Context: an optimization exercise on an open-source flow, tuned for small area and a short achievable clock period. The choices shown serve that exercise and are no tape-out recipe.
Where RTL was checked, it was by simulation tests only, not by an equivalence proof against the original.
The series may have gaps, and a smaller design here may also do less where the tests do not look.
Only the layout flow was run in runs 4 to 9; the RTL was not checked for function there.

--- design/flow/run.sh ---
#!/bin/bash
# synth_recipe.tcl (not shown) runs the flow's synth.tcl, then flattens the netlist and writes it again
# the make line also repeats each setting of config.mk as NAME=value (left out here)
make -C /OpenROAD-flow-scripts/flow DESIGN_CONFIG=/design/flow/config.mk WORK_HOME=/design/flow/orfs CLKGATE_MAP_FILE= SYNTH_SCRIPT=/design/flow/synth_recipe.tcl finish
--- design/flow/config.mk ---
export PLATFORM = sky130hd
export DESIGN_NAME = nn
export DESIGN_NICKNAME = nn
export VERILOG_FILES = /design/flow/design.v
export SDC_FILE = /design/flow/constraint.sdc
export NUM_CORES = 4
export LEC_CHECK = 0
export CAP_MARGIN = 20
export CORE_MARGIN = 2
export CORE_UTILIZATION = 40
export SLEW_MARGIN = 20
--- design/flow/constraint.sdc ---
create_clock -name core_clock -period 21.0 [get_ports {clk}]
set_input_delay 4.2000 -clock core_clock [delete_from_list [all_inputs] [get_ports {clk}]]
set_output_delay 4.2000 -clock core_clock [all_outputs]
set_load 0.01 [all_outputs]
--- design/flow/design.v ---
module nn #(parameter SIZE = 32) (
    input [SIZE-1:0] input_1,
    input [SIZE-1:0] input_2,
    input clk,
    input resetn,
    input enable,
    output reg [SIZE-1:0] final_output,
    output reg total_ovf,
    output reg total_zero,
    output reg [2:0] ovf_fsm_stage,
    output reg [2:0] zero_fsm_stage
);
    localparam [4:0] S_PRE = 5'd0, S_IN = 5'd1, S_OUT = 5'd2, S_POST = 5'd3,
                     S_IDLE = 5'd4, S_DEACT = 5'd8, S_LOAD = 5'd15;
    reg [4:0] st, nst;
    wire loaded = final_output[2];
    always @(*) begin
        case (st)
            S_DEACT: nst = enable ? (loaded ? S_PRE : S_LOAD) : S_DEACT;
            S_IDLE:  nst = enable ? S_PRE : S_DEACT;
            S_PRE:   nst = S_IN;
            S_IN:    nst = S_OUT;
            S_OUT:   nst = S_POST;
            S_POST:  nst = S_IDLE;
            default: nst = st + 5'd1;
        endcase
    end
    always @(posedge clk or negedge resetn)
        if (!resetn) st <= S_DEACT;
        else         st <= nst;
    reg signed [29:0] X;
    reg signed [30:0] Y;
    reg zxy;
    wire zin = ~|input_1[31:2] | ~|input_2[31:1];
    always @(posedge clk) begin
        zxy <= zin;
        if (st == S_PRE) begin
            X <= input_1[31:2];
            Y <= input_2[31:1];
        end
    end
    wire x3 = (X >= -30'sd357913940) && (X <= 30'sd357913941);
    wire y3 = (Y >= -31'sd429496729) && (Y <= 31'sd429496729);
    wire x4 = (X >= -30'sd44739242)  && (X <= 30'sd44739243);
    wire y4 = (Y >= -31'sd42949672)  && (Y <= 31'sd42949673);
    wire xq = (X >= -30'sd59652322)  && (X <= 30'sd59652324);
    wire yq = (Y >= -31'sd107374181) && (Y <= 31'sd107374183);
    wire signed [27:0] c = $signed(X[26:0]) + $signed(Y[26:0]);
    wire signed [33:0] s = ($signed(c) <<< 5) + ($signed(c) <<< 4) + ($signed(Y[26:0]) <<< 1) - 34'sd67;
    wire s_ok32 = (s[33:31] == 3'b000) || (s[33:31] == 3'b111);
    wire s_ok30 = (s[33:29] == 5'b00000) || (s[33:29] == 5'b11111);
    wire signed [31:0] v = ($signed(X[26:0]) <<< 3) + $signed(X[26:0])
                         - ($signed(Y[27:0]) <<< 2) - $signed(Y[27:0]) - 32'sd2;
    wire v_ok = (v[31:29] == 3'b000) || (v[31:29] == 3'b111);
    reg qovf, qzero;
    wire ovf3 = ~(x3 & y3);
    wire quirk = ~ovf_fsm_stage[2];    
    wire ovf4 = quirk ? qovf : ~(x4 & y4 & s_ok32);
    wire zero4 = quirk & qzero;         
    wire ovf5 = total_ovf | ~s_ok30;
    always @(posedge clk or negedge resetn) begin
        if (!resetn) begin
            total_ovf <= 1'b0;
            total_zero <= 1'b0;
            ovf_fsm_stage <= 3'd7;
            zero_fsm_stage <= 3'd7;
            final_output <= 0;
            qovf <= 1'b0;
            qzero <= 1'b1;
        end else begin
            case (st)
                S_DEACT: if (enable) begin
                    total_ovf <= 1'b0; total_zero <= 1'b0;
                    ovf_fsm_stage <= 3'd7; zero_fsm_stage <= 3'd7;
                end
                S_PRE: if (zin) begin
                    total_zero <= 1'b1; zero_fsm_stage <= 3'd2;
                end
                S_IN: if (ovf3) begin
                    total_ovf <= 1'b1; ovf_fsm_stage <= 3'd3;
                end else begin
                    if (zxy) begin total_zero <= 1'b1; zero_fsm_stage <= 3'd3; end
                    qovf <= ~(xq & yq & v_ok);
                    qzero <= 1'b0;
                end
                S_OUT: if (ovf4) begin
                    total_ovf <= 1'b1; ovf_fsm_stage <= 3'd4;
                end else if (zero4) begin
                    total_zero <= 1'b1; zero_fsm_stage <= 3'd4;
                end
                S_POST: if (ovf5) begin
                    total_ovf <= 1'b1; ovf_fsm_stage <= 3'd5;
                    final_output <= 32'hffffffff;
                end else begin
                    final_output <= {s[29:0], 2'b00};
                end
                default: ;
            endcase
        end
    end
endmodule
### Metal 3, run 1

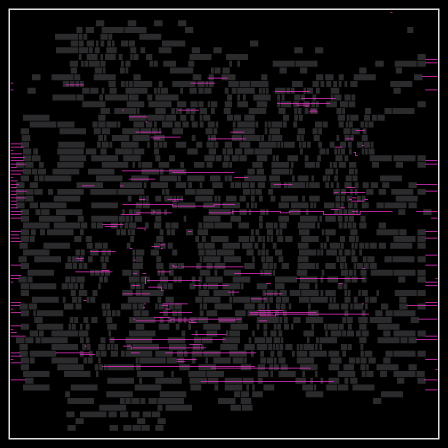
wire length on this layer: 1,430 um
longest straight run: 61.2 um
share of all routed wire: 4.7%
nets with wire on the layer: 158
met3 Track Usage GR: 0.02265
vias post-DR: 9,400
final wirelength: 30,670 um

### Local utilization, run 1

The die is cut into 17 by 17 equal tiles; dark blue is low, red is high, 0 to 100% covered.
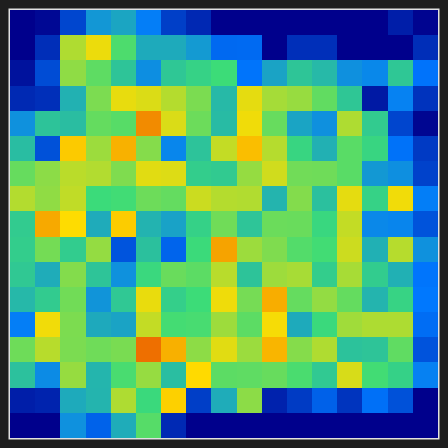
nearly empty tiles: 10%
fullest tile: 87%
tiles over 75% full: 4.5%
mean over tiles: 42%
post-layout util: 0.4705
CORE AREA: 27,860 sq um

### Sequential cells colored by netlist name, run 1

Other sequential cells in the stronger gray, the rest of the logic in the fainter gray.
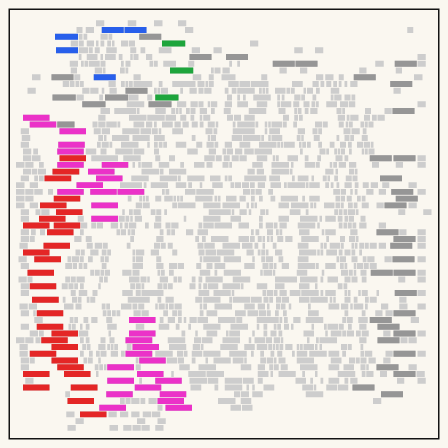
| color | name in the netlist | sequential cells |
|---|---|---|
| magenta | Y | 31 |
| green | ovf_fsm_stage | 3 |
| blue | st | 5 |
| red | X | 30 |
not colored: 39
sequential cell area share: 0.2299

### Drive-strength map, run 1

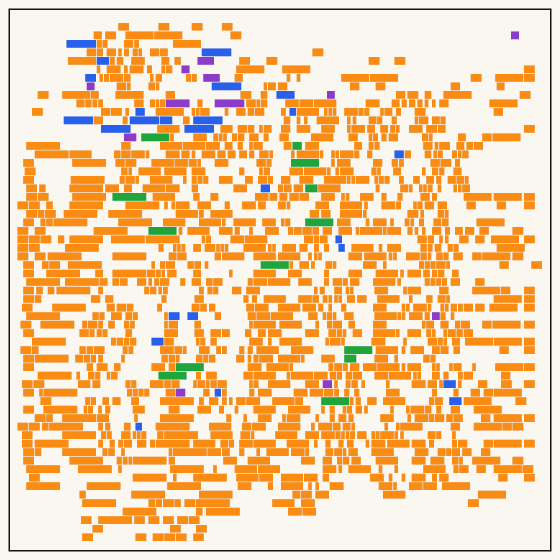
| color | size | cells |
|---|---|---|
| orange | _0 and _1 cells | 1,220 |
| green | _6 and larger | 13 |
| purple | _3 and _4 cells | 12 |
| blue | _2 cells | 25 |

==> results.yml, run 1 <==
floorplanning:
  num_rows: 61
worst_hold_path:
  hold_class: "flop to flop"
  hold_depth: 1
clocking:
  cts_buffers: 9
  cts_setup_buffers: 0
  hold_buffers: 0
logic_synthesis:
  ys_warn_count: 1
  yosysUniqueCellTypes: 79
  syn_area_per_cell_sq_um: 9.673
  synth_edf_count: 61
  synth_compound_area_frac: 0.1981
finish:
  seq_area_sq_um: 3013
  fillers: 2726
  nonClkBufAreaFrac: 0.08076
  nClkBuffers: 9
flow_run:
  maxCapViolCount: 0
outcome:
  outcome: "no timing/DRC/antenna violations"
routing:
  ant_nets: 0
  wl_per_cell_um: 18.61
placement:
  port_buffers: 103
  dp_cells: 1632
critical_path:
  path_max_fanout: 29
  worstSetupStartpointType: "flop"
global_route:
  grt_overflow: 0
  antenna_found_initial: 0
==> run 1: cells in the final DEF, fill, tap and decap left out, types with 7 or more instances in the layout <==
cell,Yosys,layout
a2111oi_0,9,9
a211o_1,8,8
a211oi_1,12,12
a21o_1,25,25
a21oi_1,79,79
and2_1,7,7
and3_1,8,8
clkbuf_16,0,9
clkdlybuf4s50_1,0,102
dfrtp_1,38,38
dfstp_2,8,8
edfxtp_1,61,61
fa_1,82,82
ha_1,128,128
inv_1,117,117
nand2_1,68,68
nand2b_1,13,13
nand3_1,35,35
nand4_1,31,31
nor2_1,46,46
nor2b_1,12,12
nor3_1,33,32
nor4_1,31,31
o211ai_1,10,10
o21a_1,16,16
o21ai_0,59,59
o21bai_1,9,9
o22a_1,30,30
o31a_1,7,7
xnor2_1,27,27
xor2_1,24,24
==> run 1: worst max path at each step <==
stage | from | end | slack (ns) | cells past startpoint
2_1_floorplan | X[2] | final_output[25] | 14.62 | 27
3_3_place_gp | Y[0] | final_output[3] | 13.46 | 28
3_5_place_dp | Y[0] | final_output[9] | 13.46 | 28
4_1_cts | Y[0] | final_output[14] | 13.42 | 28
5_1_grt | Y[0] | final_output[13] | 12.88 | 28
6_report | Y[0] | final_output[14] | 13.38 | 28
==> run 1: state kept, by name, summed over array words and instances (netlist names), 3 cells and up <==
name / cells
Y: 31
st: 5
final_output: 31
zero_fsm_stage: 3
X: 30
ovf_fsm_stage: 3
==> run 1: through the flow <==
step | hold WS, ns | setup WS, ns | cell area [sq um] | util
6_report | 0.4982 | 13.38 | 13110 | 0.4705
4_1_cts | 0.4981 | 13.42 | 13110 | 0.4704
3_3_place_gp | 0.4796 | 13.46 | 12800 | 0.4594
2_1_floorplan | 0.4735 | 14.62 | 11380 | -
5_1_grt | 0.5060 | 12.88 | 13110 | 0.4705
3_5_place_dp | 0.4855 | 13.46 | 12800 | 0.4594
==> run 1: layer usage <==
metal | up-vias | share of wire | global-route usage
met5 | - | 0 | 0
met1 | 4501 | 0.48 | 0.2896
met2 | 284 | 0.46 | 0.3417
met3 | 40 | 0.047 | 0.02265
li1 | 4575 | - | -
met4 | 0 | 0.019 | 0.05947
==> inputs of run 2 (changes only) <==
==> design/flow/flow/run.sh (new file) <==
#!/bin/bash
# Standard layout, with timing repair aimed below the clock period.
export SETUP_SLACK_MARGIN=15
bash standard.sh > standard.log 2>&1
==> design/flow/standard.sh (new file) <==
#!/bin/bash
# synth_recipe.tcl (not shown) runs the flow's synth.tcl, then flattens the netlist and writes it again
# the make line also repeats each setting of config.mk as NAME=value (left out here)
make -C /OpenROAD-flow-scripts/flow DESIGN_CONFIG=/design/flow/config.mk WORK_HOME=/design/flow/orfs CLKGATE_MAP_FILE= SYNTH_SCRIPT=/design/flow/synth_recipe.tcl "${@:-finish}"
removed: design/flow/run.sh
### Drive-strength map, run 2

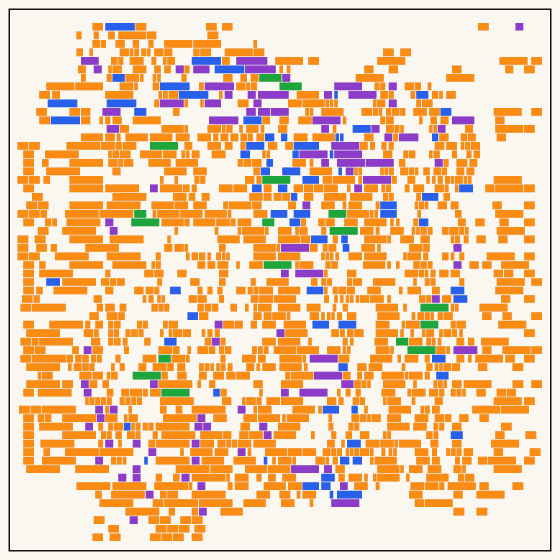
post-route design area: 14,080 sq um
post-route worst setup slack: 14.69 ns
Non-CTS buffers: 164

### Metal 3, run 2

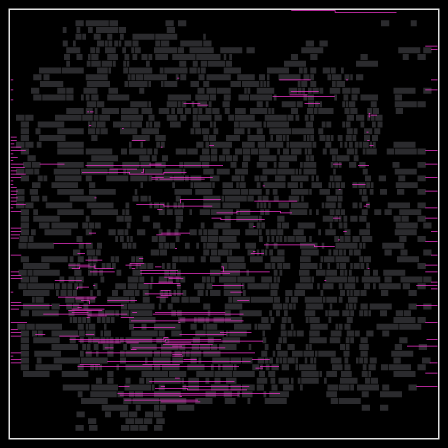
main direction: horizontal
wire length on this layer: 2,090 um

### Sequential cells colored by netlist name, run 2

Other sequential cells in the stronger gray, the rest of the logic in the fainter gray.
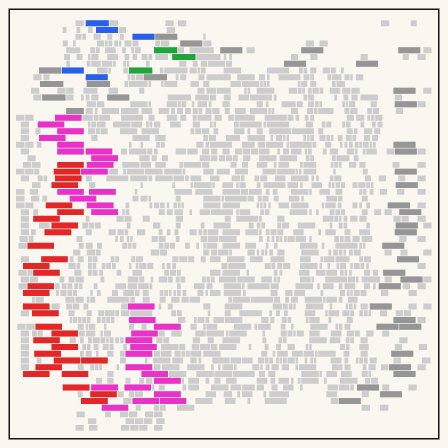
| color | name in the netlist | sequential cells |
|---|---|---|
| magenta | Y | 31 |
| red | X | 30 |
| blue | st | 5 |
| green | ovf_fsm_stage | 3 |
not colored: 39
post-layout util: 0.5055
register area: 3013 sq um

### Local utilization, run 2

The die is cut into 17 by 17 equal tiles; dark blue is low, red is high, 0 to 100% covered.
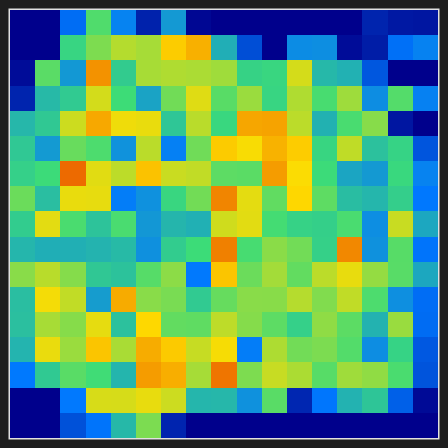
mean over tiles: 46%
fullest tile: 88%
emptiest ninth of the die: north-east
densest ninth of the die: center
nearly empty tiles: 10%

==> results.yml, run 2 <==
floorplanning:
  num_rows: 61
  core_area_sq_um: 27860
clocking:
  hold_buffers: 0
sta:
  whs_ns: 0.5029
  rsz0062_at_grt: "yes"
  period_share: 0.3002
outcome:
  outcome: "no timing/DRC/antenna violations"
placement:
  dp_cells: 1632
  port_buffers: 103
  post-place-ws_ns: 13.95
logic_synthesis:
  syn_area_per_cell_sq_um: 9.673
  synth.top_cells.by_count: "ha_1, inv_1, fa_1"
  synth_edf_count: 61
finish:
  fillers: 2582
  reg.largest.list: "Y (31), final_output (31), X (30)"
  final_cell_mix: "inv_1, ha_1, clkdlybuf4s50_1, fa_1, a21oi_1"
  final_common_cell: "inv_1"
routing:
  wirelength_um: 33010
  ant_nets: 0
  wl_per_cell_um: 19.36
  num_vias: 9760
critical_path:
  worstSetupStartpointType: "flop"
  path_max_fanout: 7
global_route:
  antenna_found_initial: 0
  grt_overflow: 0
worst_hold_path:
  hold_class: "flop to flop"
## run 2: cell families after synthesis
family	share of synthesized area
and+or+nand+nor	0.1581
AOI/OAI and AO/OA	0.1981
adders and majority gates	0.2851
buffers and inverters	0.04916
DFF	0.2648
xor gates and xnor gates	0.03927
muxes	0.005499
## run 2: cell type report
| type | instances | share of cell area |
|---|---|---|
| inverter | 117 | 0.03119 |
| sequential | 108 | 0.2139 |
| clock inverter | 7 | 0.006042 |
| multi-input combinational | 922 | 0.5919 |
| clock buffer | 9 | 0.01599 |
| timing repair buffer | 164 | 0.1073 |
| tap | 378 | 0.03358 |
## run 2: routing by layer
metal,vias to the layer above,GRT usage,wire length [um]
met4,0,0.07265,886
met5,-,0,0
met3,50,0.03738,2085
met1,4694,0.3111,15430
met2,337,0.3511,14610
li1,4679,-,-
## run 2: worst max-delay path: stages, from the launching register on
cell       delay, ns
edfxtp_1        0.58
ha_4            0.33
and3_4          0.16
a21boi_0        0.13
nor2_2          0.18
a41oi_2         0.17
o2111ai_2       0.23
nand3_2         0.16
a211o_1         0.30
a21oi_2         0.16
xor2_2          0.26
ha_4            0.25
fa_1            0.49
inv_2           0.06
ha_4            0.30
nand4_1         0.16
nor4_2          0.35
o311a_1         0.28
a211oi_4        0.08
or3_4           0.42
and2_4          0.17
o31a_1          0.30
o311ai_4        0.36
mux2_4          0.34
## run 2: what timing repair did
item	in CTS	in global routing
setup endpoints to repair	38	38
setup buffers	31	26
pin swaps	32	31
gates resized for setup	43	24
## run 2: worst max path at each step
| stage | slack [ns] | start | to | depth (start not counted) |
|---|---|---|---|---|
| 2_1_floorplan | 15.00 | X[2] | ovf_fsm_stage[0] | 24 |
| 3_3_place_gp | 14.03 | Y[0] | total_zero | 26 |
| 3_5_place_dp | 13.95 | Y[0] | total_zero | 27 |
| 4_1_cts | 14.66 | X[0] | ovf_fsm_stage[0] | 27 |
| 5_1_grt | 14.43 | Y[1] | ovf_fsm_stage[0] | 26 |
| 6_report | 14.69 | Y[9] | ovf_fsm_stage[0] | 23 |
==> inputs of run 3 (changes only) <==
==> design/flow/flow/run.sh (replaced) <==
#!/bin/bash
# Standard layout, with timing repair aimed below the clock period.
export SETUP_SLACK_MARGIN=16.5
bash standard.sh > standard.log 2>&1
### Full-chip view from the flow's report step, run 3

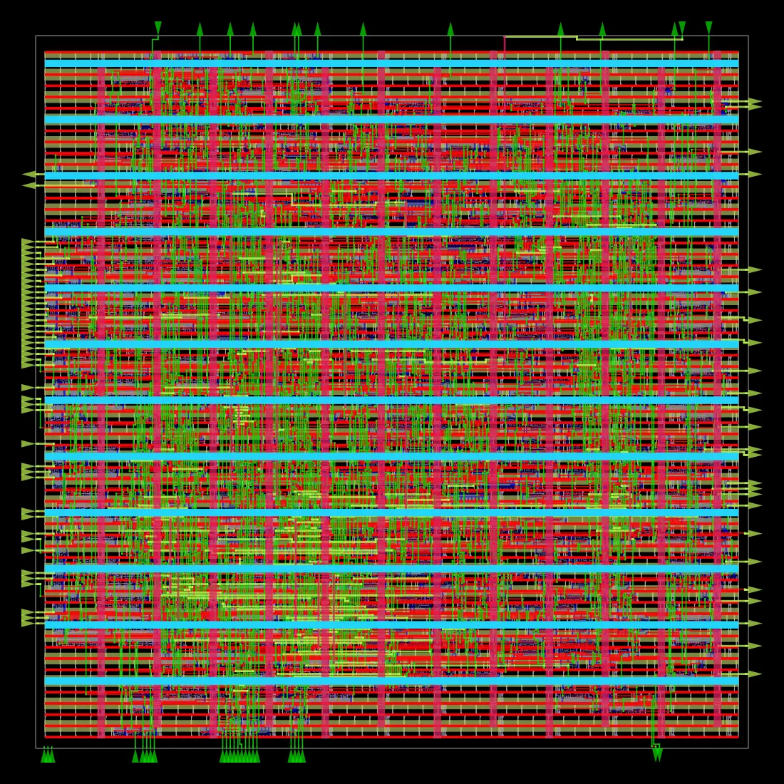
DIE AREA: 29,800 sq um
Top Ports: 107

### Sequential cells colored by netlist name, run 3

Other sequential cells in the stronger gray, the rest of the logic in the fainter gray.
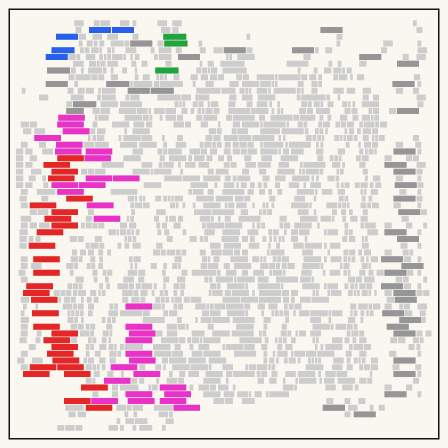
| color | name in the netlist | sequential cells |
|---|---|---|
| blue | st | 5 |
| red | X | 30 |
| green | ovf_fsm_stage | 3 |
| magenta | Y | 31 |
post-layout util: 0.5212
sequential cell area share: 0.2075

### Metal 3, run 3

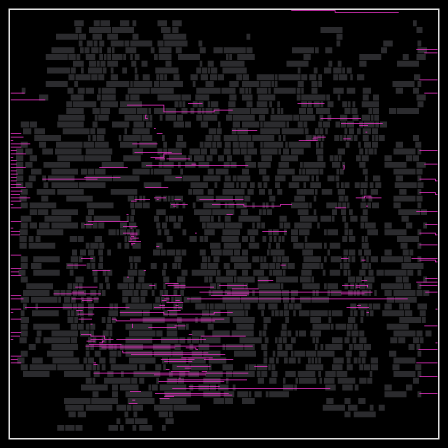
main direction: horizontal
wire length on this layer: 2,010 um
nets with wire on the layer: 184

### Local utilization, run 3

The die is cut into 17 by 17 equal tiles; dark blue is low, red is high, 0 to 100% covered.
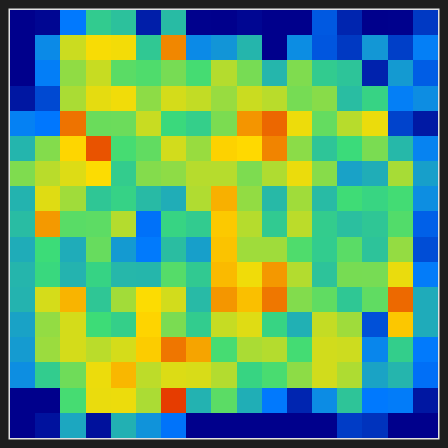
fullest tile: 93%
tiles over 75% full: 9.3%
densest ninth of the die: center
mean over tiles: 47%

==> results.yml, run 3 <==
sta:
  rsz0062_at_grt: "yes"
  slew_viol_final: 0
  report.final.setup_viol: 0
  period_share: 0.2997
  fmax_mhz: 158.9
finish:
  final_cell_mix: "buf_4, inv_1, ha_1, fa_1, a21oi_1"
  nNetsFinal: 1654
  final_common_cell: "buf_4"
  reg.largest.list: "Y (31), final_output (31), X (30)"
  area_growth_pct: 27.64
  stdcell_area_sq_um: 14520
placement:
  routabilityCongestion: 0.9197
  port_buffers: 103
  postPlaceCellArea_sq_um: 13120
critical_path:
  slowest_delay_ns: 0.53
  slowest_stage: "fa_1"
  worst_path_most_repeated_cell: "buf_4"
  path_max_fanout: 9
clocking:
  cts_buffers: 9
  cts_setup_buffers: 66
  hold_buffers: 0
  post_cts_resized: 348
logic_synthesis:
  yosysUniqueCellTypes: 79
  syn_area_per_cell_sq_um: 9.673
  ys_warn_count: 1
  synth.top_cells.by_count: "ha_1, inv_1, fa_1"
  yosysTopAreaCell: "edfxtp_1"
  synth_edf_count: 61
flow_run:
  maxCapViolCount: 0
global_route:
  antenna_found_initial: 0
  use_met1: 0.3145
  grt_use_met2: 0.3527
  grt_use_met3: 0.04464
  busiest_layer: "met2"
  grt_overflow: 0
routing:
  wl_per_cell_um: 18.75
  wirelength_um: 33000
  ant_nets: 0
  num_vias: 9940
  vias_per_cell: 5.648
worst_hold_path:
  hold_class: "flop to flop"
floorplanning:
  die_h_um: 172.6
  core_area_sq_um: 27860
  num_rows: 61
outcome:
  outcome: "no timing/DRC/antenna violations"
==> run 3: cell counts after synthesis <==
Identical to the previous run, type by type.
==> run 3: final cells by class <==
type | count | area (sq um)
Tap cell | 378 | 473.0
Multi-Input combinational cell | 922 | 8557
Timing Repair Buffer | 219 | 1727
Fill cell | 2582 | 13340
Sequential cell | 108 | 3013
Clock buffer | 9 | 225.2
Clock inverter | 7 | 82.58
Inverter | 117 | 442.9
==> run 3: metal layers <==
metal	vias to the layer above	wire length (um)	share of wire
li1	4766	-	-
met1	4778	15660	0.47
met2	355	14800	0.45
met3	41	2010	0.061
met4	0	530	0.016
met5	-	0	0
==> run 3: through the flow <==
stage	hold slack (ns)	instances	worst slack [ns]
after CTS	0.5079	1715	14.73
after global placement	0.4803	1633	14.07
after detailed placement	0.4823	1633	14.10
after floorplan	0.4735	1176	15.03
after global routing	0.5190	1760	14.39
final	0.5002	1760	14.71
==> run 3: kinds of logic after synthesis <==
| family | after synthesis | synth area share |
|---|---|---|
| multiplexers | 5 | 0.005499 |
| AND/OR/NAND/NOR | 331 | 0.1581 |
| flip-flops | 108 | 0.2648 |
| adder cells (fa/ha/maj) | 210 | 0.2851 |
| XOR/XNOR | 51 | 0.03927 |
| buffers and inverters | 146 | 0.04916 |
| AO/OA/AOI/OAI | 325 | 0.1981 |
==> run 3: path summary, 6_finish.rpt <==
kind | from | cells after the start | slack (ns) | end
max | X[0] | 29 | 14.71 | ovf_fsm_stage[1]
min | final_output[18] | 1 | 0.50 | final_output[18]
max reg2reg | X[0] | 29 | 14.71 | ovf_fsm_stage[1]
min reg2reg | final_output[18] | 1 | 0.50 | final_output[18]
max in group asynchronous | resetn | 2 | 16.67 | final_output[14]
min in group asynchronous | resetn | 2 | 3.92 | final_output[10]
==> run 3: critical path: cells and delay by family (launching register included) <==
kind            cells  cell delay, ns
compound gates     13            2.92
mux                 1            0.33
buf+inv             5            0.45
flops               1            0.43
fa+ha+maj           4            1.39
simple gates        6            0.72
## Run 4: files that changed since run 3, shown whole
==> design/flow/design.v <==
module nn #(parameter SIZE = 32) (
    input [SIZE-1:0] input_1,
    input [SIZE-1:0] input_2,
    input clk,
    input resetn,
    input enable,
    output [SIZE-1:0] final_output,
    output reg total_ovf,
    output reg total_zero,
    output [2:0] ovf_fsm_stage,
    output [2:0] zero_fsm_stage
);
    localparam [4:0] S_PRE = 5'd0, S_IN = 5'd1, S_OUT = 5'd2, S_POST = 5'd3,
                     S_IDLE = 5'd4, S_DEACT = 5'd8, S_LOAD = 5'd15;
    reg [4:0] st, nst;
    reg is_pre;          
    reg md;              
    reg [28:0] fo_hi;    
    reg fo_2;            
    reg fo_lo;           
    assign final_output = {fo_hi, fo_2, fo_lo, fo_lo};
    reg [2:0] ostg_n, zstg_n;
    assign ovf_fsm_stage = ~ostg_n;
    assign zero_fsm_stage = ~zstg_n;
    always @(*) begin
        case (st)
            S_DEACT: nst = enable ? (fo_2 ? S_PRE : S_LOAD) : S_DEACT;
            S_IDLE:  nst = enable ? S_PRE : S_DEACT;
            S_PRE:   nst = S_IN;
            S_IN:    nst = S_OUT;
            S_OUT:   nst = S_POST;
            S_POST:  nst = S_IDLE;
            default: nst = st + 5'd1;
        endcase
    end
    always @(posedge clk or negedge resetn)
        if (!resetn) begin
            st <= S_DEACT;
            is_pre <= 1'b0;
            md <= 1'b0;
        end else begin
            st <= nst;
            is_pre <= (nst == S_PRE);
            md <= (st == S_POST);
        end
    reg signed [29:0] X;
    reg signed [30:0] Y;
    reg zxy;
    wire zin = ~|input_1[31:2] | ~|input_2[31:1];
    always @(posedge clk) begin
        zxy <= zin;
        if (is_pre) begin
            X <= input_1[31:2];
            Y <= input_2[31:1];
        end
    end
    wire x3, y3, x4, y4, xq, yq;
    assign x3 = (~X[29] | (X[28] | (X[27] & (X[26] | (X[25] & (X[24] | (X[23] & (X[22] | (X[21] & (X[20] | (X[19] & (X[18] | (X[17] & (X[16] | (X[15] & (X[14] | (X[13] & (X[12] | (X[11] & (X[10] | (X[9] & (X[8] | (X[7] & (X[6] | (X[5] & (X[4] | (X[3] & (X[2] & (X[1] | (X[0] | 1'b1))))))))))))))))))))))))))))))
        & (X[29] | (~X[28] | (~X[27] & (~X[26] | (~X[25] & (~X[24] | (~X[23] & (~X[22] | (~X[21] & (~X[20] | (~X[19] & (~X[18] | (~X[17] & (~X[16] | (~X[15] & (~X[14] | (~X[13] & (~X[12] | (~X[11] & (~X[10] | (~X[9] & (~X[8] | (~X[7] & (~X[6] | (~X[5] & (~X[4] | (~X[3] & (~X[2] | (~X[1] & (~X[0] | 1'b1))))))))))))))))))))))))))))));
    assign y3 = (~Y[30] | (Y[29] & (Y[28] | (Y[27] | (Y[26] & (Y[25] & (Y[24] | (Y[23] | (Y[22] & (Y[21] & (Y[20] | (Y[19] | (Y[18] & (Y[17] & (Y[16] | (Y[15] | (Y[14] & (Y[13] & (Y[12] | (Y[11] | (Y[10] & (Y[9] & (Y[8] | (Y[7] | (Y[6] & (Y[5] & (Y[4] | (Y[3] | (Y[2] & (Y[1] & (Y[0] & 1'b1)))))))))))))))))))))))))))))))
        & (Y[30] | (~Y[29] & (~Y[28] | (~Y[27] | (~Y[26] & (~Y[25] & (~Y[24] | (~Y[23] | (~Y[22] & (~Y[21] & (~Y[20] | (~Y[19] | (~Y[18] & (~Y[17] & (~Y[16] | (~Y[15] | (~Y[14] & (~Y[13] & (~Y[12] | (~Y[11] | (~Y[10] & (~Y[9] & (~Y[8] | (~Y[7] | (~Y[6] & (~Y[5] & (~Y[4] | (~Y[3] | (~Y[2] & (~Y[1] & (~Y[0] | 1'b1)))))))))))))))))))))))))))))));
    assign x4 = (~X[29] | (X[28] & (X[27] & (X[26] & (X[25] | (X[24] & (X[23] | (X[22] & (X[21] | (X[20] & (X[19] | (X[18] & (X[17] | (X[16] & (X[15] | (X[14] & (X[13] | (X[12] & (X[11] | (X[10] & (X[9] | (X[8] & (X[7] | (X[6] & (X[5] | (X[4] & (X[3] | (X[2] & (X[1] & (X[0] | 1'b1))))))))))))))))))))))))))))))
        & (X[29] | (~X[28] & (~X[27] & (~X[26] & (~X[25] | (~X[24] & (~X[23] | (~X[22] & (~X[21] | (~X[20] & (~X[19] | (~X[18] & (~X[17] | (~X[16] & (~X[15] | (~X[14] & (~X[13] | (~X[12] & (~X[11] | (~X[10] & (~X[9] | (~X[8] & (~X[7] | (~X[6] & (~X[5] | (~X[4] & (~X[3] | (~X[2] & (~X[1] | (~X[0] | 1'b1))))))))))))))))))))))))))))));
    assign y4 = (~Y[30] | (Y[29] & (Y[28] & (Y[27] & (Y[26] & (Y[25] | (Y[24] & (Y[23] | (Y[22] & (Y[21] & (Y[20] & (Y[19] | (Y[18] | (Y[17] | (Y[16] | (Y[15] & (Y[14] | (Y[13] & (Y[12] | (Y[11] | (Y[10] | (Y[9] & (Y[8] & (Y[7] & (Y[6] & (Y[5] | (Y[4] & (Y[3] & (Y[2] | (Y[1] | (Y[0] | 1'b1)))))))))))))))))))))))))))))))
        & (Y[30] | (~Y[29] & (~Y[28] & (~Y[27] & (~Y[26] & (~Y[25] | (~Y[24] & (~Y[23] | (~Y[22] & (~Y[21] & (~Y[20] & (~Y[19] | (~Y[18] | (~Y[17] | (~Y[16] | (~Y[15] & (~Y[14] | (~Y[13] & (~Y[12] | (~Y[11] | (~Y[10] | (~Y[9] & (~Y[8] & (~Y[7] & (~Y[6] & (~Y[5] | (~Y[4] & (~Y[3] | (~Y[2] & (~Y[1] & (~Y[0] | 1'b1)))))))))))))))))))))))))))))));
    assign xq = (~X[29] | (X[28] & (X[27] & (X[26] & (X[25] | (X[24] | (X[23] | (X[22] & (X[21] & (X[20] & (X[19] | (X[18] | (X[17] | (X[16] & (X[15] & (X[14] & (X[13] | (X[12] | (X[11] | (X[10] & (X[9] & (X[8] & (X[7] | (X[6] | (X[5] | (X[4] & (X[3] & (X[2] & (X[1] & (X[0] | 1'b1))))))))))))))))))))))))))))))
        & (X[29] | (~X[28] & (~X[27] & (~X[26] & (~X[25] | (~X[24] | (~X[23] | (~X[22] & (~X[21] & (~X[20] & (~X[19] | (~X[18] | (~X[17] | (~X[16] & (~X[15] & (~X[14] & (~X[13] | (~X[12] | (~X[11] | (~X[10] & (~X[9] & (~X[8] & (~X[7] | (~X[6] | (~X[5] | (~X[4] & (~X[3] & (~X[2] | (~X[1] & (~X[0] & 1'b1))))))))))))))))))))))))))))));
    assign yq = (~Y[30] | (Y[29] & (Y[28] & (Y[27] & (Y[26] | (Y[25] | (Y[24] & (Y[23] & (Y[22] | (Y[21] | (Y[20] & (Y[19] & (Y[18] | (Y[17] | (Y[16] & (Y[15] & (Y[14] | (Y[13] | (Y[12] & (Y[11] & (Y[10] | (Y[9] | (Y[8] & (Y[7] & (Y[6] | (Y[5] | (Y[4] & (Y[3] & (Y[2] | (Y[1] & (Y[0] & 1'b1)))))))))))))))))))))))))))))))
        & (Y[30] | (~Y[29] & (~Y[28] & (~Y[27] & (~Y[26] | (~Y[25] | (~Y[24] & (~Y[23] & (~Y[22] | (~Y[21] | (~Y[20] & (~Y[19] & (~Y[18] | (~Y[17] | (~Y[16] & (~Y[15] & (~Y[14] | (~Y[13] | (~Y[12] & (~Y[11] & (~Y[10] | (~Y[9] | (~Y[8] & (~Y[7] & (~Y[6] | (~Y[5] | (~Y[4] & (~Y[3] & (~Y[2] | (~Y[1] | (~Y[0] | 1'b1)))))))))))))))))))))))))))))));
    wire [26:0] xs = X[26:0];
    wire [27:0] yv = Y[27:0];
    wire [31:0] ssum;             
    wire ok32 = (ssum[31:30] == 2'b00) || (ssum[31:30] == 2'b11);   
    wire ok30 = (ssum[31:28] == 4'h0) || (ssum[31:28] == 4'hf);     
    wire v_ok = (ssum[31:29] == 3'b000) || (ssum[31:29] == 3'b111);
    reg qovf, qzero, ok32r, ok30r, n3;
    wire ovf3 = ~(x3 & y3);
    wire quirk = ostg_n[2];    
    wire ovf4 = quirk ? qovf : ~(x4 & y4 & ok32r);
    wire zero4 = quirk & qzero;         
    wire ovf5 = total_ovf | ~ok30r;
    wire zpre = is_pre & zin;
    always @(posedge clk)
        if (st == S_IN) begin
            ok32r <= ok32;
            ok30r <= ok30;
            n3 <= ~ovf3;
        end
    always @(posedge clk or negedge resetn) begin
        if (!resetn) begin
            total_ovf <= 1'b0;
            total_zero <= 1'b0;
            ostg_n <= 3'd0;
            zstg_n <= 3'd0;
        end else if (zpre) begin
            total_zero <= 1'b1; zstg_n <= ~3'd2;
        end else begin
            case (st)
                S_DEACT: if (enable) begin
                    total_ovf <= 1'b0; total_zero <= 1'b0;
                    ostg_n <= 3'd0; zstg_n <= 3'd0;
                end
                S_IN: if (ovf3) begin
                    total_ovf <= 1'b1; ostg_n <= ~3'd3;
                end else if (zxy) begin
                    total_zero <= 1'b1; zstg_n <= ~3'd3;
                end
                S_OUT: if (ovf4) begin
                    total_ovf <= 1'b1; ostg_n <= ~3'd4;
                end else if (zero4) begin
                    total_zero <= 1'b1; zstg_n <= ~3'd4;
                end
                S_POST: if (ovf5) begin
                    total_ovf <= 1'b1; ostg_n <= ~3'd5;
                end
                default: ;
            endcase
        end
    end
    always @(posedge clk or negedge resetn) begin
        if (!resetn) begin
            fo_hi <= 29'd0;
            fo_2 <= 1'b0;
            fo_lo <= 1'b0;
        end else if (st == S_POST) begin
            fo_2 <= 1'b1;
            fo_hi <= ovf5 ? {29{1'b1}} : ssum[28:0];
            fo_lo <= ovf5;
        end
    end
    always @(posedge clk or negedge resetn) begin
        if (!resetn) begin
            qovf <= 1'b0;
            qzero <= 1'b1;
        end else if (md && n3) begin
            qovf <= ~(xq & yq & v_ok);
            qzero <= 1'b0;
        end
    end
  wire sS_1;
  assign sS_1 = yv[0] ^ md;
  wire sS_2;
  assign sS_2 = md & xs[0];
  wire sS_3;
  assign sS_3 = yv[1] ^ md;
  wire sS_4;
  assign sS_4 = md & xs[1];
  wire sS_5;
  assign sS_5 = yv[2] ^ md;
  wire sS_6;
  assign sS_6 = md & xs[2];
  wire sS_7;
  assign sS_7 = md & ~yv[0];
  wire sS_8;
  assign sS_8 = yv[3] ^ md;
  wire sS_9;
  assign sS_9 = md ? xs[3] : yv[0];
  wire sS_10;
  assign sS_10 = md & ~yv[1];
  wire sS_11;
  assign sS_11 = yv[4] ^ md;
  wire sS_12;
  assign sS_12 = md ? xs[4] : xs[0];
  wire sS_13;
  assign sS_13 = md ? ~yv[2] : yv[0];
  wire sS_14;
  assign sS_14 = ~md & yv[1];
  wire sS_15;
  assign sS_15 = yv[5] ^ md;
  wire sS_16;
  assign sS_16 = md ? xs[5] : xs[1];
  wire sS_17;
  assign sS_17 = md ? ~yv[3] : yv[1];
  wire sS_18;
  assign sS_18 = ~md & yv[2];
  wire sS_19;
  assign sS_19 = yv[6] ^ md;
  wire sS_20;
  assign sS_20 = md ? xs[6] : xs[2];
  wire sS_21;
  assign sS_21 = md ? ~yv[4] : yv[2];
  wire sS_22;
  assign sS_22 = ~md & yv[3];
  wire sS_23;
  assign sS_23 = yv[7] ^ md;
  wire sS_24;
  assign sS_24 = md ? xs[7] : xs[3];
  wire sS_25;
  assign sS_25 = md ? ~yv[5] : yv[3];
  wire sS_26;
  assign sS_26 = ~md & yv[4];
  wire sS_27;
  assign sS_27 = yv[8] ^ md;
  wire sS_28;
  assign sS_28 = md ? xs[8] : xs[4];
  wire sS_29;
  assign sS_29 = md ? ~yv[6] : yv[4];
  wire sS_30;
  assign sS_30 = ~md & yv[5];
  wire sS_31;
  assign sS_31 = yv[9] ^ md;
  wire sS_32;
  assign sS_32 = md ? xs[9] : xs[5];
  wire sS_33;
  assign sS_33 = md ? ~yv[7] : yv[5];
  wire sS_34;
  assign sS_34 = ~md & yv[6];
  wire sS_35;
  assign sS_35 = yv[10] ^ md;
  wire sS_36;
  assign sS_36 = md ? xs[10] : xs[6];
  wire sS_37;
  assign sS_37 = md ? ~yv[8] : yv[6];
  wire sS_38;
  assign sS_38 = ~md & yv[7];
  wire sS_39;
  assign sS_39 = yv[11] ^ md;
  wire sS_40;
  assign sS_40 = md ? xs[11] : xs[7];
  wire sS_41;
  assign sS_41 = md ? ~yv[9] : yv[7];
  wire sS_42;
  assign sS_42 = ~md & yv[8];
  wire sS_43;
  assign sS_43 = yv[12] ^ md;
  wire sS_44;
  assign sS_44 = md ? xs[12] : xs[8];
  wire sS_45;
  assign sS_45 = md ? ~yv[10] : yv[8];
  wire sS_46;
  assign sS_46 = ~md & yv[9];
  wire sS_47;
  assign sS_47 = yv[13] ^ md;
  wire sS_48;
  assign sS_48 = md ? xs[13] : xs[9];
  wire sS_49;
  assign sS_49 = md ? ~yv[11] : yv[9];
  wire sS_50;
  assign sS_50 = ~md & yv[10];
  wire sS_51;
  assign sS_51 = yv[14] ^ md;
  wire sS_52;
  assign sS_52 = md ? xs[14] : xs[10];
  wire sS_53;
  assign sS_53 = md ? ~yv[12] : yv[10];
  wire sS_54;
  assign sS_54 = ~md & yv[11];
  wire sS_55;
  assign sS_55 = yv[15] ^ md;
  wire sS_56;
  assign sS_56 = md ? xs[15] : xs[11];
  wire sS_57;
  assign sS_57 = md ? ~yv[13] : yv[11];
  wire sS_58;
  assign sS_58 = ~md & yv[12];
  wire sS_59;
  assign sS_59 = yv[16] ^ md;
  wire sS_60;
  assign sS_60 = md ? xs[16] : xs[12];
  wire sS_61;
  assign sS_61 = md ? ~yv[14] : yv[12];
  wire sS_62;
  assign sS_62 = ~md & yv[13];
  wire sS_63;
  assign sS_63 = yv[17] ^ md;
  wire sS_64;
  assign sS_64 = md ? xs[17] : xs[13];
  wire sS_65;
  assign sS_65 = md ? ~yv[15] : yv[13];
  wire sS_66;
  assign sS_66 = ~md & yv[14];
  wire sS_67;
  assign sS_67 = yv[18] ^ md;
  wire sS_68;
  assign sS_68 = md ? xs[18] : xs[14];
  wire sS_69;
  assign sS_69 = md ? ~yv[16] : yv[14];
  wire sS_70;
  assign sS_70 = ~md & yv[15];
  wire sS_71;
  assign sS_71 = yv[19] ^ md;
  wire sS_72;
  assign sS_72 = md ? xs[19] : xs[15];
  wire sS_73;
  assign sS_73 = md ? ~yv[17] : yv[15];
  wire sS_74;
  assign sS_74 = ~md & yv[16];
  wire sS_75;
  assign sS_75 = yv[20] ^ md;
  wire sS_76;
  assign sS_76 = md ? xs[20] : xs[16];
  wire sS_77;
  assign sS_77 = md ? ~yv[18] : yv[16];
  wire sS_78;
  assign sS_78 = ~md & yv[17];
  wire sS_79;
  assign sS_79 = yv[21] ^ md;
  wire sS_80;
  assign sS_80 = md ? xs[21] : xs[17];
  wire sS_81;
  assign sS_81 = md ? ~yv[19] : yv[17];
  wire sS_82;
  assign sS_82 = ~md & yv[18];
  wire sS_83;
  assign sS_83 = yv[22] ^ md;
  wire sS_84;
  assign sS_84 = md ? xs[22] : xs[18];
  wire sS_85;
  assign sS_85 = md ? ~yv[20] : yv[18];
  wire sS_86;
  assign sS_86 = ~md & yv[19];
  wire sS_87;
  assign sS_87 = yv[23] ^ md;
  wire sS_88;
  assign sS_88 = md ? xs[23] : xs[19];
  wire sS_89;
  assign sS_89 = md ? ~yv[21] : yv[19];
  wire sS_90;
  assign sS_90 = ~md & yv[20];
  wire sS_91;
  assign sS_91 = yv[24] ^ md;
  wire sS_92;
  assign sS_92 = md ? xs[24] : xs[20];
  wire sS_93;
  assign sS_93 = md ? ~yv[22] : yv[20];
  wire sS_94;
  assign sS_94 = ~md & yv[21];
  wire sS_95;
  assign sS_95 = yv[25] ^ md;
  wire sS_96;
  assign sS_96 = md ? xs[25] : xs[21];
  wire sS_97;
  assign sS_97 = md ? ~yv[23] : yv[21];
  wire sS_98;
  assign sS_98 = ~md & yv[22];
  wire sS_99;
  assign sS_99 = yv[26] ^ md;
  wire sS_100;
  assign sS_100 = md ? ~xs[26] : xs[22];
  wire sS_101;
  assign sS_101 = md ? ~yv[24] : yv[22];
  wire sS_102;
  assign sS_102 = ~md & yv[23];
  wire sS_103;
  assign sS_103 = yv[27] ^ md;
  wire sS_104;
  assign sS_104 = md ? ~yv[25] : xs[23];
  wire sS_105;
  assign sS_105 = ~md & yv[23];
  wire sS_106;
  assign sS_106 = ~md & yv[24];
  wire sS_107;
  assign sS_107 = md ? ~yv[26] : xs[24];
  wire sS_108;
  assign sS_108 = ~md & yv[24];
  wire sS_109;
  assign sS_109 = ~md & yv[25];
  wire sS_110;
  assign sS_110 = md ? yv[27] : xs[25];
  wire sS_111;
  assign sS_111 = ~md & yv[25];
  wire sS_112;
  assign sS_112 = ~md & yv[26];
  wire sS_113;
  assign sS_113 = ~md & ~xs[26];
  wire sS_114;
  assign sS_114 = ~md & yv[26];
  wire sS_115;
  assign sS_115 = ~md & ~yv[27];
  wire sS_116;
  assign sS_116 = ~md & ~yv[27];
  wire sS_117;
  wire sS_118;
  sS_ha usS_117 (xs[0], sS_8, sS_117, sS_118);
  wire sS_119;
  wire sS_120;
  sS_fa usS_119 (xs[1], sS_11, sS_12, sS_119, sS_120);
  wire sS_121;
  wire sS_122;
  sS_ha usS_121 (sS_13, sS_14, sS_121, sS_122);
  wire sS_123;
  wire sS_124;
  sS_fa usS_123 (xs[2], sS_15, sS_16, sS_123, sS_124);
  wire sS_125;
  wire sS_126;
  sS_ha usS_125 (sS_17, sS_18, sS_125, sS_126);
  wire sS_127;
  wire sS_128;
  sS_fa usS_127 (xs[3], sS_19, sS_20, sS_127, sS_128);
  wire sS_129;
  wire sS_130;
  sS_fa usS_129 (sS_21, sS_22, ~md, sS_129, sS_130);
  wire sS_131;
  wire sS_132;
  sS_fa usS_131 (xs[4], sS_23, sS_24, sS_131, sS_132);
  wire sS_133;
  wire sS_134;
  sS_fa usS_133 (sS_25, sS_26, ~md, sS_133, sS_134);
  wire sS_135;
  wire sS_136;
  sS_fa usS_135 (xs[5], sS_27, sS_28, sS_135, sS_136);
  wire sS_137;
  wire sS_138;
  sS_fa usS_137 (sS_29, sS_30, ~md, sS_137, sS_138);
  wire sS_139;
  wire sS_140;
  sS_fa usS_139 (xs[6], sS_31, sS_32, sS_139, sS_140);
  wire sS_141;
  wire sS_142;
  sS_fa usS_141 (sS_33, sS_34, ~md, sS_141, sS_142);
  wire sS_143;
  wire sS_144;
  sS_fa usS_143 (xs[7], sS_35, sS_36, sS_143, sS_144);
  wire sS_145;
  wire sS_146;
  sS_fa usS_145 (sS_37, sS_38, ~md, sS_145, sS_146);
  wire sS_147;
  wire sS_148;
  sS_fa usS_147 (xs[8], sS_39, sS_40, sS_147, sS_148);
  wire sS_149;
  wire sS_150;
  sS_fa usS_149 (sS_41, sS_42, ~md, sS_149, sS_150);
  wire sS_151;
  wire sS_152;
  sS_fa usS_151 (xs[9], sS_43, sS_44, sS_151, sS_152);
  wire sS_153;
  wire sS_154;
  sS_fa usS_153 (sS_45, sS_46, ~md, sS_153, sS_154);
  wire sS_155;
  wire sS_156;
  sS_fa usS_155 (xs[10], sS_47, sS_48, sS_155, sS_156);
  wire sS_157;
  wire sS_158;
  sS_fa usS_157 (sS_49, sS_50, ~md, sS_157, sS_158);
  wire sS_159;
  wire sS_160;
  sS_fa usS_159 (xs[11], sS_51, sS_52, sS_159, sS_160);
  wire sS_161;
  wire sS_162;
  sS_fa usS_161 (sS_53, sS_54, ~md, sS_161, sS_162);
  wire sS_163;
  wire sS_164;
  sS_fa usS_163 (xs[12], sS_55, sS_56, sS_163, sS_164);
  wire sS_165;
  wire sS_166;
  sS_fa usS_165 (sS_57, sS_58, ~md, sS_165, sS_166);
  wire sS_167;
  wire sS_168;
  sS_fa usS_167 (xs[13], sS_59, sS_60, sS_167, sS_168);
  wire sS_169;
  wire sS_170;
  sS_fa usS_169 (sS_61, sS_62, ~md, sS_169, sS_170);
  wire sS_171;
  wire sS_172;
  sS_fa usS_171 (xs[14], sS_63, sS_64, sS_171, sS_172);
  wire sS_173;
  wire sS_174;
  sS_fa usS_173 (sS_65, sS_66, ~md, sS_173, sS_174);
  wire sS_175;
  wire sS_176;
  sS_fa usS_175 (xs[15], sS_67, sS_68, sS_175, sS_176);
  wire sS_177;
  wire sS_178;
  sS_fa usS_177 (sS_69, sS_70, ~md, sS_177, sS_178);
  wire sS_179;
  wire sS_180;
  sS_fa usS_179 (xs[16], sS_71, sS_72, sS_179, sS_180);
  wire sS_181;
  wire sS_182;
  sS_fa usS_181 (sS_73, sS_74, ~md, sS_181, sS_182);
  wire sS_183;
  wire sS_184;
  sS_fa usS_183 (xs[17], sS_75, sS_76, sS_183, sS_184);
  wire sS_185;
  wire sS_186;
  sS_fa usS_185 (sS_77, sS_78, ~md, sS_185, sS_186);
  wire sS_187;
  wire sS_188;
  sS_fa usS_187 (xs[18], sS_79, sS_80, sS_187, sS_188);
  wire sS_189;
  wire sS_190;
  sS_fa usS_189 (sS_81, sS_82, ~md, sS_189, sS_190);
  wire sS_191;
  wire sS_192;
  sS_fa usS_191 (xs[19], sS_83, sS_84, sS_191, sS_192);
  wire sS_193;
  wire sS_194;
  sS_fa usS_193 (sS_85, sS_86, ~md, sS_193, sS_194);
  wire sS_195;
  wire sS_196;
  sS_fa usS_195 (xs[20], sS_87, sS_88, sS_195, sS_196);
  wire sS_197;
  wire sS_198;
  sS_fa usS_197 (sS_89, sS_90, ~md, sS_197, sS_198);
  wire sS_199;
  wire sS_200;
  sS_fa usS_199 (xs[21], sS_91, sS_92, sS_199, sS_200);
  wire sS_201;
  wire sS_202;
  sS_fa usS_201 (sS_93, sS_94, ~md, sS_201, sS_202);
  wire sS_203;
  wire sS_204;
  sS_fa usS_203 (xs[22], sS_95, sS_96, sS_203, sS_204);
  wire sS_205;
  wire sS_206;
  sS_fa usS_205 (sS_97, sS_98, ~md, sS_205, sS_206);
  wire sS_207;
  wire sS_208;
  assign sS_207 = xs[23] ^ sS_99;
  assign sS_208 = xs[23] | sS_99;
  wire sS_209;
  wire sS_210;
  sS_fa usS_209 (sS_100, sS_101, sS_102, sS_209, sS_210);
  wire sS_211;
  wire sS_212;
  sS_fa usS_211 (xs[24], sS_104, sS_105, sS_211, sS_212);
  wire sS_213;
  wire sS_214;
  assign sS_213 = sS_106 ^ sS_103;
  assign sS_214 = sS_106 & ~sS_103;
  wire sS_215;
  wire sS_216;
  assign sS_215 = xs[25] ^ sS_107;
  assign sS_216 = xs[25] | sS_107;
  wire sS_217;
  wire sS_218;
  sS_ha usS_217 (sS_108, sS_109, sS_217, sS_218);
  wire sS_219;
  wire sS_220;
  sS_fa usS_219 (sS_110, sS_111, sS_112, sS_219, sS_220);
  wire sS_221;
  wire sS_222;
  assign sS_221 = md ^ xs[26];
  assign sS_222 = md & ~xs[26];
  wire sS_223;
  wire sS_224;
  sS_fa usS_223 (sS_113, sS_114, sS_115, sS_223, sS_224);
  wire sS_225;
  wire sS_226;
  sS_ha usS_225 (sS_5, sS_6, sS_225, sS_226);
  wire sS_227;
  wire sS_228;
  sS_fa usS_227 (sS_9, sS_10, sS_117, sS_227, sS_228);
  wire sS_229;
  wire sS_230;
  sS_fa usS_229 (sS_119, sS_121, sS_118, sS_229, sS_230);
  wire sS_231;
  wire sS_232;
  sS_fa usS_231 (sS_123, sS_125, sS_120, sS_231, sS_232);
  wire sS_233;
  wire sS_234;
  sS_fa usS_233 (sS_127, sS_129, sS_124, sS_233, sS_234);
  wire sS_235;
  wire sS_236;
  sS_fa usS_235 (sS_131, sS_133, sS_128, sS_235, sS_236);
  wire sS_237;
  wire sS_238;
  sS_fa usS_237 (sS_135, sS_137, sS_132, sS_237, sS_238);
  wire sS_239;
  wire sS_240;
  sS_fa usS_239 (sS_139, sS_141, sS_136, sS_239, sS_240);
  wire sS_241;
  wire sS_242;
  sS_fa usS_241 (sS_143, sS_145, sS_140, sS_241, sS_242);
  wire sS_243;
  wire sS_244;
  sS_fa usS_243 (sS_147, sS_149, sS_144, sS_243, sS_244);
  wire sS_245;
  wire sS_246;
  sS_fa usS_245 (sS_151, sS_153, sS_148, sS_245, sS_246);
  wire sS_247;
  wire sS_248;
  sS_fa usS_247 (sS_155, sS_157, sS_152, sS_247, sS_248);
  wire sS_249;
  wire sS_250;
  sS_fa usS_249 (sS_159, sS_161, sS_156, sS_249, sS_250);
  wire sS_251;
  wire sS_252;
  sS_fa usS_251 (sS_163, sS_165, sS_160, sS_251, sS_252);
  wire sS_253;
  wire sS_254;
  sS_fa usS_253 (sS_167, sS_169, sS_164, sS_253, sS_254);
  wire sS_255;
  wire sS_256;
  sS_fa usS_255 (sS_171, sS_173, sS_168, sS_255, sS_256);
  wire sS_257;
  wire sS_258;
  sS_fa usS_257 (sS_175, sS_177, sS_172, sS_257, sS_258);
  wire sS_259;
  wire sS_260;
  sS_fa usS_259 (sS_179, sS_181, sS_176, sS_259, sS_260);
  wire sS_261;
  wire sS_262;
  sS_fa usS_261 (sS_183, sS_185, sS_180, sS_261, sS_262);
  wire sS_263;
  wire sS_264;
  sS_fa usS_263 (sS_187, sS_189, sS_184, sS_263, sS_264);
  wire sS_265;
  wire sS_266;
  sS_fa usS_265 (sS_191, sS_193, sS_188, sS_265, sS_266);
  wire sS_267;
  wire sS_268;
  sS_fa usS_267 (sS_195, sS_197, sS_192, sS_267, sS_268);
  wire sS_269;
  wire sS_270;
  sS_fa usS_269 (sS_199, sS_201, sS_196, sS_269, sS_270);
  wire sS_271;
  wire sS_272;
  sS_fa usS_271 (sS_203, sS_205, sS_200, sS_271, sS_272);
  wire sS_273;
  wire sS_274;
  sS_fa usS_273 (sS_209, sS_204, sS_206, sS_273, sS_274);
  wire sS_275;
  wire sS_276;
  sS_fa usS_275 (sS_211, sS_208, sS_210, sS_275, sS_276);
  wire sS_277;
  wire sS_278;
  sS_fa usS_277 (sS_217, sS_212, sS_214, sS_277, sS_278);
  wire sS_279;
  wire sS_280;
  sS_fa usS_279 (sS_219, sS_216, sS_218, sS_279, sS_280);
  wire sS_281;
  wire sS_282;
  sS_fa usS_281 (sS_223, sS_220, sS_222, sS_281, sS_282);
  wire sS_283;
  wire sS_284;
  assign sS_283 = sS_116 ^ sS_224;
  assign sS_284 = sS_116 | sS_224;
  wire sS_285;
  wire sS_286;
  sS_ha usS_285 (sS_1, sS_2, sS_285, sS_286);
  wire sS_287;
  wire sS_288;
  assign sS_287 = sS_3 ^ sS_4;
  assign sS_288 = sS_3 | sS_4;
  wire sS_289;
  wire sS_290;
  sS_fa usS_289 (sS_7, sS_225, ~md, sS_289, sS_290);
  wire sS_291;
  wire sS_292;
  sS_fa usS_291 (sS_227, sS_226, ~md, sS_291, sS_292);
  wire sS_293;
  wire sS_294;
  sS_fa usS_293 (sS_229, sS_228, ~md, sS_293, sS_294);
  wire sS_295;
  wire sS_296;
  sS_fa usS_295 (sS_122, sS_231, sS_230, sS_295, sS_296);
  wire sS_297;
  wire sS_298;
  sS_fa usS_297 (sS_126, sS_233, sS_232, sS_297, sS_298);
  wire sS_299;
  wire sS_300;
  sS_fa usS_299 (sS_130, sS_235, sS_234, sS_299, sS_300);
  wire sS_301;
  wire sS_302;
  sS_fa usS_301 (sS_134, sS_237, sS_236, sS_301, sS_302);
  wire sS_303;
  wire sS_304;
  sS_fa usS_303 (sS_138, sS_239, sS_238, sS_303, sS_304);
  wire sS_305;
  wire sS_306;
  sS_fa usS_305 (sS_142, sS_241, sS_240, sS_305, sS_306);
  wire sS_307;
  wire sS_308;
  sS_fa usS_307 (sS_146, sS_243, sS_242, sS_307, sS_308);
  wire sS_309;
  wire sS_310;
  sS_fa usS_309 (sS_150, sS_245, sS_244, sS_309, sS_310);
  wire sS_311;
  wire sS_312;
  sS_fa usS_311 (sS_154, sS_247, sS_246, sS_311, sS_312);
  wire sS_313;
  wire sS_314;
  sS_fa usS_313 (sS_158, sS_249, sS_248, sS_313, sS_314);
  wire sS_315;
  wire sS_316;
  sS_fa usS_315 (sS_162, sS_251, sS_250, sS_315, sS_316);
  wire sS_317;
  wire sS_318;
  sS_fa usS_317 (sS_166, sS_253, sS_252, sS_317, sS_318);
  wire sS_319;
  wire sS_320;
  sS_fa usS_319 (sS_170, sS_255, sS_254, sS_319, sS_320);
  wire sS_321;
  wire sS_322;
  sS_fa usS_321 (sS_174, sS_257, sS_256, sS_321, sS_322);
  wire sS_323;
  wire sS_324;
  sS_fa usS_323 (sS_178, sS_259, sS_258, sS_323, sS_324);
  wire sS_325;
  wire sS_326;
  sS_fa usS_325 (sS_182, sS_261, sS_260, sS_325, sS_326);
  wire sS_327;
  wire sS_328;
  sS_fa usS_327 (sS_186, sS_263, sS_262, sS_327, sS_328);
  wire sS_329;
  wire sS_330;
  sS_fa usS_329 (sS_190, sS_265, sS_264, sS_329, sS_330);
  wire sS_331;
  wire sS_332;
  sS_fa usS_331 (sS_194, sS_267, sS_266, sS_331, sS_332);
  wire sS_333;
  wire sS_334;
  sS_fa usS_333 (sS_198, sS_269, sS_268, sS_333, sS_334);
  wire sS_335;
  wire sS_336;
  sS_fa usS_335 (sS_202, sS_271, sS_270, sS_335, sS_336);
  wire sS_337;
  wire sS_338;
  sS_fa usS_337 (sS_273, sS_272, ~sS_207, sS_337, sS_338);
  wire sS_339;
  wire sS_340;
  sS_fa usS_339 (sS_275, sS_274, ~sS_213, sS_339, sS_340);
  wire sS_341;
  wire sS_342;
  sS_fa usS_341 (sS_277, sS_276, ~sS_215, sS_341, sS_342);
  wire sS_343;
  wire sS_344;
  sS_fa usS_343 (sS_279, sS_278, ~sS_221, sS_343, sS_344);
  wire sS_345;
  wire sS_346;
  sS_fa usS_345 (sS_281, sS_280, ~md, sS_345, sS_346);
  wire sS_347;
  wire sS_348;
  assign sS_347 = sS_282 ^ sS_283;
  assign sS_348 = sS_282 & ~sS_283;
  wire [31:0] sS_a = {~sS_347, sS_345, sS_343, sS_341, sS_339, sS_337, sS_335, sS_333, sS_331, sS_329, sS_327, sS_325, sS_323, sS_321, sS_319, sS_317, sS_315, sS_313, sS_311, sS_309, sS_307, sS_305, sS_303, sS_301, sS_299, sS_297, sS_295, sS_293, sS_291, sS_289, ~sS_287, md};
  wire [31:0] sS_b = {sS_346, sS_344, sS_342, sS_340, sS_338, sS_336, sS_334, sS_332, sS_330, sS_328, sS_326, sS_324, sS_322, sS_320, sS_318, sS_316, sS_314, sS_312, sS_310, sS_308, sS_306, sS_304, sS_302, sS_300, sS_298, sS_296, sS_294, sS_292, sS_290, sS_288, sS_286, sS_285};
  wire [31:0] sS_p0 = sS_a ^ sS_b;
  wire [31:0] sS_g0 = sS_a & sS_b;
  wire sS_G0_1 = sS_g0[1] | (sS_p0[1] & sS_g0[0]);
  wire sS_P0_1 = sS_p0[1] & sS_p0[0];
  wire sS_G0_3 = sS_g0[3] | (sS_p0[3] & sS_g0[2]);
  wire sS_P0_3 = sS_p0[3] & sS_p0[2];
  wire sS_G0_5 = sS_g0[5] | (sS_p0[5] & sS_g0[4]);
  wire sS_P0_5 = sS_p0[5] & sS_p0[4];
  wire sS_G0_7 = sS_g0[7] | (sS_p0[7] & sS_g0[6]);
  wire sS_P0_7 = sS_p0[7] & sS_p0[6];
  wire sS_G0_9 = sS_g0[9] | (sS_p0[9] & sS_g0[8]);
  wire sS_P0_9 = sS_p0[9] & sS_p0[8];
  wire sS_G0_11 = sS_g0[11] | (sS_p0[11] & sS_g0[10]);
  wire sS_P0_11 = sS_p0[11] & sS_p0[10];
  wire sS_G0_13 = sS_g0[13] | (sS_p0[13] & sS_g0[12]);
  wire sS_P0_13 = sS_p0[13] & sS_p0[12];
  wire sS_G0_15 = sS_g0[15] | (sS_p0[15] & sS_g0[14]);
  wire sS_P0_15 = sS_p0[15] & sS_p0[14];
  wire sS_G0_17 = sS_g0[17] | (sS_p0[17] & sS_g0[16]);
  wire sS_P0_17 = sS_p0[17] & sS_p0[16];
  wire sS_G0_19 = sS_g0[19] | (sS_p0[19] & sS_g0[18]);
  wire sS_P0_19 = sS_p0[19] & sS_p0[18];
  wire sS_G0_21 = sS_g0[21] | (sS_p0[21] & sS_g0[20]);
  wire sS_P0_21 = sS_p0[21] & sS_p0[20];
  wire sS_G0_23 = sS_g0[23] | (sS_p0[23] & sS_g0[22]);
  wire sS_P0_23 = sS_p0[23] & sS_p0[22];
  wire sS_G0_25 = sS_g0[25] | (sS_p0[25] & sS_g0[24]);
  wire sS_P0_25 = sS_p0[25] & sS_p0[24];
  wire sS_G0_27 = sS_g0[27] | (sS_p0[27] & sS_g0[26]);
  wire sS_P0_27 = sS_p0[27] & sS_p0[26];
  wire sS_G0_29 = sS_g0[29] | (sS_p0[29] & sS_g0[28]);
  wire sS_P0_29 = sS_p0[29] & sS_p0[28];
  wire sS_G0_31 = sS_g0[31] | (sS_p0[31] & sS_g0[30]);
  wire sS_P0_31 = sS_p0[31] & sS_p0[30];
  wire sS_G1_3 = sS_G0_3 | (sS_P0_3 & sS_G0_1);
  wire sS_P1_3 = sS_P0_3 & sS_P0_1;
  wire sS_G1_7 = sS_G0_7 | (sS_P0_7 & sS_G0_5);
  wire sS_P1_7 = sS_P0_7 & sS_P0_5;
  wire sS_G1_11 = sS_G0_11 | (sS_P0_11 & sS_G0_9);
  wire sS_P1_11 = sS_P0_11 & sS_P0_9;
  wire sS_G1_15 = sS_G0_15 | (sS_P0_15 & sS_G0_13);
  wire sS_P1_15 = sS_P0_15 & sS_P0_13;
  wire sS_G1_19 = sS_G0_19 | (sS_P0_19 & sS_G0_17);
  wire sS_P1_19 = sS_P0_19 & sS_P0_17;
  wire sS_G1_23 = sS_G0_23 | (sS_P0_23 & sS_G0_21);
  wire sS_P1_23 = sS_P0_23 & sS_P0_21;
  wire sS_G1_27 = sS_G0_27 | (sS_P0_27 & sS_G0_25);
  wire sS_P1_27 = sS_P0_27 & sS_P0_25;
  wire sS_G1_31 = sS_G0_31 | (sS_P0_31 & sS_G0_29);
  wire sS_P1_31 = sS_P0_31 & sS_P0_29;
  wire sS_G2_7 = sS_G1_7 | (sS_P1_7 & sS_G1_3);
  wire sS_P2_7 = sS_P1_7 & sS_P1_3;
  wire sS_G2_15 = sS_G1_15 | (sS_P1_15 & sS_G1_11);
  wire sS_P2_15 = sS_P1_15 & sS_P1_11;
  wire sS_G2_23 = sS_G1_23 | (sS_P1_23 & sS_G1_19);
  wire sS_P2_23 = sS_P1_23 & sS_P1_19;
  wire sS_G2_31 = sS_G1_31 | (sS_P1_31 & sS_G1_27);
  wire sS_P2_31 = sS_P1_31 & sS_P1_27;
  wire sS_G3_15 = sS_G2_15 | (sS_P2_15 & sS_G2_7);
  wire sS_P3_15 = sS_P2_15 & sS_P2_7;
  wire sS_G3_31 = sS_G2_31 | (sS_P2_31 & sS_G2_23);
  wire sS_P3_31 = sS_P2_31 & sS_P2_23;
  wire sS_G4_31 = sS_G3_31 | (sS_P3_31 & sS_G3_15);
  wire sS_P4_31 = sS_P3_31 & sS_P3_15;
  wire sS_G5_23 = sS_G2_23 | (sS_P2_23 & sS_G3_15);
  wire sS_P5_23 = sS_P2_23 & sS_P3_15;
  wire sS_G6_11 = sS_G1_11 | (sS_P1_11 & sS_G2_7);
  wire sS_P6_11 = sS_P1_11 & sS_P2_7;
  wire sS_G6_19 = sS_G1_19 | (sS_P1_19 & sS_G3_15);
  wire sS_P6_19 = sS_P1_19 & sS_P3_15;
  wire sS_G6_27 = sS_G1_27 | (sS_P1_27 & sS_G5_23);
  wire sS_P6_27 = sS_P1_27 & sS_P5_23;
  wire sS_G7_5 = sS_G0_5 | (sS_P0_5 & sS_G1_3);
  wire sS_P7_5 = sS_P0_5 & sS_P1_3;
  wire sS_G7_9 = sS_G0_9 | (sS_P0_9 & sS_G2_7);
  wire sS_P7_9 = sS_P0_9 & sS_P2_7;
  wire sS_G7_13 = sS_G0_13 | (sS_P0_13 & sS_G6_11);
  wire sS_P7_13 = sS_P0_13 & sS_P6_11;
  wire sS_G7_17 = sS_G0_17 | (sS_P0_17 & sS_G3_15);
  wire sS_P7_17 = sS_P0_17 & sS_P3_15;
  wire sS_G7_21 = sS_G0_21 | (sS_P0_21 & sS_G6_19);
  wire sS_P7_21 = sS_P0_21 & sS_P6_19;
  wire sS_G7_25 = sS_G0_25 | (sS_P0_25 & sS_G5_23);
  wire sS_P7_25 = sS_P0_25 & sS_P5_23;
  wire sS_G7_29 = sS_G0_29 | (sS_P0_29 & sS_G6_27);
  wire sS_P7_29 = sS_P0_29 & sS_P6_27;
  wire sS_G8_2 = sS_g0[2] | (sS_p0[2] & sS_G0_1);
  wire sS_P8_2 = sS_p0[2] & sS_P0_1;
  wire sS_G8_4 = sS_g0[4] | (sS_p0[4] & sS_G1_3);
  wire sS_P8_4 = sS_p0[4] & sS_P1_3;
  wire sS_G8_6 = sS_g0[6] | (sS_p0[6] & sS_G7_5);
  wire sS_P8_6 = sS_p0[6] & sS_P7_5;
  wire sS_G8_8 = sS_g0[8] | (sS_p0[8] & sS_G2_7);
  wire sS_P8_8 = sS_p0[8] & sS_P2_7;
  wire sS_G8_10 = sS_g0[10] | (sS_p0[10] & sS_G7_9);
  wire sS_P8_10 = sS_p0[10] & sS_P7_9;
  wire sS_G8_12 = sS_g0[12] | (sS_p0[12] & sS_G6_11);
  wire sS_P8_12 = sS_p0[12] & sS_P6_11;
  wire sS_G8_14 = sS_g0[14] | (sS_p0[14] & sS_G7_13);
  wire sS_P8_14 = sS_p0[14] & sS_P7_13;
  wire sS_G8_16 = sS_g0[16] | (sS_p0[16] & sS_G3_15);
  wire sS_P8_16 = sS_p0[16] & sS_P3_15;
  wire sS_G8_18 = sS_g0[18] | (sS_p0[18] & sS_G7_17);
  wire sS_P8_18 = sS_p0[18] & sS_P7_17;
  wire sS_G8_20 = sS_g0[20] | (sS_p0[20] & sS_G6_19);
  wire sS_P8_20 = sS_p0[20] & sS_P6_19;
  wire sS_G8_22 = sS_g0[22] | (sS_p0[22] & sS_G7_21);
  wire sS_P8_22 = sS_p0[22] & sS_P7_21;
  wire sS_G8_24 = sS_g0[24] | (sS_p0[24] & sS_G5_23);
  wire sS_P8_24 = sS_p0[24] & sS_P5_23;
  wire sS_G8_26 = sS_g0[26] | (sS_p0[26] & sS_G7_25);
  wire sS_P8_26 = sS_p0[26] & sS_P7_25;
  wire sS_G8_28 = sS_g0[28] | (sS_p0[28] & sS_G6_27);
  wire sS_P8_28 = sS_p0[28] & sS_P6_27;
  wire sS_G8_30 = sS_g0[30] | (sS_p0[30] & sS_G7_29);
  wire sS_P8_30 = sS_p0[30] & sS_P7_29;
  wire [31:0] ssum_t;
  assign ssum_t[0] = sS_p0[0];
  assign ssum_t[1] = sS_p0[1] ^ sS_g0[0];
  assign ssum_t[2] = sS_p0[2] ^ sS_G0_1;
  assign ssum_t[3] = sS_p0[3] ^ sS_G8_2;
  assign ssum_t[4] = sS_p0[4] ^ sS_G1_3;
  assign ssum_t[5] = sS_p0[5] ^ sS_G8_4;
  assign ssum_t[6] = sS_p0[6] ^ sS_G7_5;
  assign ssum_t[7] = sS_p0[7] ^ sS_G8_6;
  assign ssum_t[8] = sS_p0[8] ^ sS_G2_7;
  assign ssum_t[9] = sS_p0[9] ^ sS_G8_8;
  assign ssum_t[10] = sS_p0[10] ^ sS_G7_9;
  assign ssum_t[11] = sS_p0[11] ^ sS_G8_10;
  assign ssum_t[12] = sS_p0[12] ^ sS_G6_11;
  assign ssum_t[13] = sS_p0[13] ^ sS_G8_12;
  assign ssum_t[14] = sS_p0[14] ^ sS_G7_13;
  assign ssum_t[15] = sS_p0[15] ^ sS_G8_14;
  assign ssum_t[16] = sS_p0[16] ^ sS_G3_15;
  assign ssum_t[17] = sS_p0[17] ^ sS_G8_16;
  assign ssum_t[18] = sS_p0[18] ^ sS_G7_17;
  assign ssum_t[19] = sS_p0[19] ^ sS_G8_18;
  assign ssum_t[20] = sS_p0[20] ^ sS_G6_19;
  assign ssum_t[21] = sS_p0[21] ^ sS_G8_20;
  assign ssum_t[22] = sS_p0[22] ^ sS_G7_21;
  assign ssum_t[23] = sS_p0[23] ^ sS_G8_22;
  assign ssum_t[24] = sS_p0[24] ^ sS_G5_23;
  assign ssum_t[25] = sS_p0[25] ^ sS_G8_24;
  assign ssum_t[26] = sS_p0[26] ^ sS_G7_25;
  assign ssum_t[27] = sS_p0[27] ^ sS_G8_26;
  assign ssum_t[28] = sS_p0[28] ^ sS_G6_27;
  assign ssum_t[29] = sS_p0[29] ^ sS_G8_28;
  assign ssum_t[30] = sS_p0[30] ^ sS_G7_29;
  assign ssum_t[31] = sS_p0[31] ^ sS_G8_30;
    assign ssum = ssum_t;
endmodule
module sS_fa(input a, input b, input c, output s, output co);
  assign s = a ^ b ^ c;
  assign co = (a & b) | (a & c) | (b & c);
endmodule
module sS_ha(input a, input b, output s, output co);
  assign s = a ^ b;
  assign co = a & b;
endmodule
==> design/flow/flow/run.sh <==
#!/bin/bash
# Standard ORFS layout (standard.sh), with two changes to how it is made:
#  - port buffers are sky130_fd_sc_hd__buf_2 instead of the resizer's default pick
#    (a slow delay buffer), so the input and output paths are not padded;
#  - timing repair aims at a setup margin below the clock period, so paths are
#    repaired toward the period the design can reach rather than only to 21 ns.
# Synthesis is the standard one, unchanged. Each tool's log stays under orfs/logs.
set -euo pipefail
bash standard.sh synth > make_synth.log 2>&1
export BUFFER_PORTS_ARGS="-buffer_cell sky130_fd_sc_hd__buf_2"
export SETUP_SLACK_MARGIN=15.5
bash standard.sh > make_layout.log 2>&1
### Drive-strength map, run 4

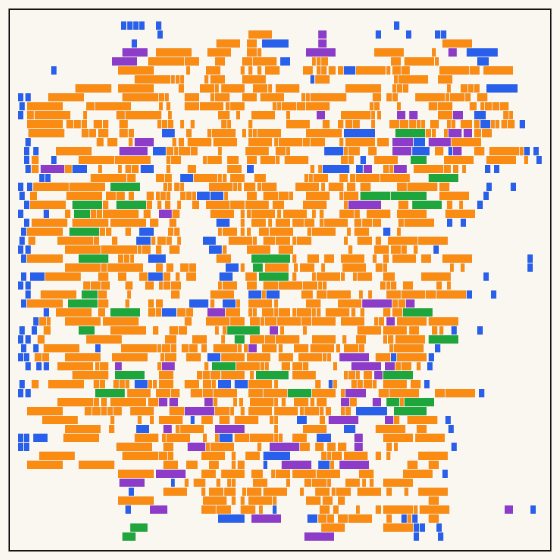
| color | size | cells |
|---|---|---|
| blue | _2 cells | 164 |
| green | _6 and larger | 34 |
| orange | _0 and _1 cells | 845 |
| purple | _3 and _4 cells | 58 |

### Local utilization, run 4

The die is cut into 16 by 16 equal tiles; dark blue is low, red is high, 0 to 100% covered.
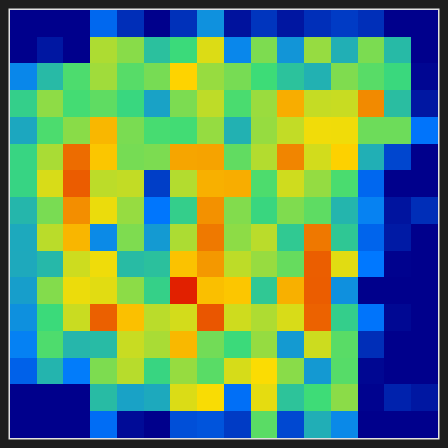
nearly empty tiles: 14%
mean over tiles: 44%
fullest tile: 96%
densest ninth of the die: center
emptiest ninth of the die: south-east
Initial Util: 0.4070
post-layout util: 0.4900
CORE AREA: 25,110 sq um

### Full-chip view from the flow's report step, run 4

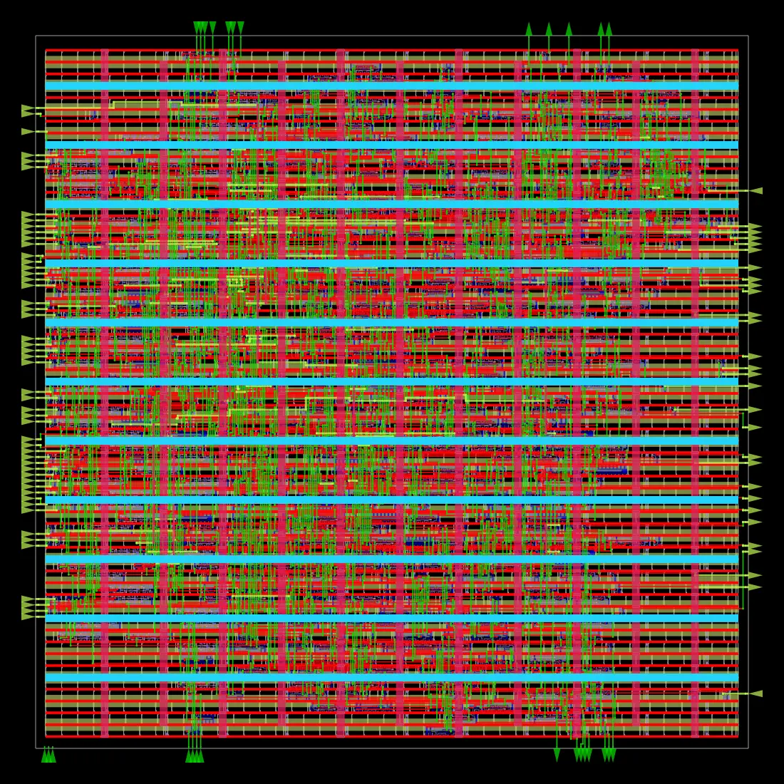
Die Wd: 163.8 um
Finished Layout Cells: 1,431

### Metal 3, run 4

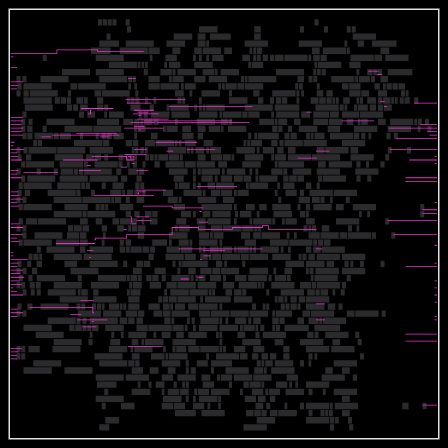
share of all routed wire: 4.4%
nets with wire on the layer: 134
main direction: horizontal
wire length on this layer: 1,120 um
longest straight run: 35.0 um

==> results.yml, run 4 <==
sta:
  report.final.setup_viol: 0
  slew_viol_final: 0
  whs_ns: 0.4898
  rsz0062_at_grt: "yes"
  period_share: 0.2825
  finalWorstSetupSlack_ns: 15.07
routing:
  ant_nets: 0
  wl_per_cell_um: 17.99
  wirelength_um: 25750
  vias_per_cell: 5.195
  num_vias: 7434
logic_synthesis:
  ys_warn_count: 1
  yosysUniqueCellTypes: 76
  synth.top_cells.by_count: "inv_1, fa_1, ha_1"
critical_path:
  slowest_stage: "fa_2"
  worst-path-buf-inv: 5
  slowest_delay_ns: 0.56
  worstSetupStartpointType: "flop"
  path_max_fanout: 7
finish:
  nNetsFinal: 1351
  largest-register: "Y"
  reg.largest.list: "Y (31), X (30), fo_hi (29)"
  final_common_cell: "inv_1"
  final_cell_mix: "inv_1, buf_2, fa_1, ha_1, edfxtp_1"
  largest_register_ffs: 31
clocking:
  hold_buffers: 0
  cts_buffers: 17
global_route:
  antenna_found_initial: 0
  grt_overflow: 0
floorplanning:
  num_rows: 58
  num_io_pins: 107
outcome:
  outcome: "no timing/DRC/antenna violations"
placement:
  postPlaceCellArea_sq_um: 11190
  routabilityCongestion: 0.8805
  port_buffers: 103
worst_hold_path:
  hold_class: "flop to flop"
## run 4: repair_timing
action / 4_1_cts / 5_1_grt
endpoints found under the setup margin: 21 / 9
gates cloned: 5 / 0
pin swaps: 18 / 14
buffers inserted: 15 / 7
resized for setup: 38 / 9
hold endpoints to repair: 0 / 0
## run 4: per-layer routing
layer / track usage / up-vias / part of all wire
met5: 0 / - / 0
met4: 0.04665 / 0 / 0.011
met3: 0.03106 / 25 / 0.044
met2: 0.3027 / 215 / 0.44
met1: 0.3020 / 3617 / 0.50
li1: - / 3577 / -
## run 4: logic make-up after synthesis
| family | synth area share |
|---|---|
| AO/OA/AOI/OAI | 0.1192 |
| adder cells (fa/ha/maj) | 0.3127 |
| XOR/XNOR | 0.03428 |
| buffers and inverters | 0.07542 |
| multiplexers | 0.04481 |
| AND/OR/NAND/NOR | 0.1058 |
| flip-flops | 0.3078 |
## run 4: worst reg2reg max path, stage by stage, from the launching register on
cell,delay [ns]
dfrtp_2,0.44
buf_16,0.17
mux2_4,0.32
fa_1,0.53
inv_1,0.05
fa_1,0.47
inv_1,0.05
fa_2,0.57
ha_4,0.21
o21a_1,0.19
o211ai_2,0.20
nor3_2,0.08
a211o_4,0.37
a2111oi_4,0.34
o311a_1,0.24
o21bai_1,0.09
a21oi_2,0.16
fa_2,0.21
xor2_1,0.17
xnor2_1,0.15
xnor2_1,0.12
buf_4,0.14
buf_4,0.12
ha_1,0.17
nand2b_1,0.07
o21ai_1,0.05
## run 4: path summary, 6_finish.rpt
kind	end	depth (start not counted)	start	slack (ns)
worst max-delay path	ok30r	25	md	15.07
worst min-delay path	qzero	1	qzero	0.49
worst max register to register	ok30r	25	md	15.07
worst min register to register	qzero	1	qzero	0.49
max in group asynchronous	is_pre	2	resetn	16.65
min in group asynchronous	fo_hi[4]	2	resetn	3.88
## run 4: cell type report
type / instances / area, sq um / area share
sequential: 113 / 3148 / 0.2558
timing repair inverter: 2 / 17.52 / 0.001424
tap: 330 / 412.9 / 0.03356
timing repair buffer: 131 / 843.3 / 0.06854
clock inverter: 8 / 75.07 / 0.006101
clock buffer: 24 / 513.0 / 0.04169
inverter: 167 / 643.1 / 0.05227
multi-input combinational: 656 / 6651 / 0.5406
==> inputs of run 5 (changes only) <==
--- a/design/flow/config.mk
+++ b/design/flow/config.mk
@@ -10,2 +10,3 @@
 export CORE_UTILIZATION = 40
 export SLEW_MARGIN = 20
+export SYNTH_HIERARCHICAL = 1
### Sequential cells colored by netlist name, run 5

Other sequential cells in the stronger gray, the rest of the logic in the fainter gray.
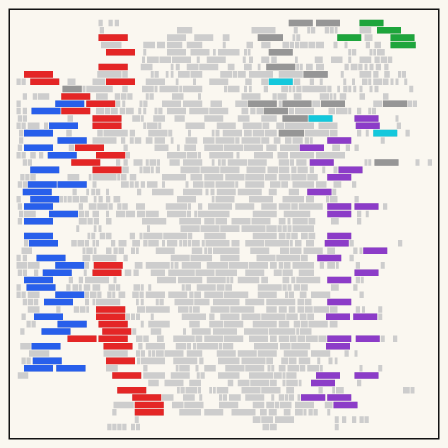
| color | name in the netlist | sequential cells |
|---|---|---|
| cyan | ostg_n | 3 |
| green | st | 5 |
| red | X | 30 |
| blue | Y | 31 |
| purple | fo_hi | 29 |
not colored: 15

### Drive-strength map, run 5

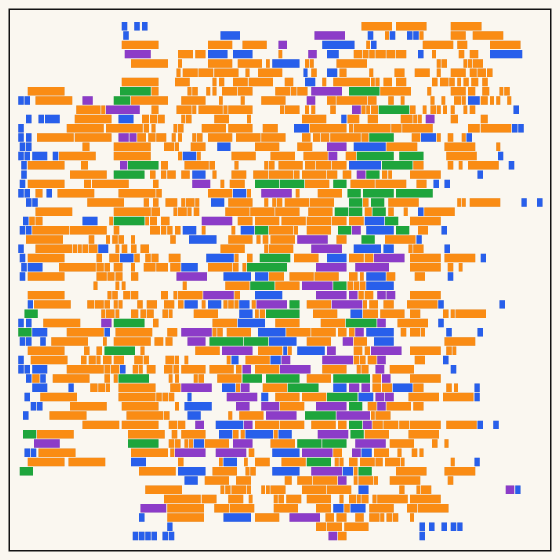
post-route worst setup slack: 15.11 ns
Area Growth Syn to Fin: 30.40%
Non-CTS buffers: 162
post-route design area: 12,450 sq um

### Full-chip view from the flow's report step, run 5

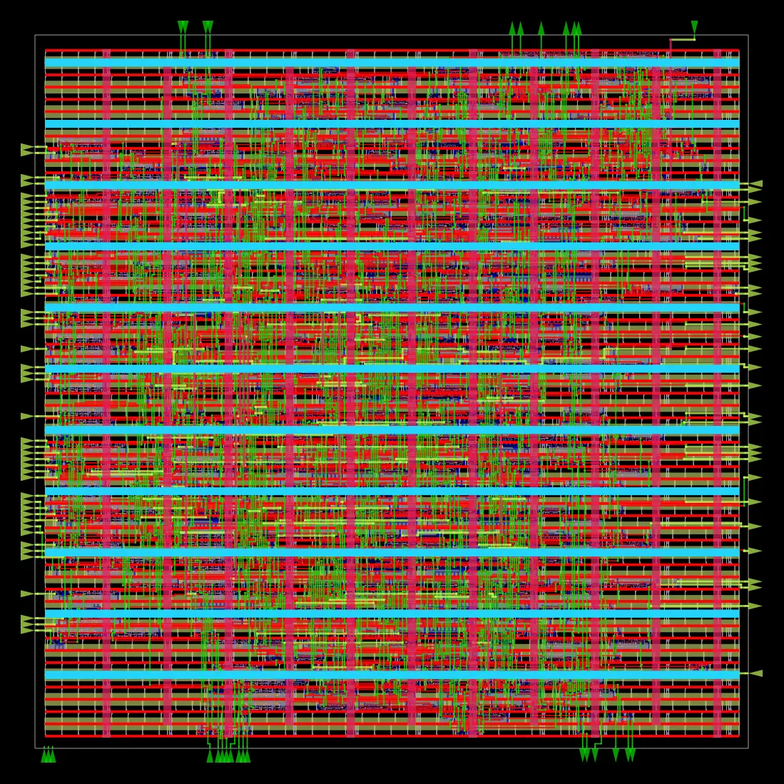
post-layout util: 0.5302
Die Wd: 158.5 um

### Local utilization, run 5

The die is cut into 16 by 16 equal tiles; dark blue is low, red is high, 0 to 100% covered.
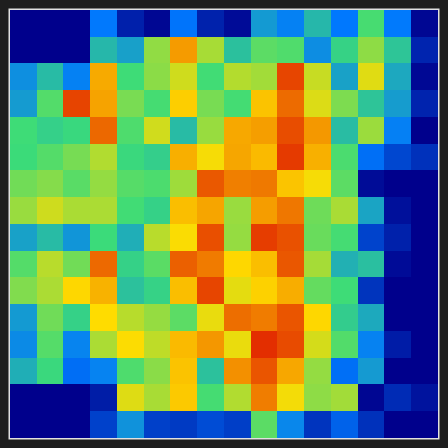
CORE AREA: 23,470 sq um
Initial Util: 0.4066

==> results.yml, run 5 <==
finish:
  final_cell_mix: "fa_1, buf_2, inv_1, edfxtp_1, nor2_1"
  nNetsFinal: 1258
  fillers: 2029
  largest_register_ffs: 31
  fin_cells: 1328
logic_synthesis:
  synth_compound_area_frac: 0.1405
  syn_area_per_cell_sq_um: 11.40
  yosysTopAreaCell: "fa_1"
  synth_top_family_by_area: "adder cells"
  synth_mux_area_frac: 0.02674
  yosysUniqueCellTypes: 69
  synth.top_cells.by_count: "fa_1, ha_1, inv_1"
  synthXorXnorAreaFrac: 0.01744
  synth_simple_gate_area_frac: 0.09858
  synth_fa_ha_area_frac: 0.3492
worst_hold_path:
  whs_endpoint: "qzero"
  hold_class: "flop to flop"
  hp-start: "qzero"
  hold_depth: 1
global_route:
  grt_overflow: 0
  antenna_found_initial: 0
sta:
  slew_viol_final: 0
  period_share: 0.2803
  rsz0062_at_grt: "yes"
  fmax_mhz: 169.9
routing:
  vias_per_cell: 5.440
  wirelength_um: 25730
floorplanning:
  num_io_pins: 107
  die_area_sq_um: 25110
critical_path:
  slowest_delay_ns: 0.54
  path_cells: "buf_12 -> buf_12 -> buf_12 -> mux2_4 -> fa_1 -> fa_1 -> fa_1 -> ha_1 -> nand4_1 -> a211oi_2 -> o211ai_1 -> nand3_1 -> o31a_1 -> a31o_1 -> a31oi_2 -> o21a_1 -> fa_2 -> xnor2_2 -> xnor2_2 -> xnor2_2 -> inv_2 -> ha_4 -> nand3_2 -> o21ai_2"
  worst-path-buf-inv: 4
  slowest_stage: "fa_1"
  r2r_slack_ns: 15.11
  path_max_fanout: 4
  rr_endpoint: "ok30r"
  worstReg2RegStart: "md"
flow_run:
  maxCapViolCount: 0
placement:
  routabilityCongestion: 0.8401
  dp_cells: 1239
  port_buffers: 103
  post-place-ws_ns: 14.07
outcome:
  outcome: "no timing/DRC/antenna violations"
-- run 5: changes by cell type in the layout (fill, tap and decap cells not counted), sizes merged, moves of 7 or more --
cell	previous run	this run
ha	97	76
a21o	10	18
inv	170	74
mux2i	21	3
buf	130	161
nor4	26	19
nand2	28	46
xnor2	32	17
fa	99	119
o21ai	29	38
-- run 5: metrics by stage --
stage	area, sq um
after global routing	12450
final	12450
after global placement	10750
after CTS	12100
after detailed placement	10750
after floorplan	9945
-- run 5: logic make-up after synthesis --
| family | count (synthesis) |
|---|---|
| AO/OA/AOI/OAI | 198 |
| XOR/XNOR | 19 |
| adder cells (fa/ha/maj) | 195 |
| buffers and inverters | 93 |
| flip-flops | 113 |
| multiplexers | 23 |
| AND/OR/NAND/NOR | 196 |
-- run 5: routing by layer --
metal,share of wire,wire length [um],vias to the layer above,track usage
li1,-,-,3345,-
met5,0,0,-,0
met2,0.43,11080,251,0.3120
met1,0.49,12620,3594,0.3231
met3,0.060,1547,34,0.03321
met4,0.019,482,0,0.06221
-- run 5: layout make-up --
cell class                 instances  area (sq um)  area share
clock inverter                    13         160.2     0.01287
timing repair inverter             2         36.28    0.002915
tap                              319         399.1     0.03207
timing repair buffer             162          1224     0.09832
multi-input combinational        631          6760      0.5432
inverter                          69         275.3     0.02212
sequential                       113          3148      0.2529
clock buffer                      19         442.9     0.03559
-- run 5: how the worst max path moves through the flow --
stage / to / cells past startpoint / from
floorplan: ok30r / 25 / md
global placement: ok30r / 24 / md
detailed placement: ok30r / 24 / md
CTS: ok30r / 24 / md
global route: ok30r / 24 / md
finish: ok30r / 24 / md
-- run 5: per-module statistics from Yosys (local to each module, per instance) --
module / cells / flip-flops and latches / copies in the design / area (sq um)
nn: 728 / 113 / 1 / 7407
sS_fa: 1 / 0 / 103 / 20.02
sS_ha: 1 / 0 / 6 / 12.51
-- run 5: repair_timing --
| action | CTS | global route |
|---|---|---|
| pin swaps | 44 | 59 |
| setup endpoints to repair | 21 | 19 |
| hold buffers | 0 | 0 |
| resized for setup | 56 | 64 |
| cloned | 6 | 0 |
| buffers inserted | 43 | 8 |
## Run 6: large edit since run 5, in outline
design/flow/design.v: 887 -> 966 lines; modules unchanged: 0
  nn: edited, 879 -> 950 lines
  wS_fa: new, 4 lines
  wS_ha: new, 4 lines
  vS_fa: new, 4 lines
  vS_ha: new, 4 lines
  removed: sS_fa, sS_ha
==> module vS_ha as of run 6 <==
module vS_ha(input a, input b, output s, output co);
  assign s = a ^ b;
  assign co = a & b;
endmodule
==> module wS_fa as of run 6 <==
module wS_fa(input a, input b, input c, output s, output co);
  assign s = a ^ b ^ c;
  assign co = (a & b) | (a & c) | (b & c);
endmodule
==> module wS_ha as of run 6 <==
module wS_ha(input a, input b, output s, output co);
  assign s = a ^ b;
  assign co = a & b;
endmodule
==> module vS_fa as of run 6 <==
module vS_fa(input a, input b, input c, output s, output co);
  assign s = a ^ b ^ c;
  assign co = (a & b) | (a & c) | (b & c);
endmodule
### Drive-strength map, run 6

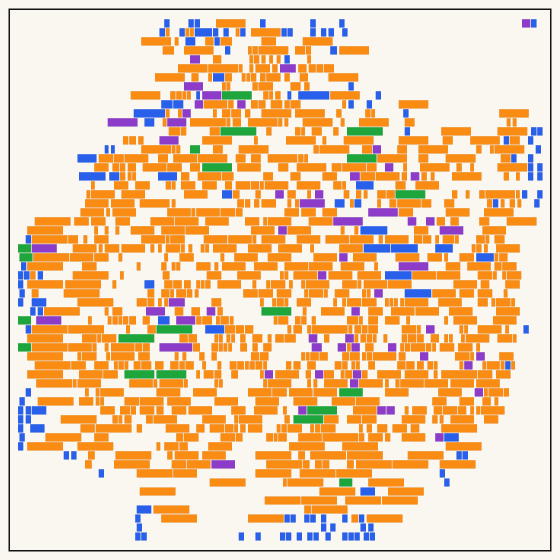
| color | size | cells |
|---|---|---|
| green | _6 and larger | 20 |
| purple | _3 and _4 cells | 56 |
| blue | _2 cells | 136 |
| orange | _0 and _1 cells | 822 |

### Sequential cells colored by netlist name, run 6

Other sequential cells in the stronger gray, the rest of the logic in the fainter gray.
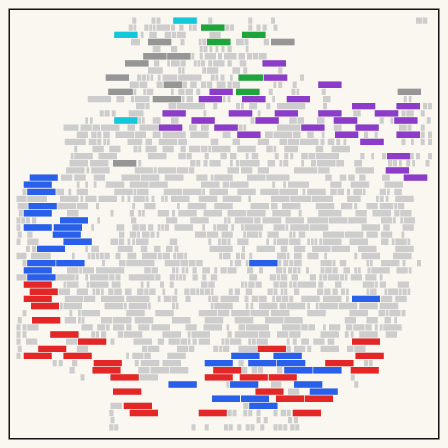
| color | name in the netlist | sequential cells |
|---|---|---|
| green | st | 5 |
| purple | fo_hi | 29 |
| red | X | 30 |
| cyan | ostg_n | 3 |
| blue | Y | 31 |
not colored: 11
sequential cell area share: 0.2547
register area: 3035 sq um
post-layout util: 0.4760

### Full-chip view from the flow's report step, run 6

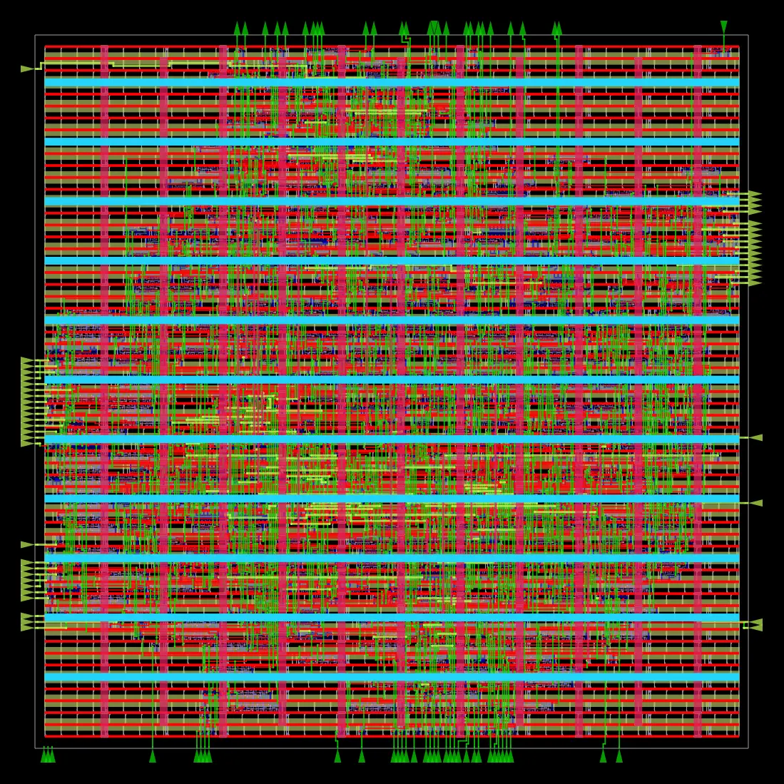
Finished Layout Cells: 1,364
DIE AREA: 26,620 sq um
row count: 58
final wirelength: 25,170 um

### Local utilization, run 6

The die is cut into 16 by 16 equal tiles; dark blue is low, red is high, 0 to 100% covered.
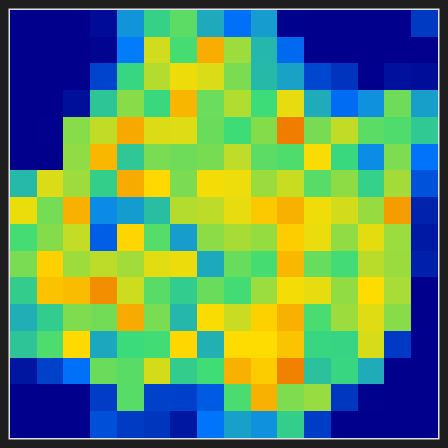
mean over tiles: 43%
fullest tile: 86%
nearly empty tiles: 18%
tiles over 75% full: 11%

==> results.yml, run 6 <==
global_route:
  grt_overflow: 0
  busiest_layer: "met2"
  grt_use_met2: 0.3537
  antenna_found_initial: 0
  grt_use_met3: 0.03098
critical_path:
  r2r_slack_ns: 15.22
  rr_worst_depth: 21
  path_max_fanout: 3
  rr_endpoint: "total_ovf"
  crit_end: "total_ovf"
  cp-startpoint: "X[1]"
  worstSetupStartpointType: "flop"
logic_synthesis:
  syn_area_per_cell_sq_um: 11.37
  synth_edf_count: 62
  synth.top_cells.by_count: "inv_1, fa_1, ha_1"
  ys_warn_count: 7
  yosysTopAreaCell: "fa_1"
finish:
  largest_register_ffs: 31
  area_growth_pct: 17.64
  reg.largest.list: "Y (31), X (30), fo_hi (29)"
  final_cell_mix: "inv_1, fa_1, ha_1, buf_2, edfxtp_1"
  final_common_cell: "inv_1"
  largest-register: "Y"
routing:
  ant_nets: 0
  num_vias: 7278
  vias_per_cell: 5.336
floorplanning:
  die_w_um: 163.1
  die_h_um: 163.1
sta:
  slew_viol_final: 0
  period_share: 0.2751
  fmax_mhz: 173.1
  rsz0062_at_grt: "yes"
  report.final.setup_viol: 0
outcome:
  outcome: "no timing/DRC/antenna violations"
clocking:
  cts_buffers: 9
worst_hold_path:
  hold_class: "flop to flop"
  whs_endpoint: "total_zero"
placement:
  postPlaceCellArea_sq_um: 11060
  port_buffers: 103
==> run 6: cell types whose count changed after synthesis, moves of 5 or more <==
| cell | before | now |
|---|---|---|
| a211o_1 | 5 | 0 |
| a21o_1 | 18 | 7 |
| clkbuf_1 | 17 | 4 |
| fa_1 | 119 | 138 |
| ha_1 | 76 | 103 |
| inv_1 | 69 | 142 |
| mux2_2 | 20 | 0 |
| nand2_1 | 46 | 31 |
| nand3_1 | 19 | 13 |
| nor3_1 | 13 | 8 |
| nor4_1 | 19 | 24 |
| o21ai_0 | 37 | 19 |
| o31ai_1 | 2 | 7 |
==> run 6: metal layers <==
metal  vias to the layer above  part of all wire
li1                       3393                 -
met1                      3646              0.42
met2                       203              0.50
met3                        36             0.046
met4                         0             0.027
met5                         -                 0
==> run 6: through the flow <==
step,hold slack [ns],setup slack (ns),util
6_report,0.4900,15.22,0.4760
5_1_grt,0.5260,14.92,0.4760
4_1_cts,0.4962,15.10,0.4723
3_5_place_dp,0.4787,14.76,0.4417
3_3_place_gp,0.4760,14.79,0.4417
2_1_floorplan,0.4890,15.52,-
==> run 6: area by class of cell <==
type	instances	area, sq um	area share
clock buffers	9	225.2	0.01890
inverters	143	536.8	0.04504
clock inverters	7	145.1	0.01218
flip-flops and latches	109	3035	0.2547
repair buffers	139	827.0	0.06940
well taps	330	412.9	0.03465
multi-input cells	627	6735	0.5651
==> run 6: cell families after synthesis <==
family / count (synthesis) / share of synthesized area
xor+xnor: 21 / 0.01816
buf+inv: 155 / 0.05903
mux: 3 / 0.002964
compound gates: 176 / 0.1240
fa+ha+maj: 241 / 0.3999
simple gates: 186 / 0.09633
flops: 109 / 0.2996
==> run 6: critical path: stages (launching register included) <==
cell and delay, ns:
edfxtp_1 0.53, fa_1 0.55, fa_1 0.43, fa_1 0.49
ha_1 0.23, or3_1 0.41, o221ai_2 0.21, o22ai_4 0.13
nand2_2 0.10, a31oi_4 0.09, a221o_1 0.36, a41oi_2 0.19
a21oi_2 0.09, fa_2 0.55, inv_2 0.05, ha_4 0.24
nor3_4 0.18, and4_1 0.23, a32oi_2 0.07, a21oi_4 0.24
nor3_4 0.09, o21a_1 0.20
==> run 6: timing repair <==
action	in CTS	in global routing
hold endpoints to repair	0	0
pin swaps	30	13
setup buffers	31	2
setup endpoints to repair	8	8
resized for setup	26	13
==> inputs of run 7 (changes only) <==
--- a/design/flow/config.mk
+++ b/design/flow/config.mk
@@ -10,3 +10,2 @@
 export CORE_UTILIZATION = 40
 export SLEW_MARGIN = 20
-export SYNTH_HIERARCHICAL = 1
### Metal 3, run 7

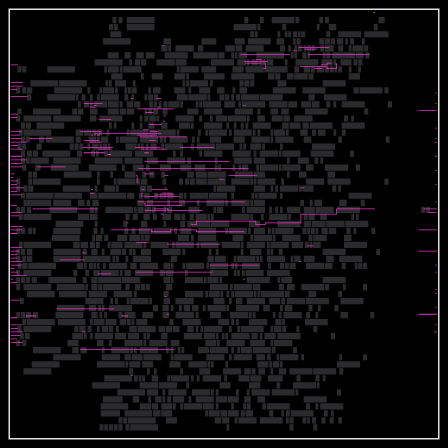
main direction: horizontal
share of all routed wire: 4.2%
longest straight run: 42.3 um
nets with wire on the layer: 139
final wirelength: 24,770 um
vias post-DR: 7,597

### Sequential cells colored by netlist name, run 7

Other sequential cells in the stronger gray, the rest of the logic in the fainter gray.
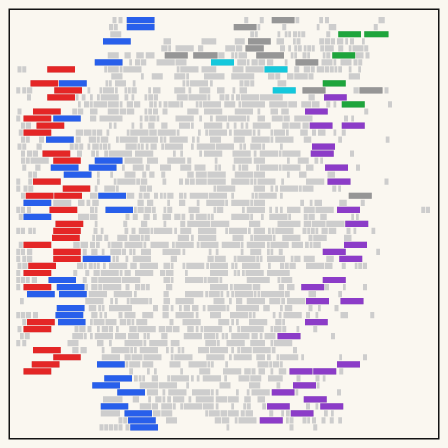
| color | name in the netlist | sequential cells |
|---|---|---|
| green | st | 5 |
| cyan | ostg_n | 3 |
| blue | Y | 31 |
| red | X | 30 |
| purple | fo_hi | 29 |
not colored: 11

### Local utilization, run 7

The die is cut into 17 by 17 equal tiles; dark blue is low, red is high, 0 to 100% covered.
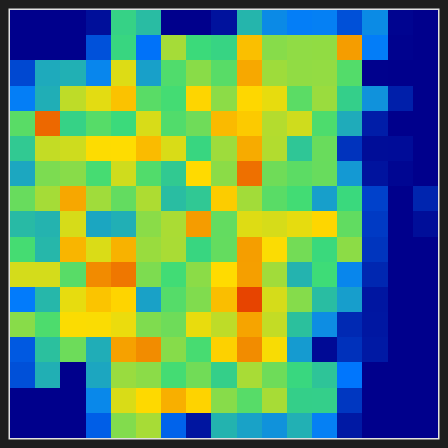
emptiest ninth of the die: south-east
mean over tiles: 43%
fullest tile: 92%
CORE AREA: 25,910 sq um
post-layout util: 0.4688
Initial Util: 0.4041

### Drive-strength map, run 7

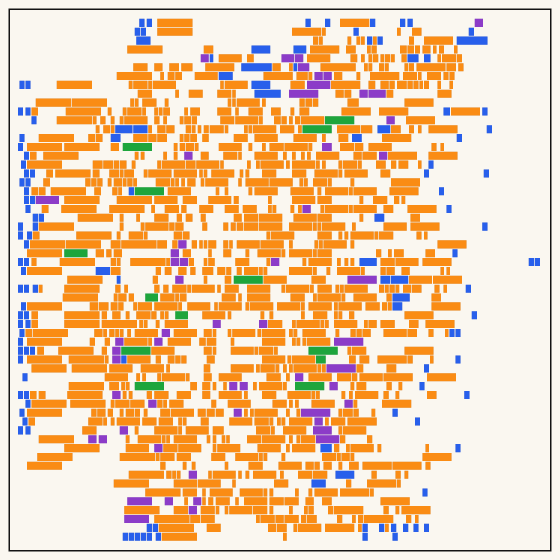
Non-CTS buffers: 144
post-route worst setup slack: 14.82 ns

==> results.yml, run 7 <==
outcome:
  outcome: "no timing/DRC/antenna violations"
floorplanning:
  die_area_sq_um: 27490
  num_rows: 59
  die_h_um: 165.8
  die_w_um: 165.8
critical_path:
  worstReg2RegStart: "Y[11]"
  crit_family: "adder cells"
  r2r_slack_ns: 14.82
clocking:
  hold_buffers: 0
  cts_buffers: 9
finish:
  largest_register_ffs: 31
  reg.largest.list: "Y (31), X (30), fo_hi (29)"
  fin_cells: 1487
  multi_input_area_sq_um: 6640
  nNetsFinal: 1459
  fillers: 2453
  seq_area_sq_um: 3035
worst_hold_path:
  whs_endpoint: "qzero"
  hp-start: "qzero"
placement:
  dp_cells: 1432
  port_buffers: 103
  postPlaceCellArea_sq_um: 11410
  routabilityCongestion: 0.9193
logic_synthesis:
  ys_warn_count: 1
  yosysTopAreaCell: "fa_1"
  syn_area_per_cell_sq_um: 10.44
  synth_edf_count: 62
sta:
  report.final.setup_viol: 0
  fmax_mhz: 161.9
  rsz0062_at_grt: "yes"
flow_run:
  maxCapViolCount: 0
global_route:
  grt_overflow: 0
==> run 7: changes by cell type in the layout (fill, tap and decap cells not counted), moves of 6 or more <==
cell	previous run	this run
a21oi_1	47	60
inv_1	139	247
nand2_1	31	37
nand3_1	13	22
o211ai_1	10	16
xnor2_1	17	9
==> run 7: area by class of cell <==
| type | instances | share of cell area |
|---|---|---|
| clock inverters | 5 | 0.002884 |
| clock buffers | 11 | 0.01916 |
| repair buffers | 144 | 0.06963 |
| well taps | 335 | 0.03451 |
| multi-input cells | 633 | 0.5467 |
| inverters | 250 | 0.07726 |
| flip-flops and latches | 109 | 0.2499 |
==> run 7: routing by layer <==
layer  share of wire  global-route usage  vias up
li1                -                   -     3640
met1            0.51              0.2878     3684
met2            0.43              0.2733      240
met3           0.042             0.02002       33
met4           0.026             0.06578        0
met5               0                   0        -
==> run 7: worst max path at each step <==
stage | start | to | slack (ns) | cells past startpoint
6_report | Y[11] | total_ovf | 14.82 | 26
5_1_grt | Y[8] | ostg_n[2] | 14.48 | 29
4_1_cts | Y[11] | total_ovf | 14.75 | 26
3_5_place_dp | Y[4] | total_ovf | 14.35 | 26
3_3_place_gp | Y[4] | total_ovf | 14.38 | 26
2_1_floorplan | Y[11] | total_ovf | 15.10 | 26
==> run 7: timing repair <==
item,CTS,global route
endpoints found under the setup margin,10,5
hold endpoints to repair,0,0
pin swaps,10,4
resized for setup,14,13
buffers inserted,33,6
==> run 7: logic make-up (layout without fill, tap and decap cells) <==
logic type / after synthesis / after routing / synth area share
buffers and inverters: 261 / 410 / 0.09547
adders and majority gates: 245 / 245 / 0.3917
and+or+nand+nor: 185 / 185 / 0.08723
AOI/OAI and AO/OA: 182 / 182 / 0.1173
DFF: 109 / 109 / 0.2899
xor gates and xnor gates: 18 / 18 / 0.01506
muxes: 3 / 3 / 0.003345
## Run 8: large edit since run 7, in outline
design/flow/design.v: 966 -> 985 lines; modules unchanged: 4
  nn: edited, 950 -> 969 lines
--- a/design/flow/config.mk
+++ b/design/flow/config.mk
@@ -10,2 +10,3 @@
 export CORE_UTILIZATION = 40
 export SLEW_MARGIN = 20
+export SYNTH_HIERARCHICAL = 1
### Sequential cells colored by netlist name, run 8

Other sequential cells in the stronger gray, the rest of the logic in the fainter gray.
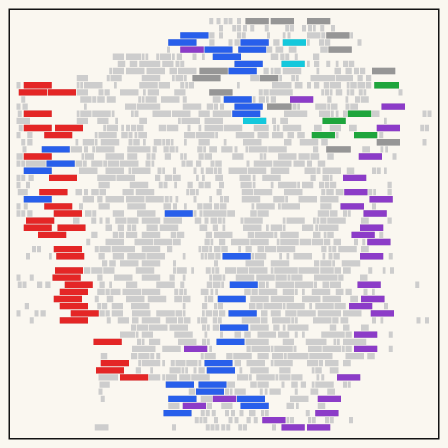
| color | name in the netlist | sequential cells |
|---|---|---|
| purple | fo_hi | 29 |
| red | X | 30 |
| green | st | 5 |
| blue | Y | 31 |
| cyan | ostg_n | 3 |
not colored: 13

### Drive-strength map, run 8

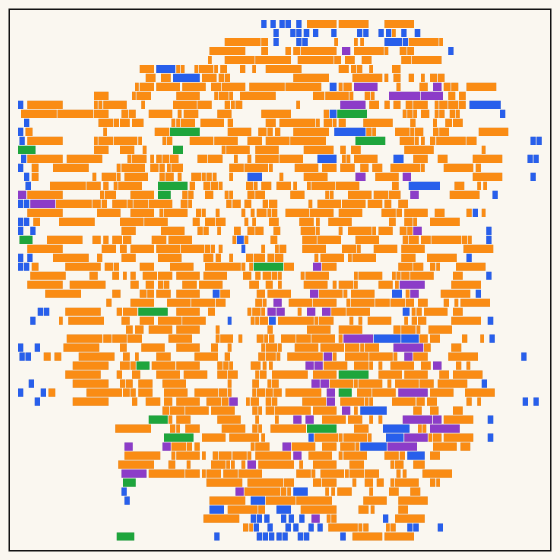
post-route worst setup slack: 15.43 ns
post-route design area: 11,890 sq um

### Metal 3, run 8

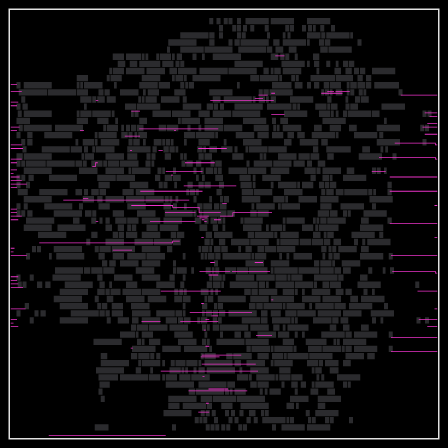
longest straight run: 50.8 um
wire length on this layer: 967 um
main direction: horizontal
share of all routed wire: 3.9%

### Full-chip view from the flow's report step, run 8

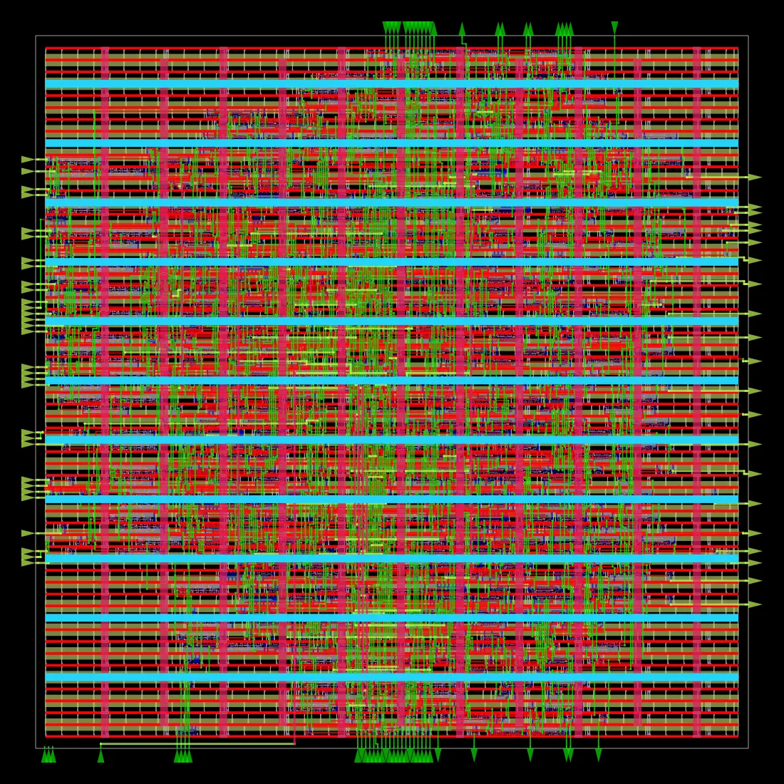
DIE AREA: 26,690 sq um
Die Wd: 163.4 um
final wirelength: 24,920 um
Die Y: 163.4 um

==> results.yml, run 8 <==
finish:
  fin_util: 0.4747
  area_growth_pct: 17.00
  nNetsFinal: 1338
  final_common_cell: "inv_1"
  final_cell_mix: "inv_1, fa_1, buf_2, ha_1, edfxtp_1"
  largest_register_ffs: 31
critical_path:
  r2r_slack_ns: 15.66
  crit_end: "ostg_n[2]"
  worstSetupStartpointType: "input port"
flow_run:
  maxCapViolCount: 0
logic_synthesis:
  yosysUniqueCellTypes: 67
  synth.top_cells.by_count: "inv_1, fa_1, ha_1"
  synth_edf_count: 63
  yosysTopAreaCell: "fa_1"
  syn_area_per_cell_sq_um: 11.40
  ys_warn_count: 7
routing:
  num_vias: 7279
  wl_per_cell_um: 18.27
  vias_per_cell: 5.337
sta:
  report.final.setup_viol: 0
  rsz0062_at_grt: "yes"
  fmax_mhz: 179.7
  period_share: 0.2651
outcome:
  outcome: "no timing/DRC/antenna violations"
floorplanning:
  initial_core_util: 0.4057
  num_rows: 58
clocking:
  cts_buffers: 9
placement:
  port_buffers: 103
global_route:
  antenna_found_initial: 0
worst_hold_path:
  hold_class: "flop to flop"
## run 8: layout make-up
class | instances | area [sq um] | share of cell area
multi-input combinational | 626 | 6735 | 0.5667
sequential | 111 | 3092 | 0.2601
timing repair buffer | 138 | 810.8 | 0.06822
inverter | 143 | 536.8 | 0.04516
tap | 330 | 412.9 | 0.03474
clock buffer | 9 | 225.2 | 0.01895
clock inverter | 7 | 72.57 | 0.006106
## run 8: how the worst min path moves through the flow
stage	startpoint	end	slack, ns	cells past startpoint
2_1_floorplan	qzero	qzero	0.47	1
3_3_place_gp	qzero	qzero	0.47	1
3_5_place_dp	qzero	qzero	0.48	1
4_1_cts	qzero	qzero	0.49	1
5_1_grt	qzero	qzero	0.49	1
6_report	qzero	qzero	0.49	1
## run 8: logic make-up after synthesis
logic type,share of synthesized area
AOI/OAI and AO/OA,0.1208
buffers and inverters,0.05801
and+or+nand+nor,0.09607
muxes,0.001971
DFF,0.3042
adders and majority gates,0.4008
xor gates and xnor gates,0.01811
## run 8: worst max-delay path, stage by stage
cell and delay (ns):
buf_2 0.11, nor4_2 0.29, nand4_1 0.32, o22ai_2 0.33
nand2_2 0.16, o2111ai_4 0.17, a211oi_4 0.09, mux2i_1 0.15
## run 8: per-stage QoR
step / instances / instance area (sq um) / setup WS (ns)
after floorplan: 891 / 10160 / 15.50
after global routing: 1364 / 11890 / 15.38
after CTS: 1348 / 11620 / 15.46
after global placement: 1316 / 11080 / 14.39
after detailed placement: 1316 / 11080 / 14.37
final: 1364 / 11890 / 15.43
## run 8: routing by layer
layer	vias up	global-route usage	wire length (um)
met2	168	0.3059	11380
met5	-	0	0
met3	30	0.02260	967
li1	3414	-	-
met1	3667	0.2854	12020
met4	0	0.07160	554
## run 8: per-module statistics from Yosys (local to each module, per instance)
module	area [sq um]	copies in the design	flip-flops and latches
vS_fa	20.02	49	0
wS_ha	12.51	5	0
vS_ha	12.51	3	0
wS_fa	20.02	75	0
nn	7576	1	111
## run 8: what timing repair did
item	in CTS	in global routing
pin swaps	12	27
setup buffers	16	16
setup endpoints to repair	10	7
hold buffers	0	0
gates resized for setup	20	23
==> inputs of run 9 (changes only) <==
--- a/design/flow/flow/run.sh
+++ b/design/flow/flow/run.sh
@@ -9,4 +9,4 @@
 bash standard.sh synth > make_synth.log 2>&1
 export BUFFER_PORTS_ARGS="-buffer_cell sky130_fd_sc_hd__buf_2"
-export SETUP_SLACK_MARGIN=15.5
+export SETUP_SLACK_MARGIN=15.8
 bash standard.sh > make_layout.log 2>&1
### Full-chip view from the flow's report step, run 9

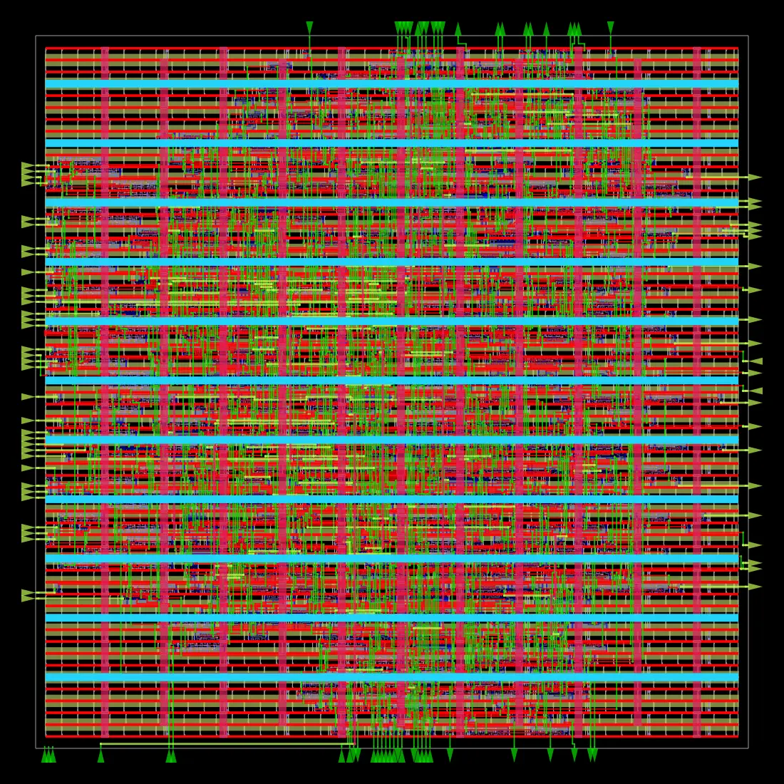
post-route design area: 12,090 sq um
post-layout util: 0.4828

### Sequential cells colored by netlist name, run 9

Other sequential cells in the stronger gray, the rest of the logic in the fainter gray.
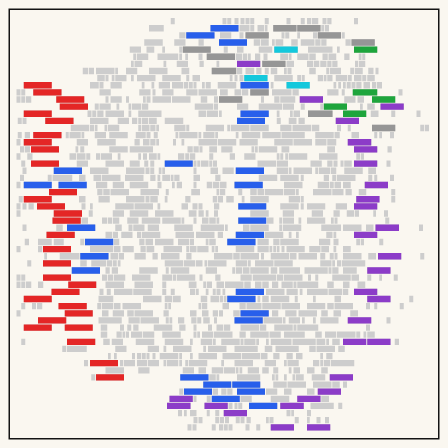
| color | name in the netlist | sequential cells |
|---|---|---|
| green | st | 5 |
| purple | fo_hi | 29 |
| red | X | 30 |
| blue | Y | 31 |
| cyan | ostg_n | 3 |

### Metal 3, run 9

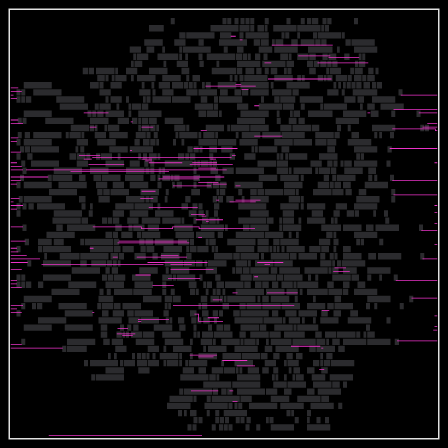
met3 Track Usage GR: 0.03428
final wirelength: 26,060 um
vias post-DR: 7,457

### Local utilization, run 9

The die is cut into 16 by 16 equal tiles; dark blue is low, red is high, 0 to 100% covered.
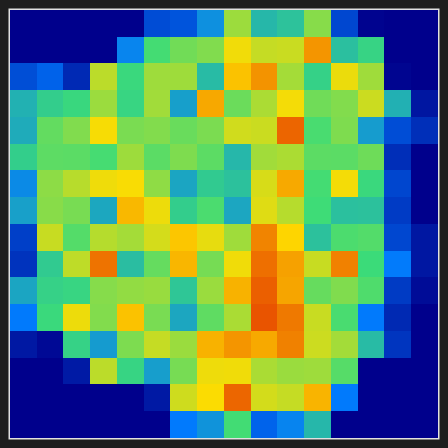
tiles over 75% full: 11%
mean over tiles: 44%
fullest tile: 91%
emptiest ninth of the die: south-west
CORE AREA: 25,040 sq um
Initial Util: 0.4057

==> results.yml, run 9 <==
outcome:
  outcome: "no timing/DRC/antenna violations"
logic_synthesis:
  synth_compound_area_frac: 0.1208
  syn_area_per_cell_sq_um: 11.40
  synth_top_family_by_area: "adder cells"
  synth.top_cells.by_count: "inv_1, fa_1, ha_1"
  synth_mux_area_frac: 0.001971
  yosysUniqueCellTypes: 67
  yosysTopAreaCell: "fa_1"
  synth_edf_count: 63
  synth_fa_ha_area_frac: 0.4008
routing:
  ant_nets: 0
  wl_per_cell_um: 18.81
  vias_per_cell: 5.384
finish:
  multi_input_area_sq_um: 6758
  area_growth_pct: 18.99
  final_cell_mix: "inv_1, fa_1, buf_2, ha_1, edfxtp_1"
floorplanning:
  die_area_sq_um: 26690
  num_rows: 58
worst_hold_path:
  hold_class: "flop to flop"
  hold_depth: 1
critical_path:
  cp-startpoint: "input_2[1]"
  worstReg2RegStart: "Y[8]"
  r2r_slack_ns: 15.68
  worstSetupStartpointType: "input port"
clocking:
  cts_buffers: 9
sta:
  period_share: 0.2640
  slew_viol_final: 0
  rsz0062_at_grt: "yes"
==> run 9: cells by family after synthesis <==
kind of cell               after synthesis
adders and majority gates              242
xor gates and xnor gates                21
AOI/OAI and AO/OA                      174
buffers and inverters                  154
and+or+nand+nor                        187
DFF                                    111
muxes                                    2
==> run 9: final timing paths <==
| path | to |
|---|---|
| setup / recovery | ostg_n[1] |
| hold / removal | qzero |
| setup reg to reg | ok30r |
| hold reg to reg | qzero |
| max in group asynchronous | is_pre |
| min in group asynchronous | fo_hi[2] |
==> run 9: layer usage <==
metal,vias up,wire length [um],GRT usage
met2,226,11840,0.3142
met5,-,0,0
met3,34,1370,0.03428
met1,3738,12270,0.2982
li1,3459,-,-
met4,0,574,0.07080
==> run 9: stage by stage <==
stage	instances	setup WS [ns]	cell area (sq um)
global placement	1317	14.34	11120
global route	1385	15.36	12090
detailed placement	1317	14.32	11120
finish	1385	15.46	12090
floorplan	891	15.57	10210
CTS	1368	15.40	11930
==> run 9: timing repair <==
item                                    CTS  global route
buffers inserted                         35            17
endpoints found under the setup margin   13            15
pin swaps                                36            25
hold buffers                              0             0
resized for setup                        34            10
==> run 9: critical path, stage by stage <==
cell and delay (ns):
buf_8 0.10, nor4_4 0.36, nand4_1 0.28, o22ai_2 0.29, nand2_2 0.15, o2111ai_4 0.20
a211oi_4 0.07, a2bb2oi_1 0.16
==> run 9: Yosys stat by module (local to each module, per instance) <==
module	cells	area, sq um	times used	flops+latches
nn	759	7576	1	111
vS_fa	1	20.02	49	0
vS_ha	1	12.51	3	0
wS_fa	1	20.02	75	0
wS_ha	1	12.51	5	0
==> run 9: layout make-up <==
cell class,instances,area share
well taps,330,0.03416
inverters,143,0.04441
flip-flops and latches,111,0.2558
multi-input cells,626,0.5591
clock inverters,6,0.006625
repair buffers,159,0.07929
clock buffers,10,0.02070

==> screenshots <==
Full-chip view from the flow's report step.
Plate I
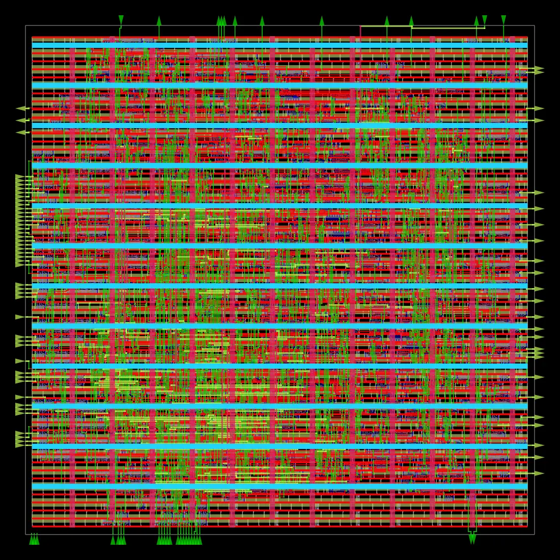
Plate II
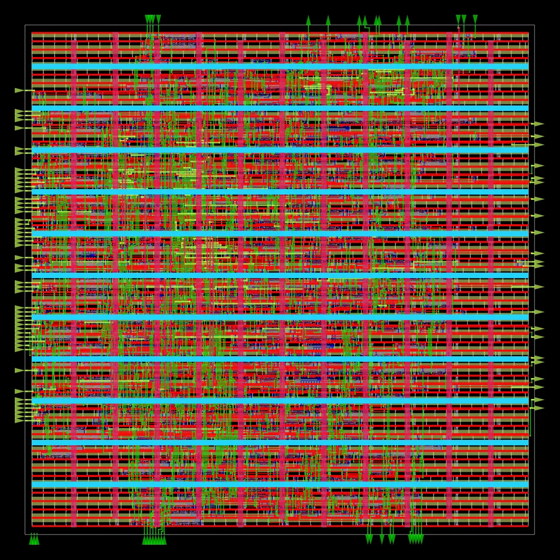
| from | picture |
|---|---|
| run 2 | Plate I |
| run 7 | Plate II |

## separate check: timing with driven ports
No port has a modelled driver above. Below, the same layouts with a new extraction and two added sets of constraints.
Step 1 assumes that a clkbuf_16 drives the clock port and a buf_2 every other input.
Step 2, shift: input delay + t, output delay - t, t = (earliest + latest rising clock arrival at the registers) / 2. This alone moves slack from input paths to output paths.
Three values: ideal, step 1, step 2; two values: the first two.
run	t, ns	setup slack, ns	worst setup path after step 2	latest minus earliest clock arrival (ns)	worst slew at a driven data input, ns
run 1	0.413	13.376 / 13.376 / 13.376	register to register	0.018 / 0.019	0.03
run 2	0.418	14.695 / 14.695 / 14.405	input to register	0.018 / 0.017	0.04
run 3	0.415	14.707 / 14.707 / 14.707	register to register	0.021 / 0.022	0.05
run 4	0.465	15.067 / 15.067 / 15.048	input to register	0.015 / 0.015	0.05
run 5	0.472	15.113 / 15.113 / 15.085	input to register	0.014 / 0.015	0.04
run 6	0.405	15.224 / 15.224 / 15.165	input to register	0.008 / 0.008	0.04
run 7	0.399	14.825 / 14.825 / 14.825	register to register	0.015 / 0.015	0.03
run 8	0.417	15.434 / 15.461 / 15.044	input to register	0.017 / 0.017	0.06
run 9	0.411	15.456 / 15.458 / 15.047	input to register	0.021 / 0.021	0.05
After both steps setup and hold are still met in every run listed. For run 9, which loses most, drivers alone change the setup slack by +0.002 ns; drivers and shift together by -0.409 ns.
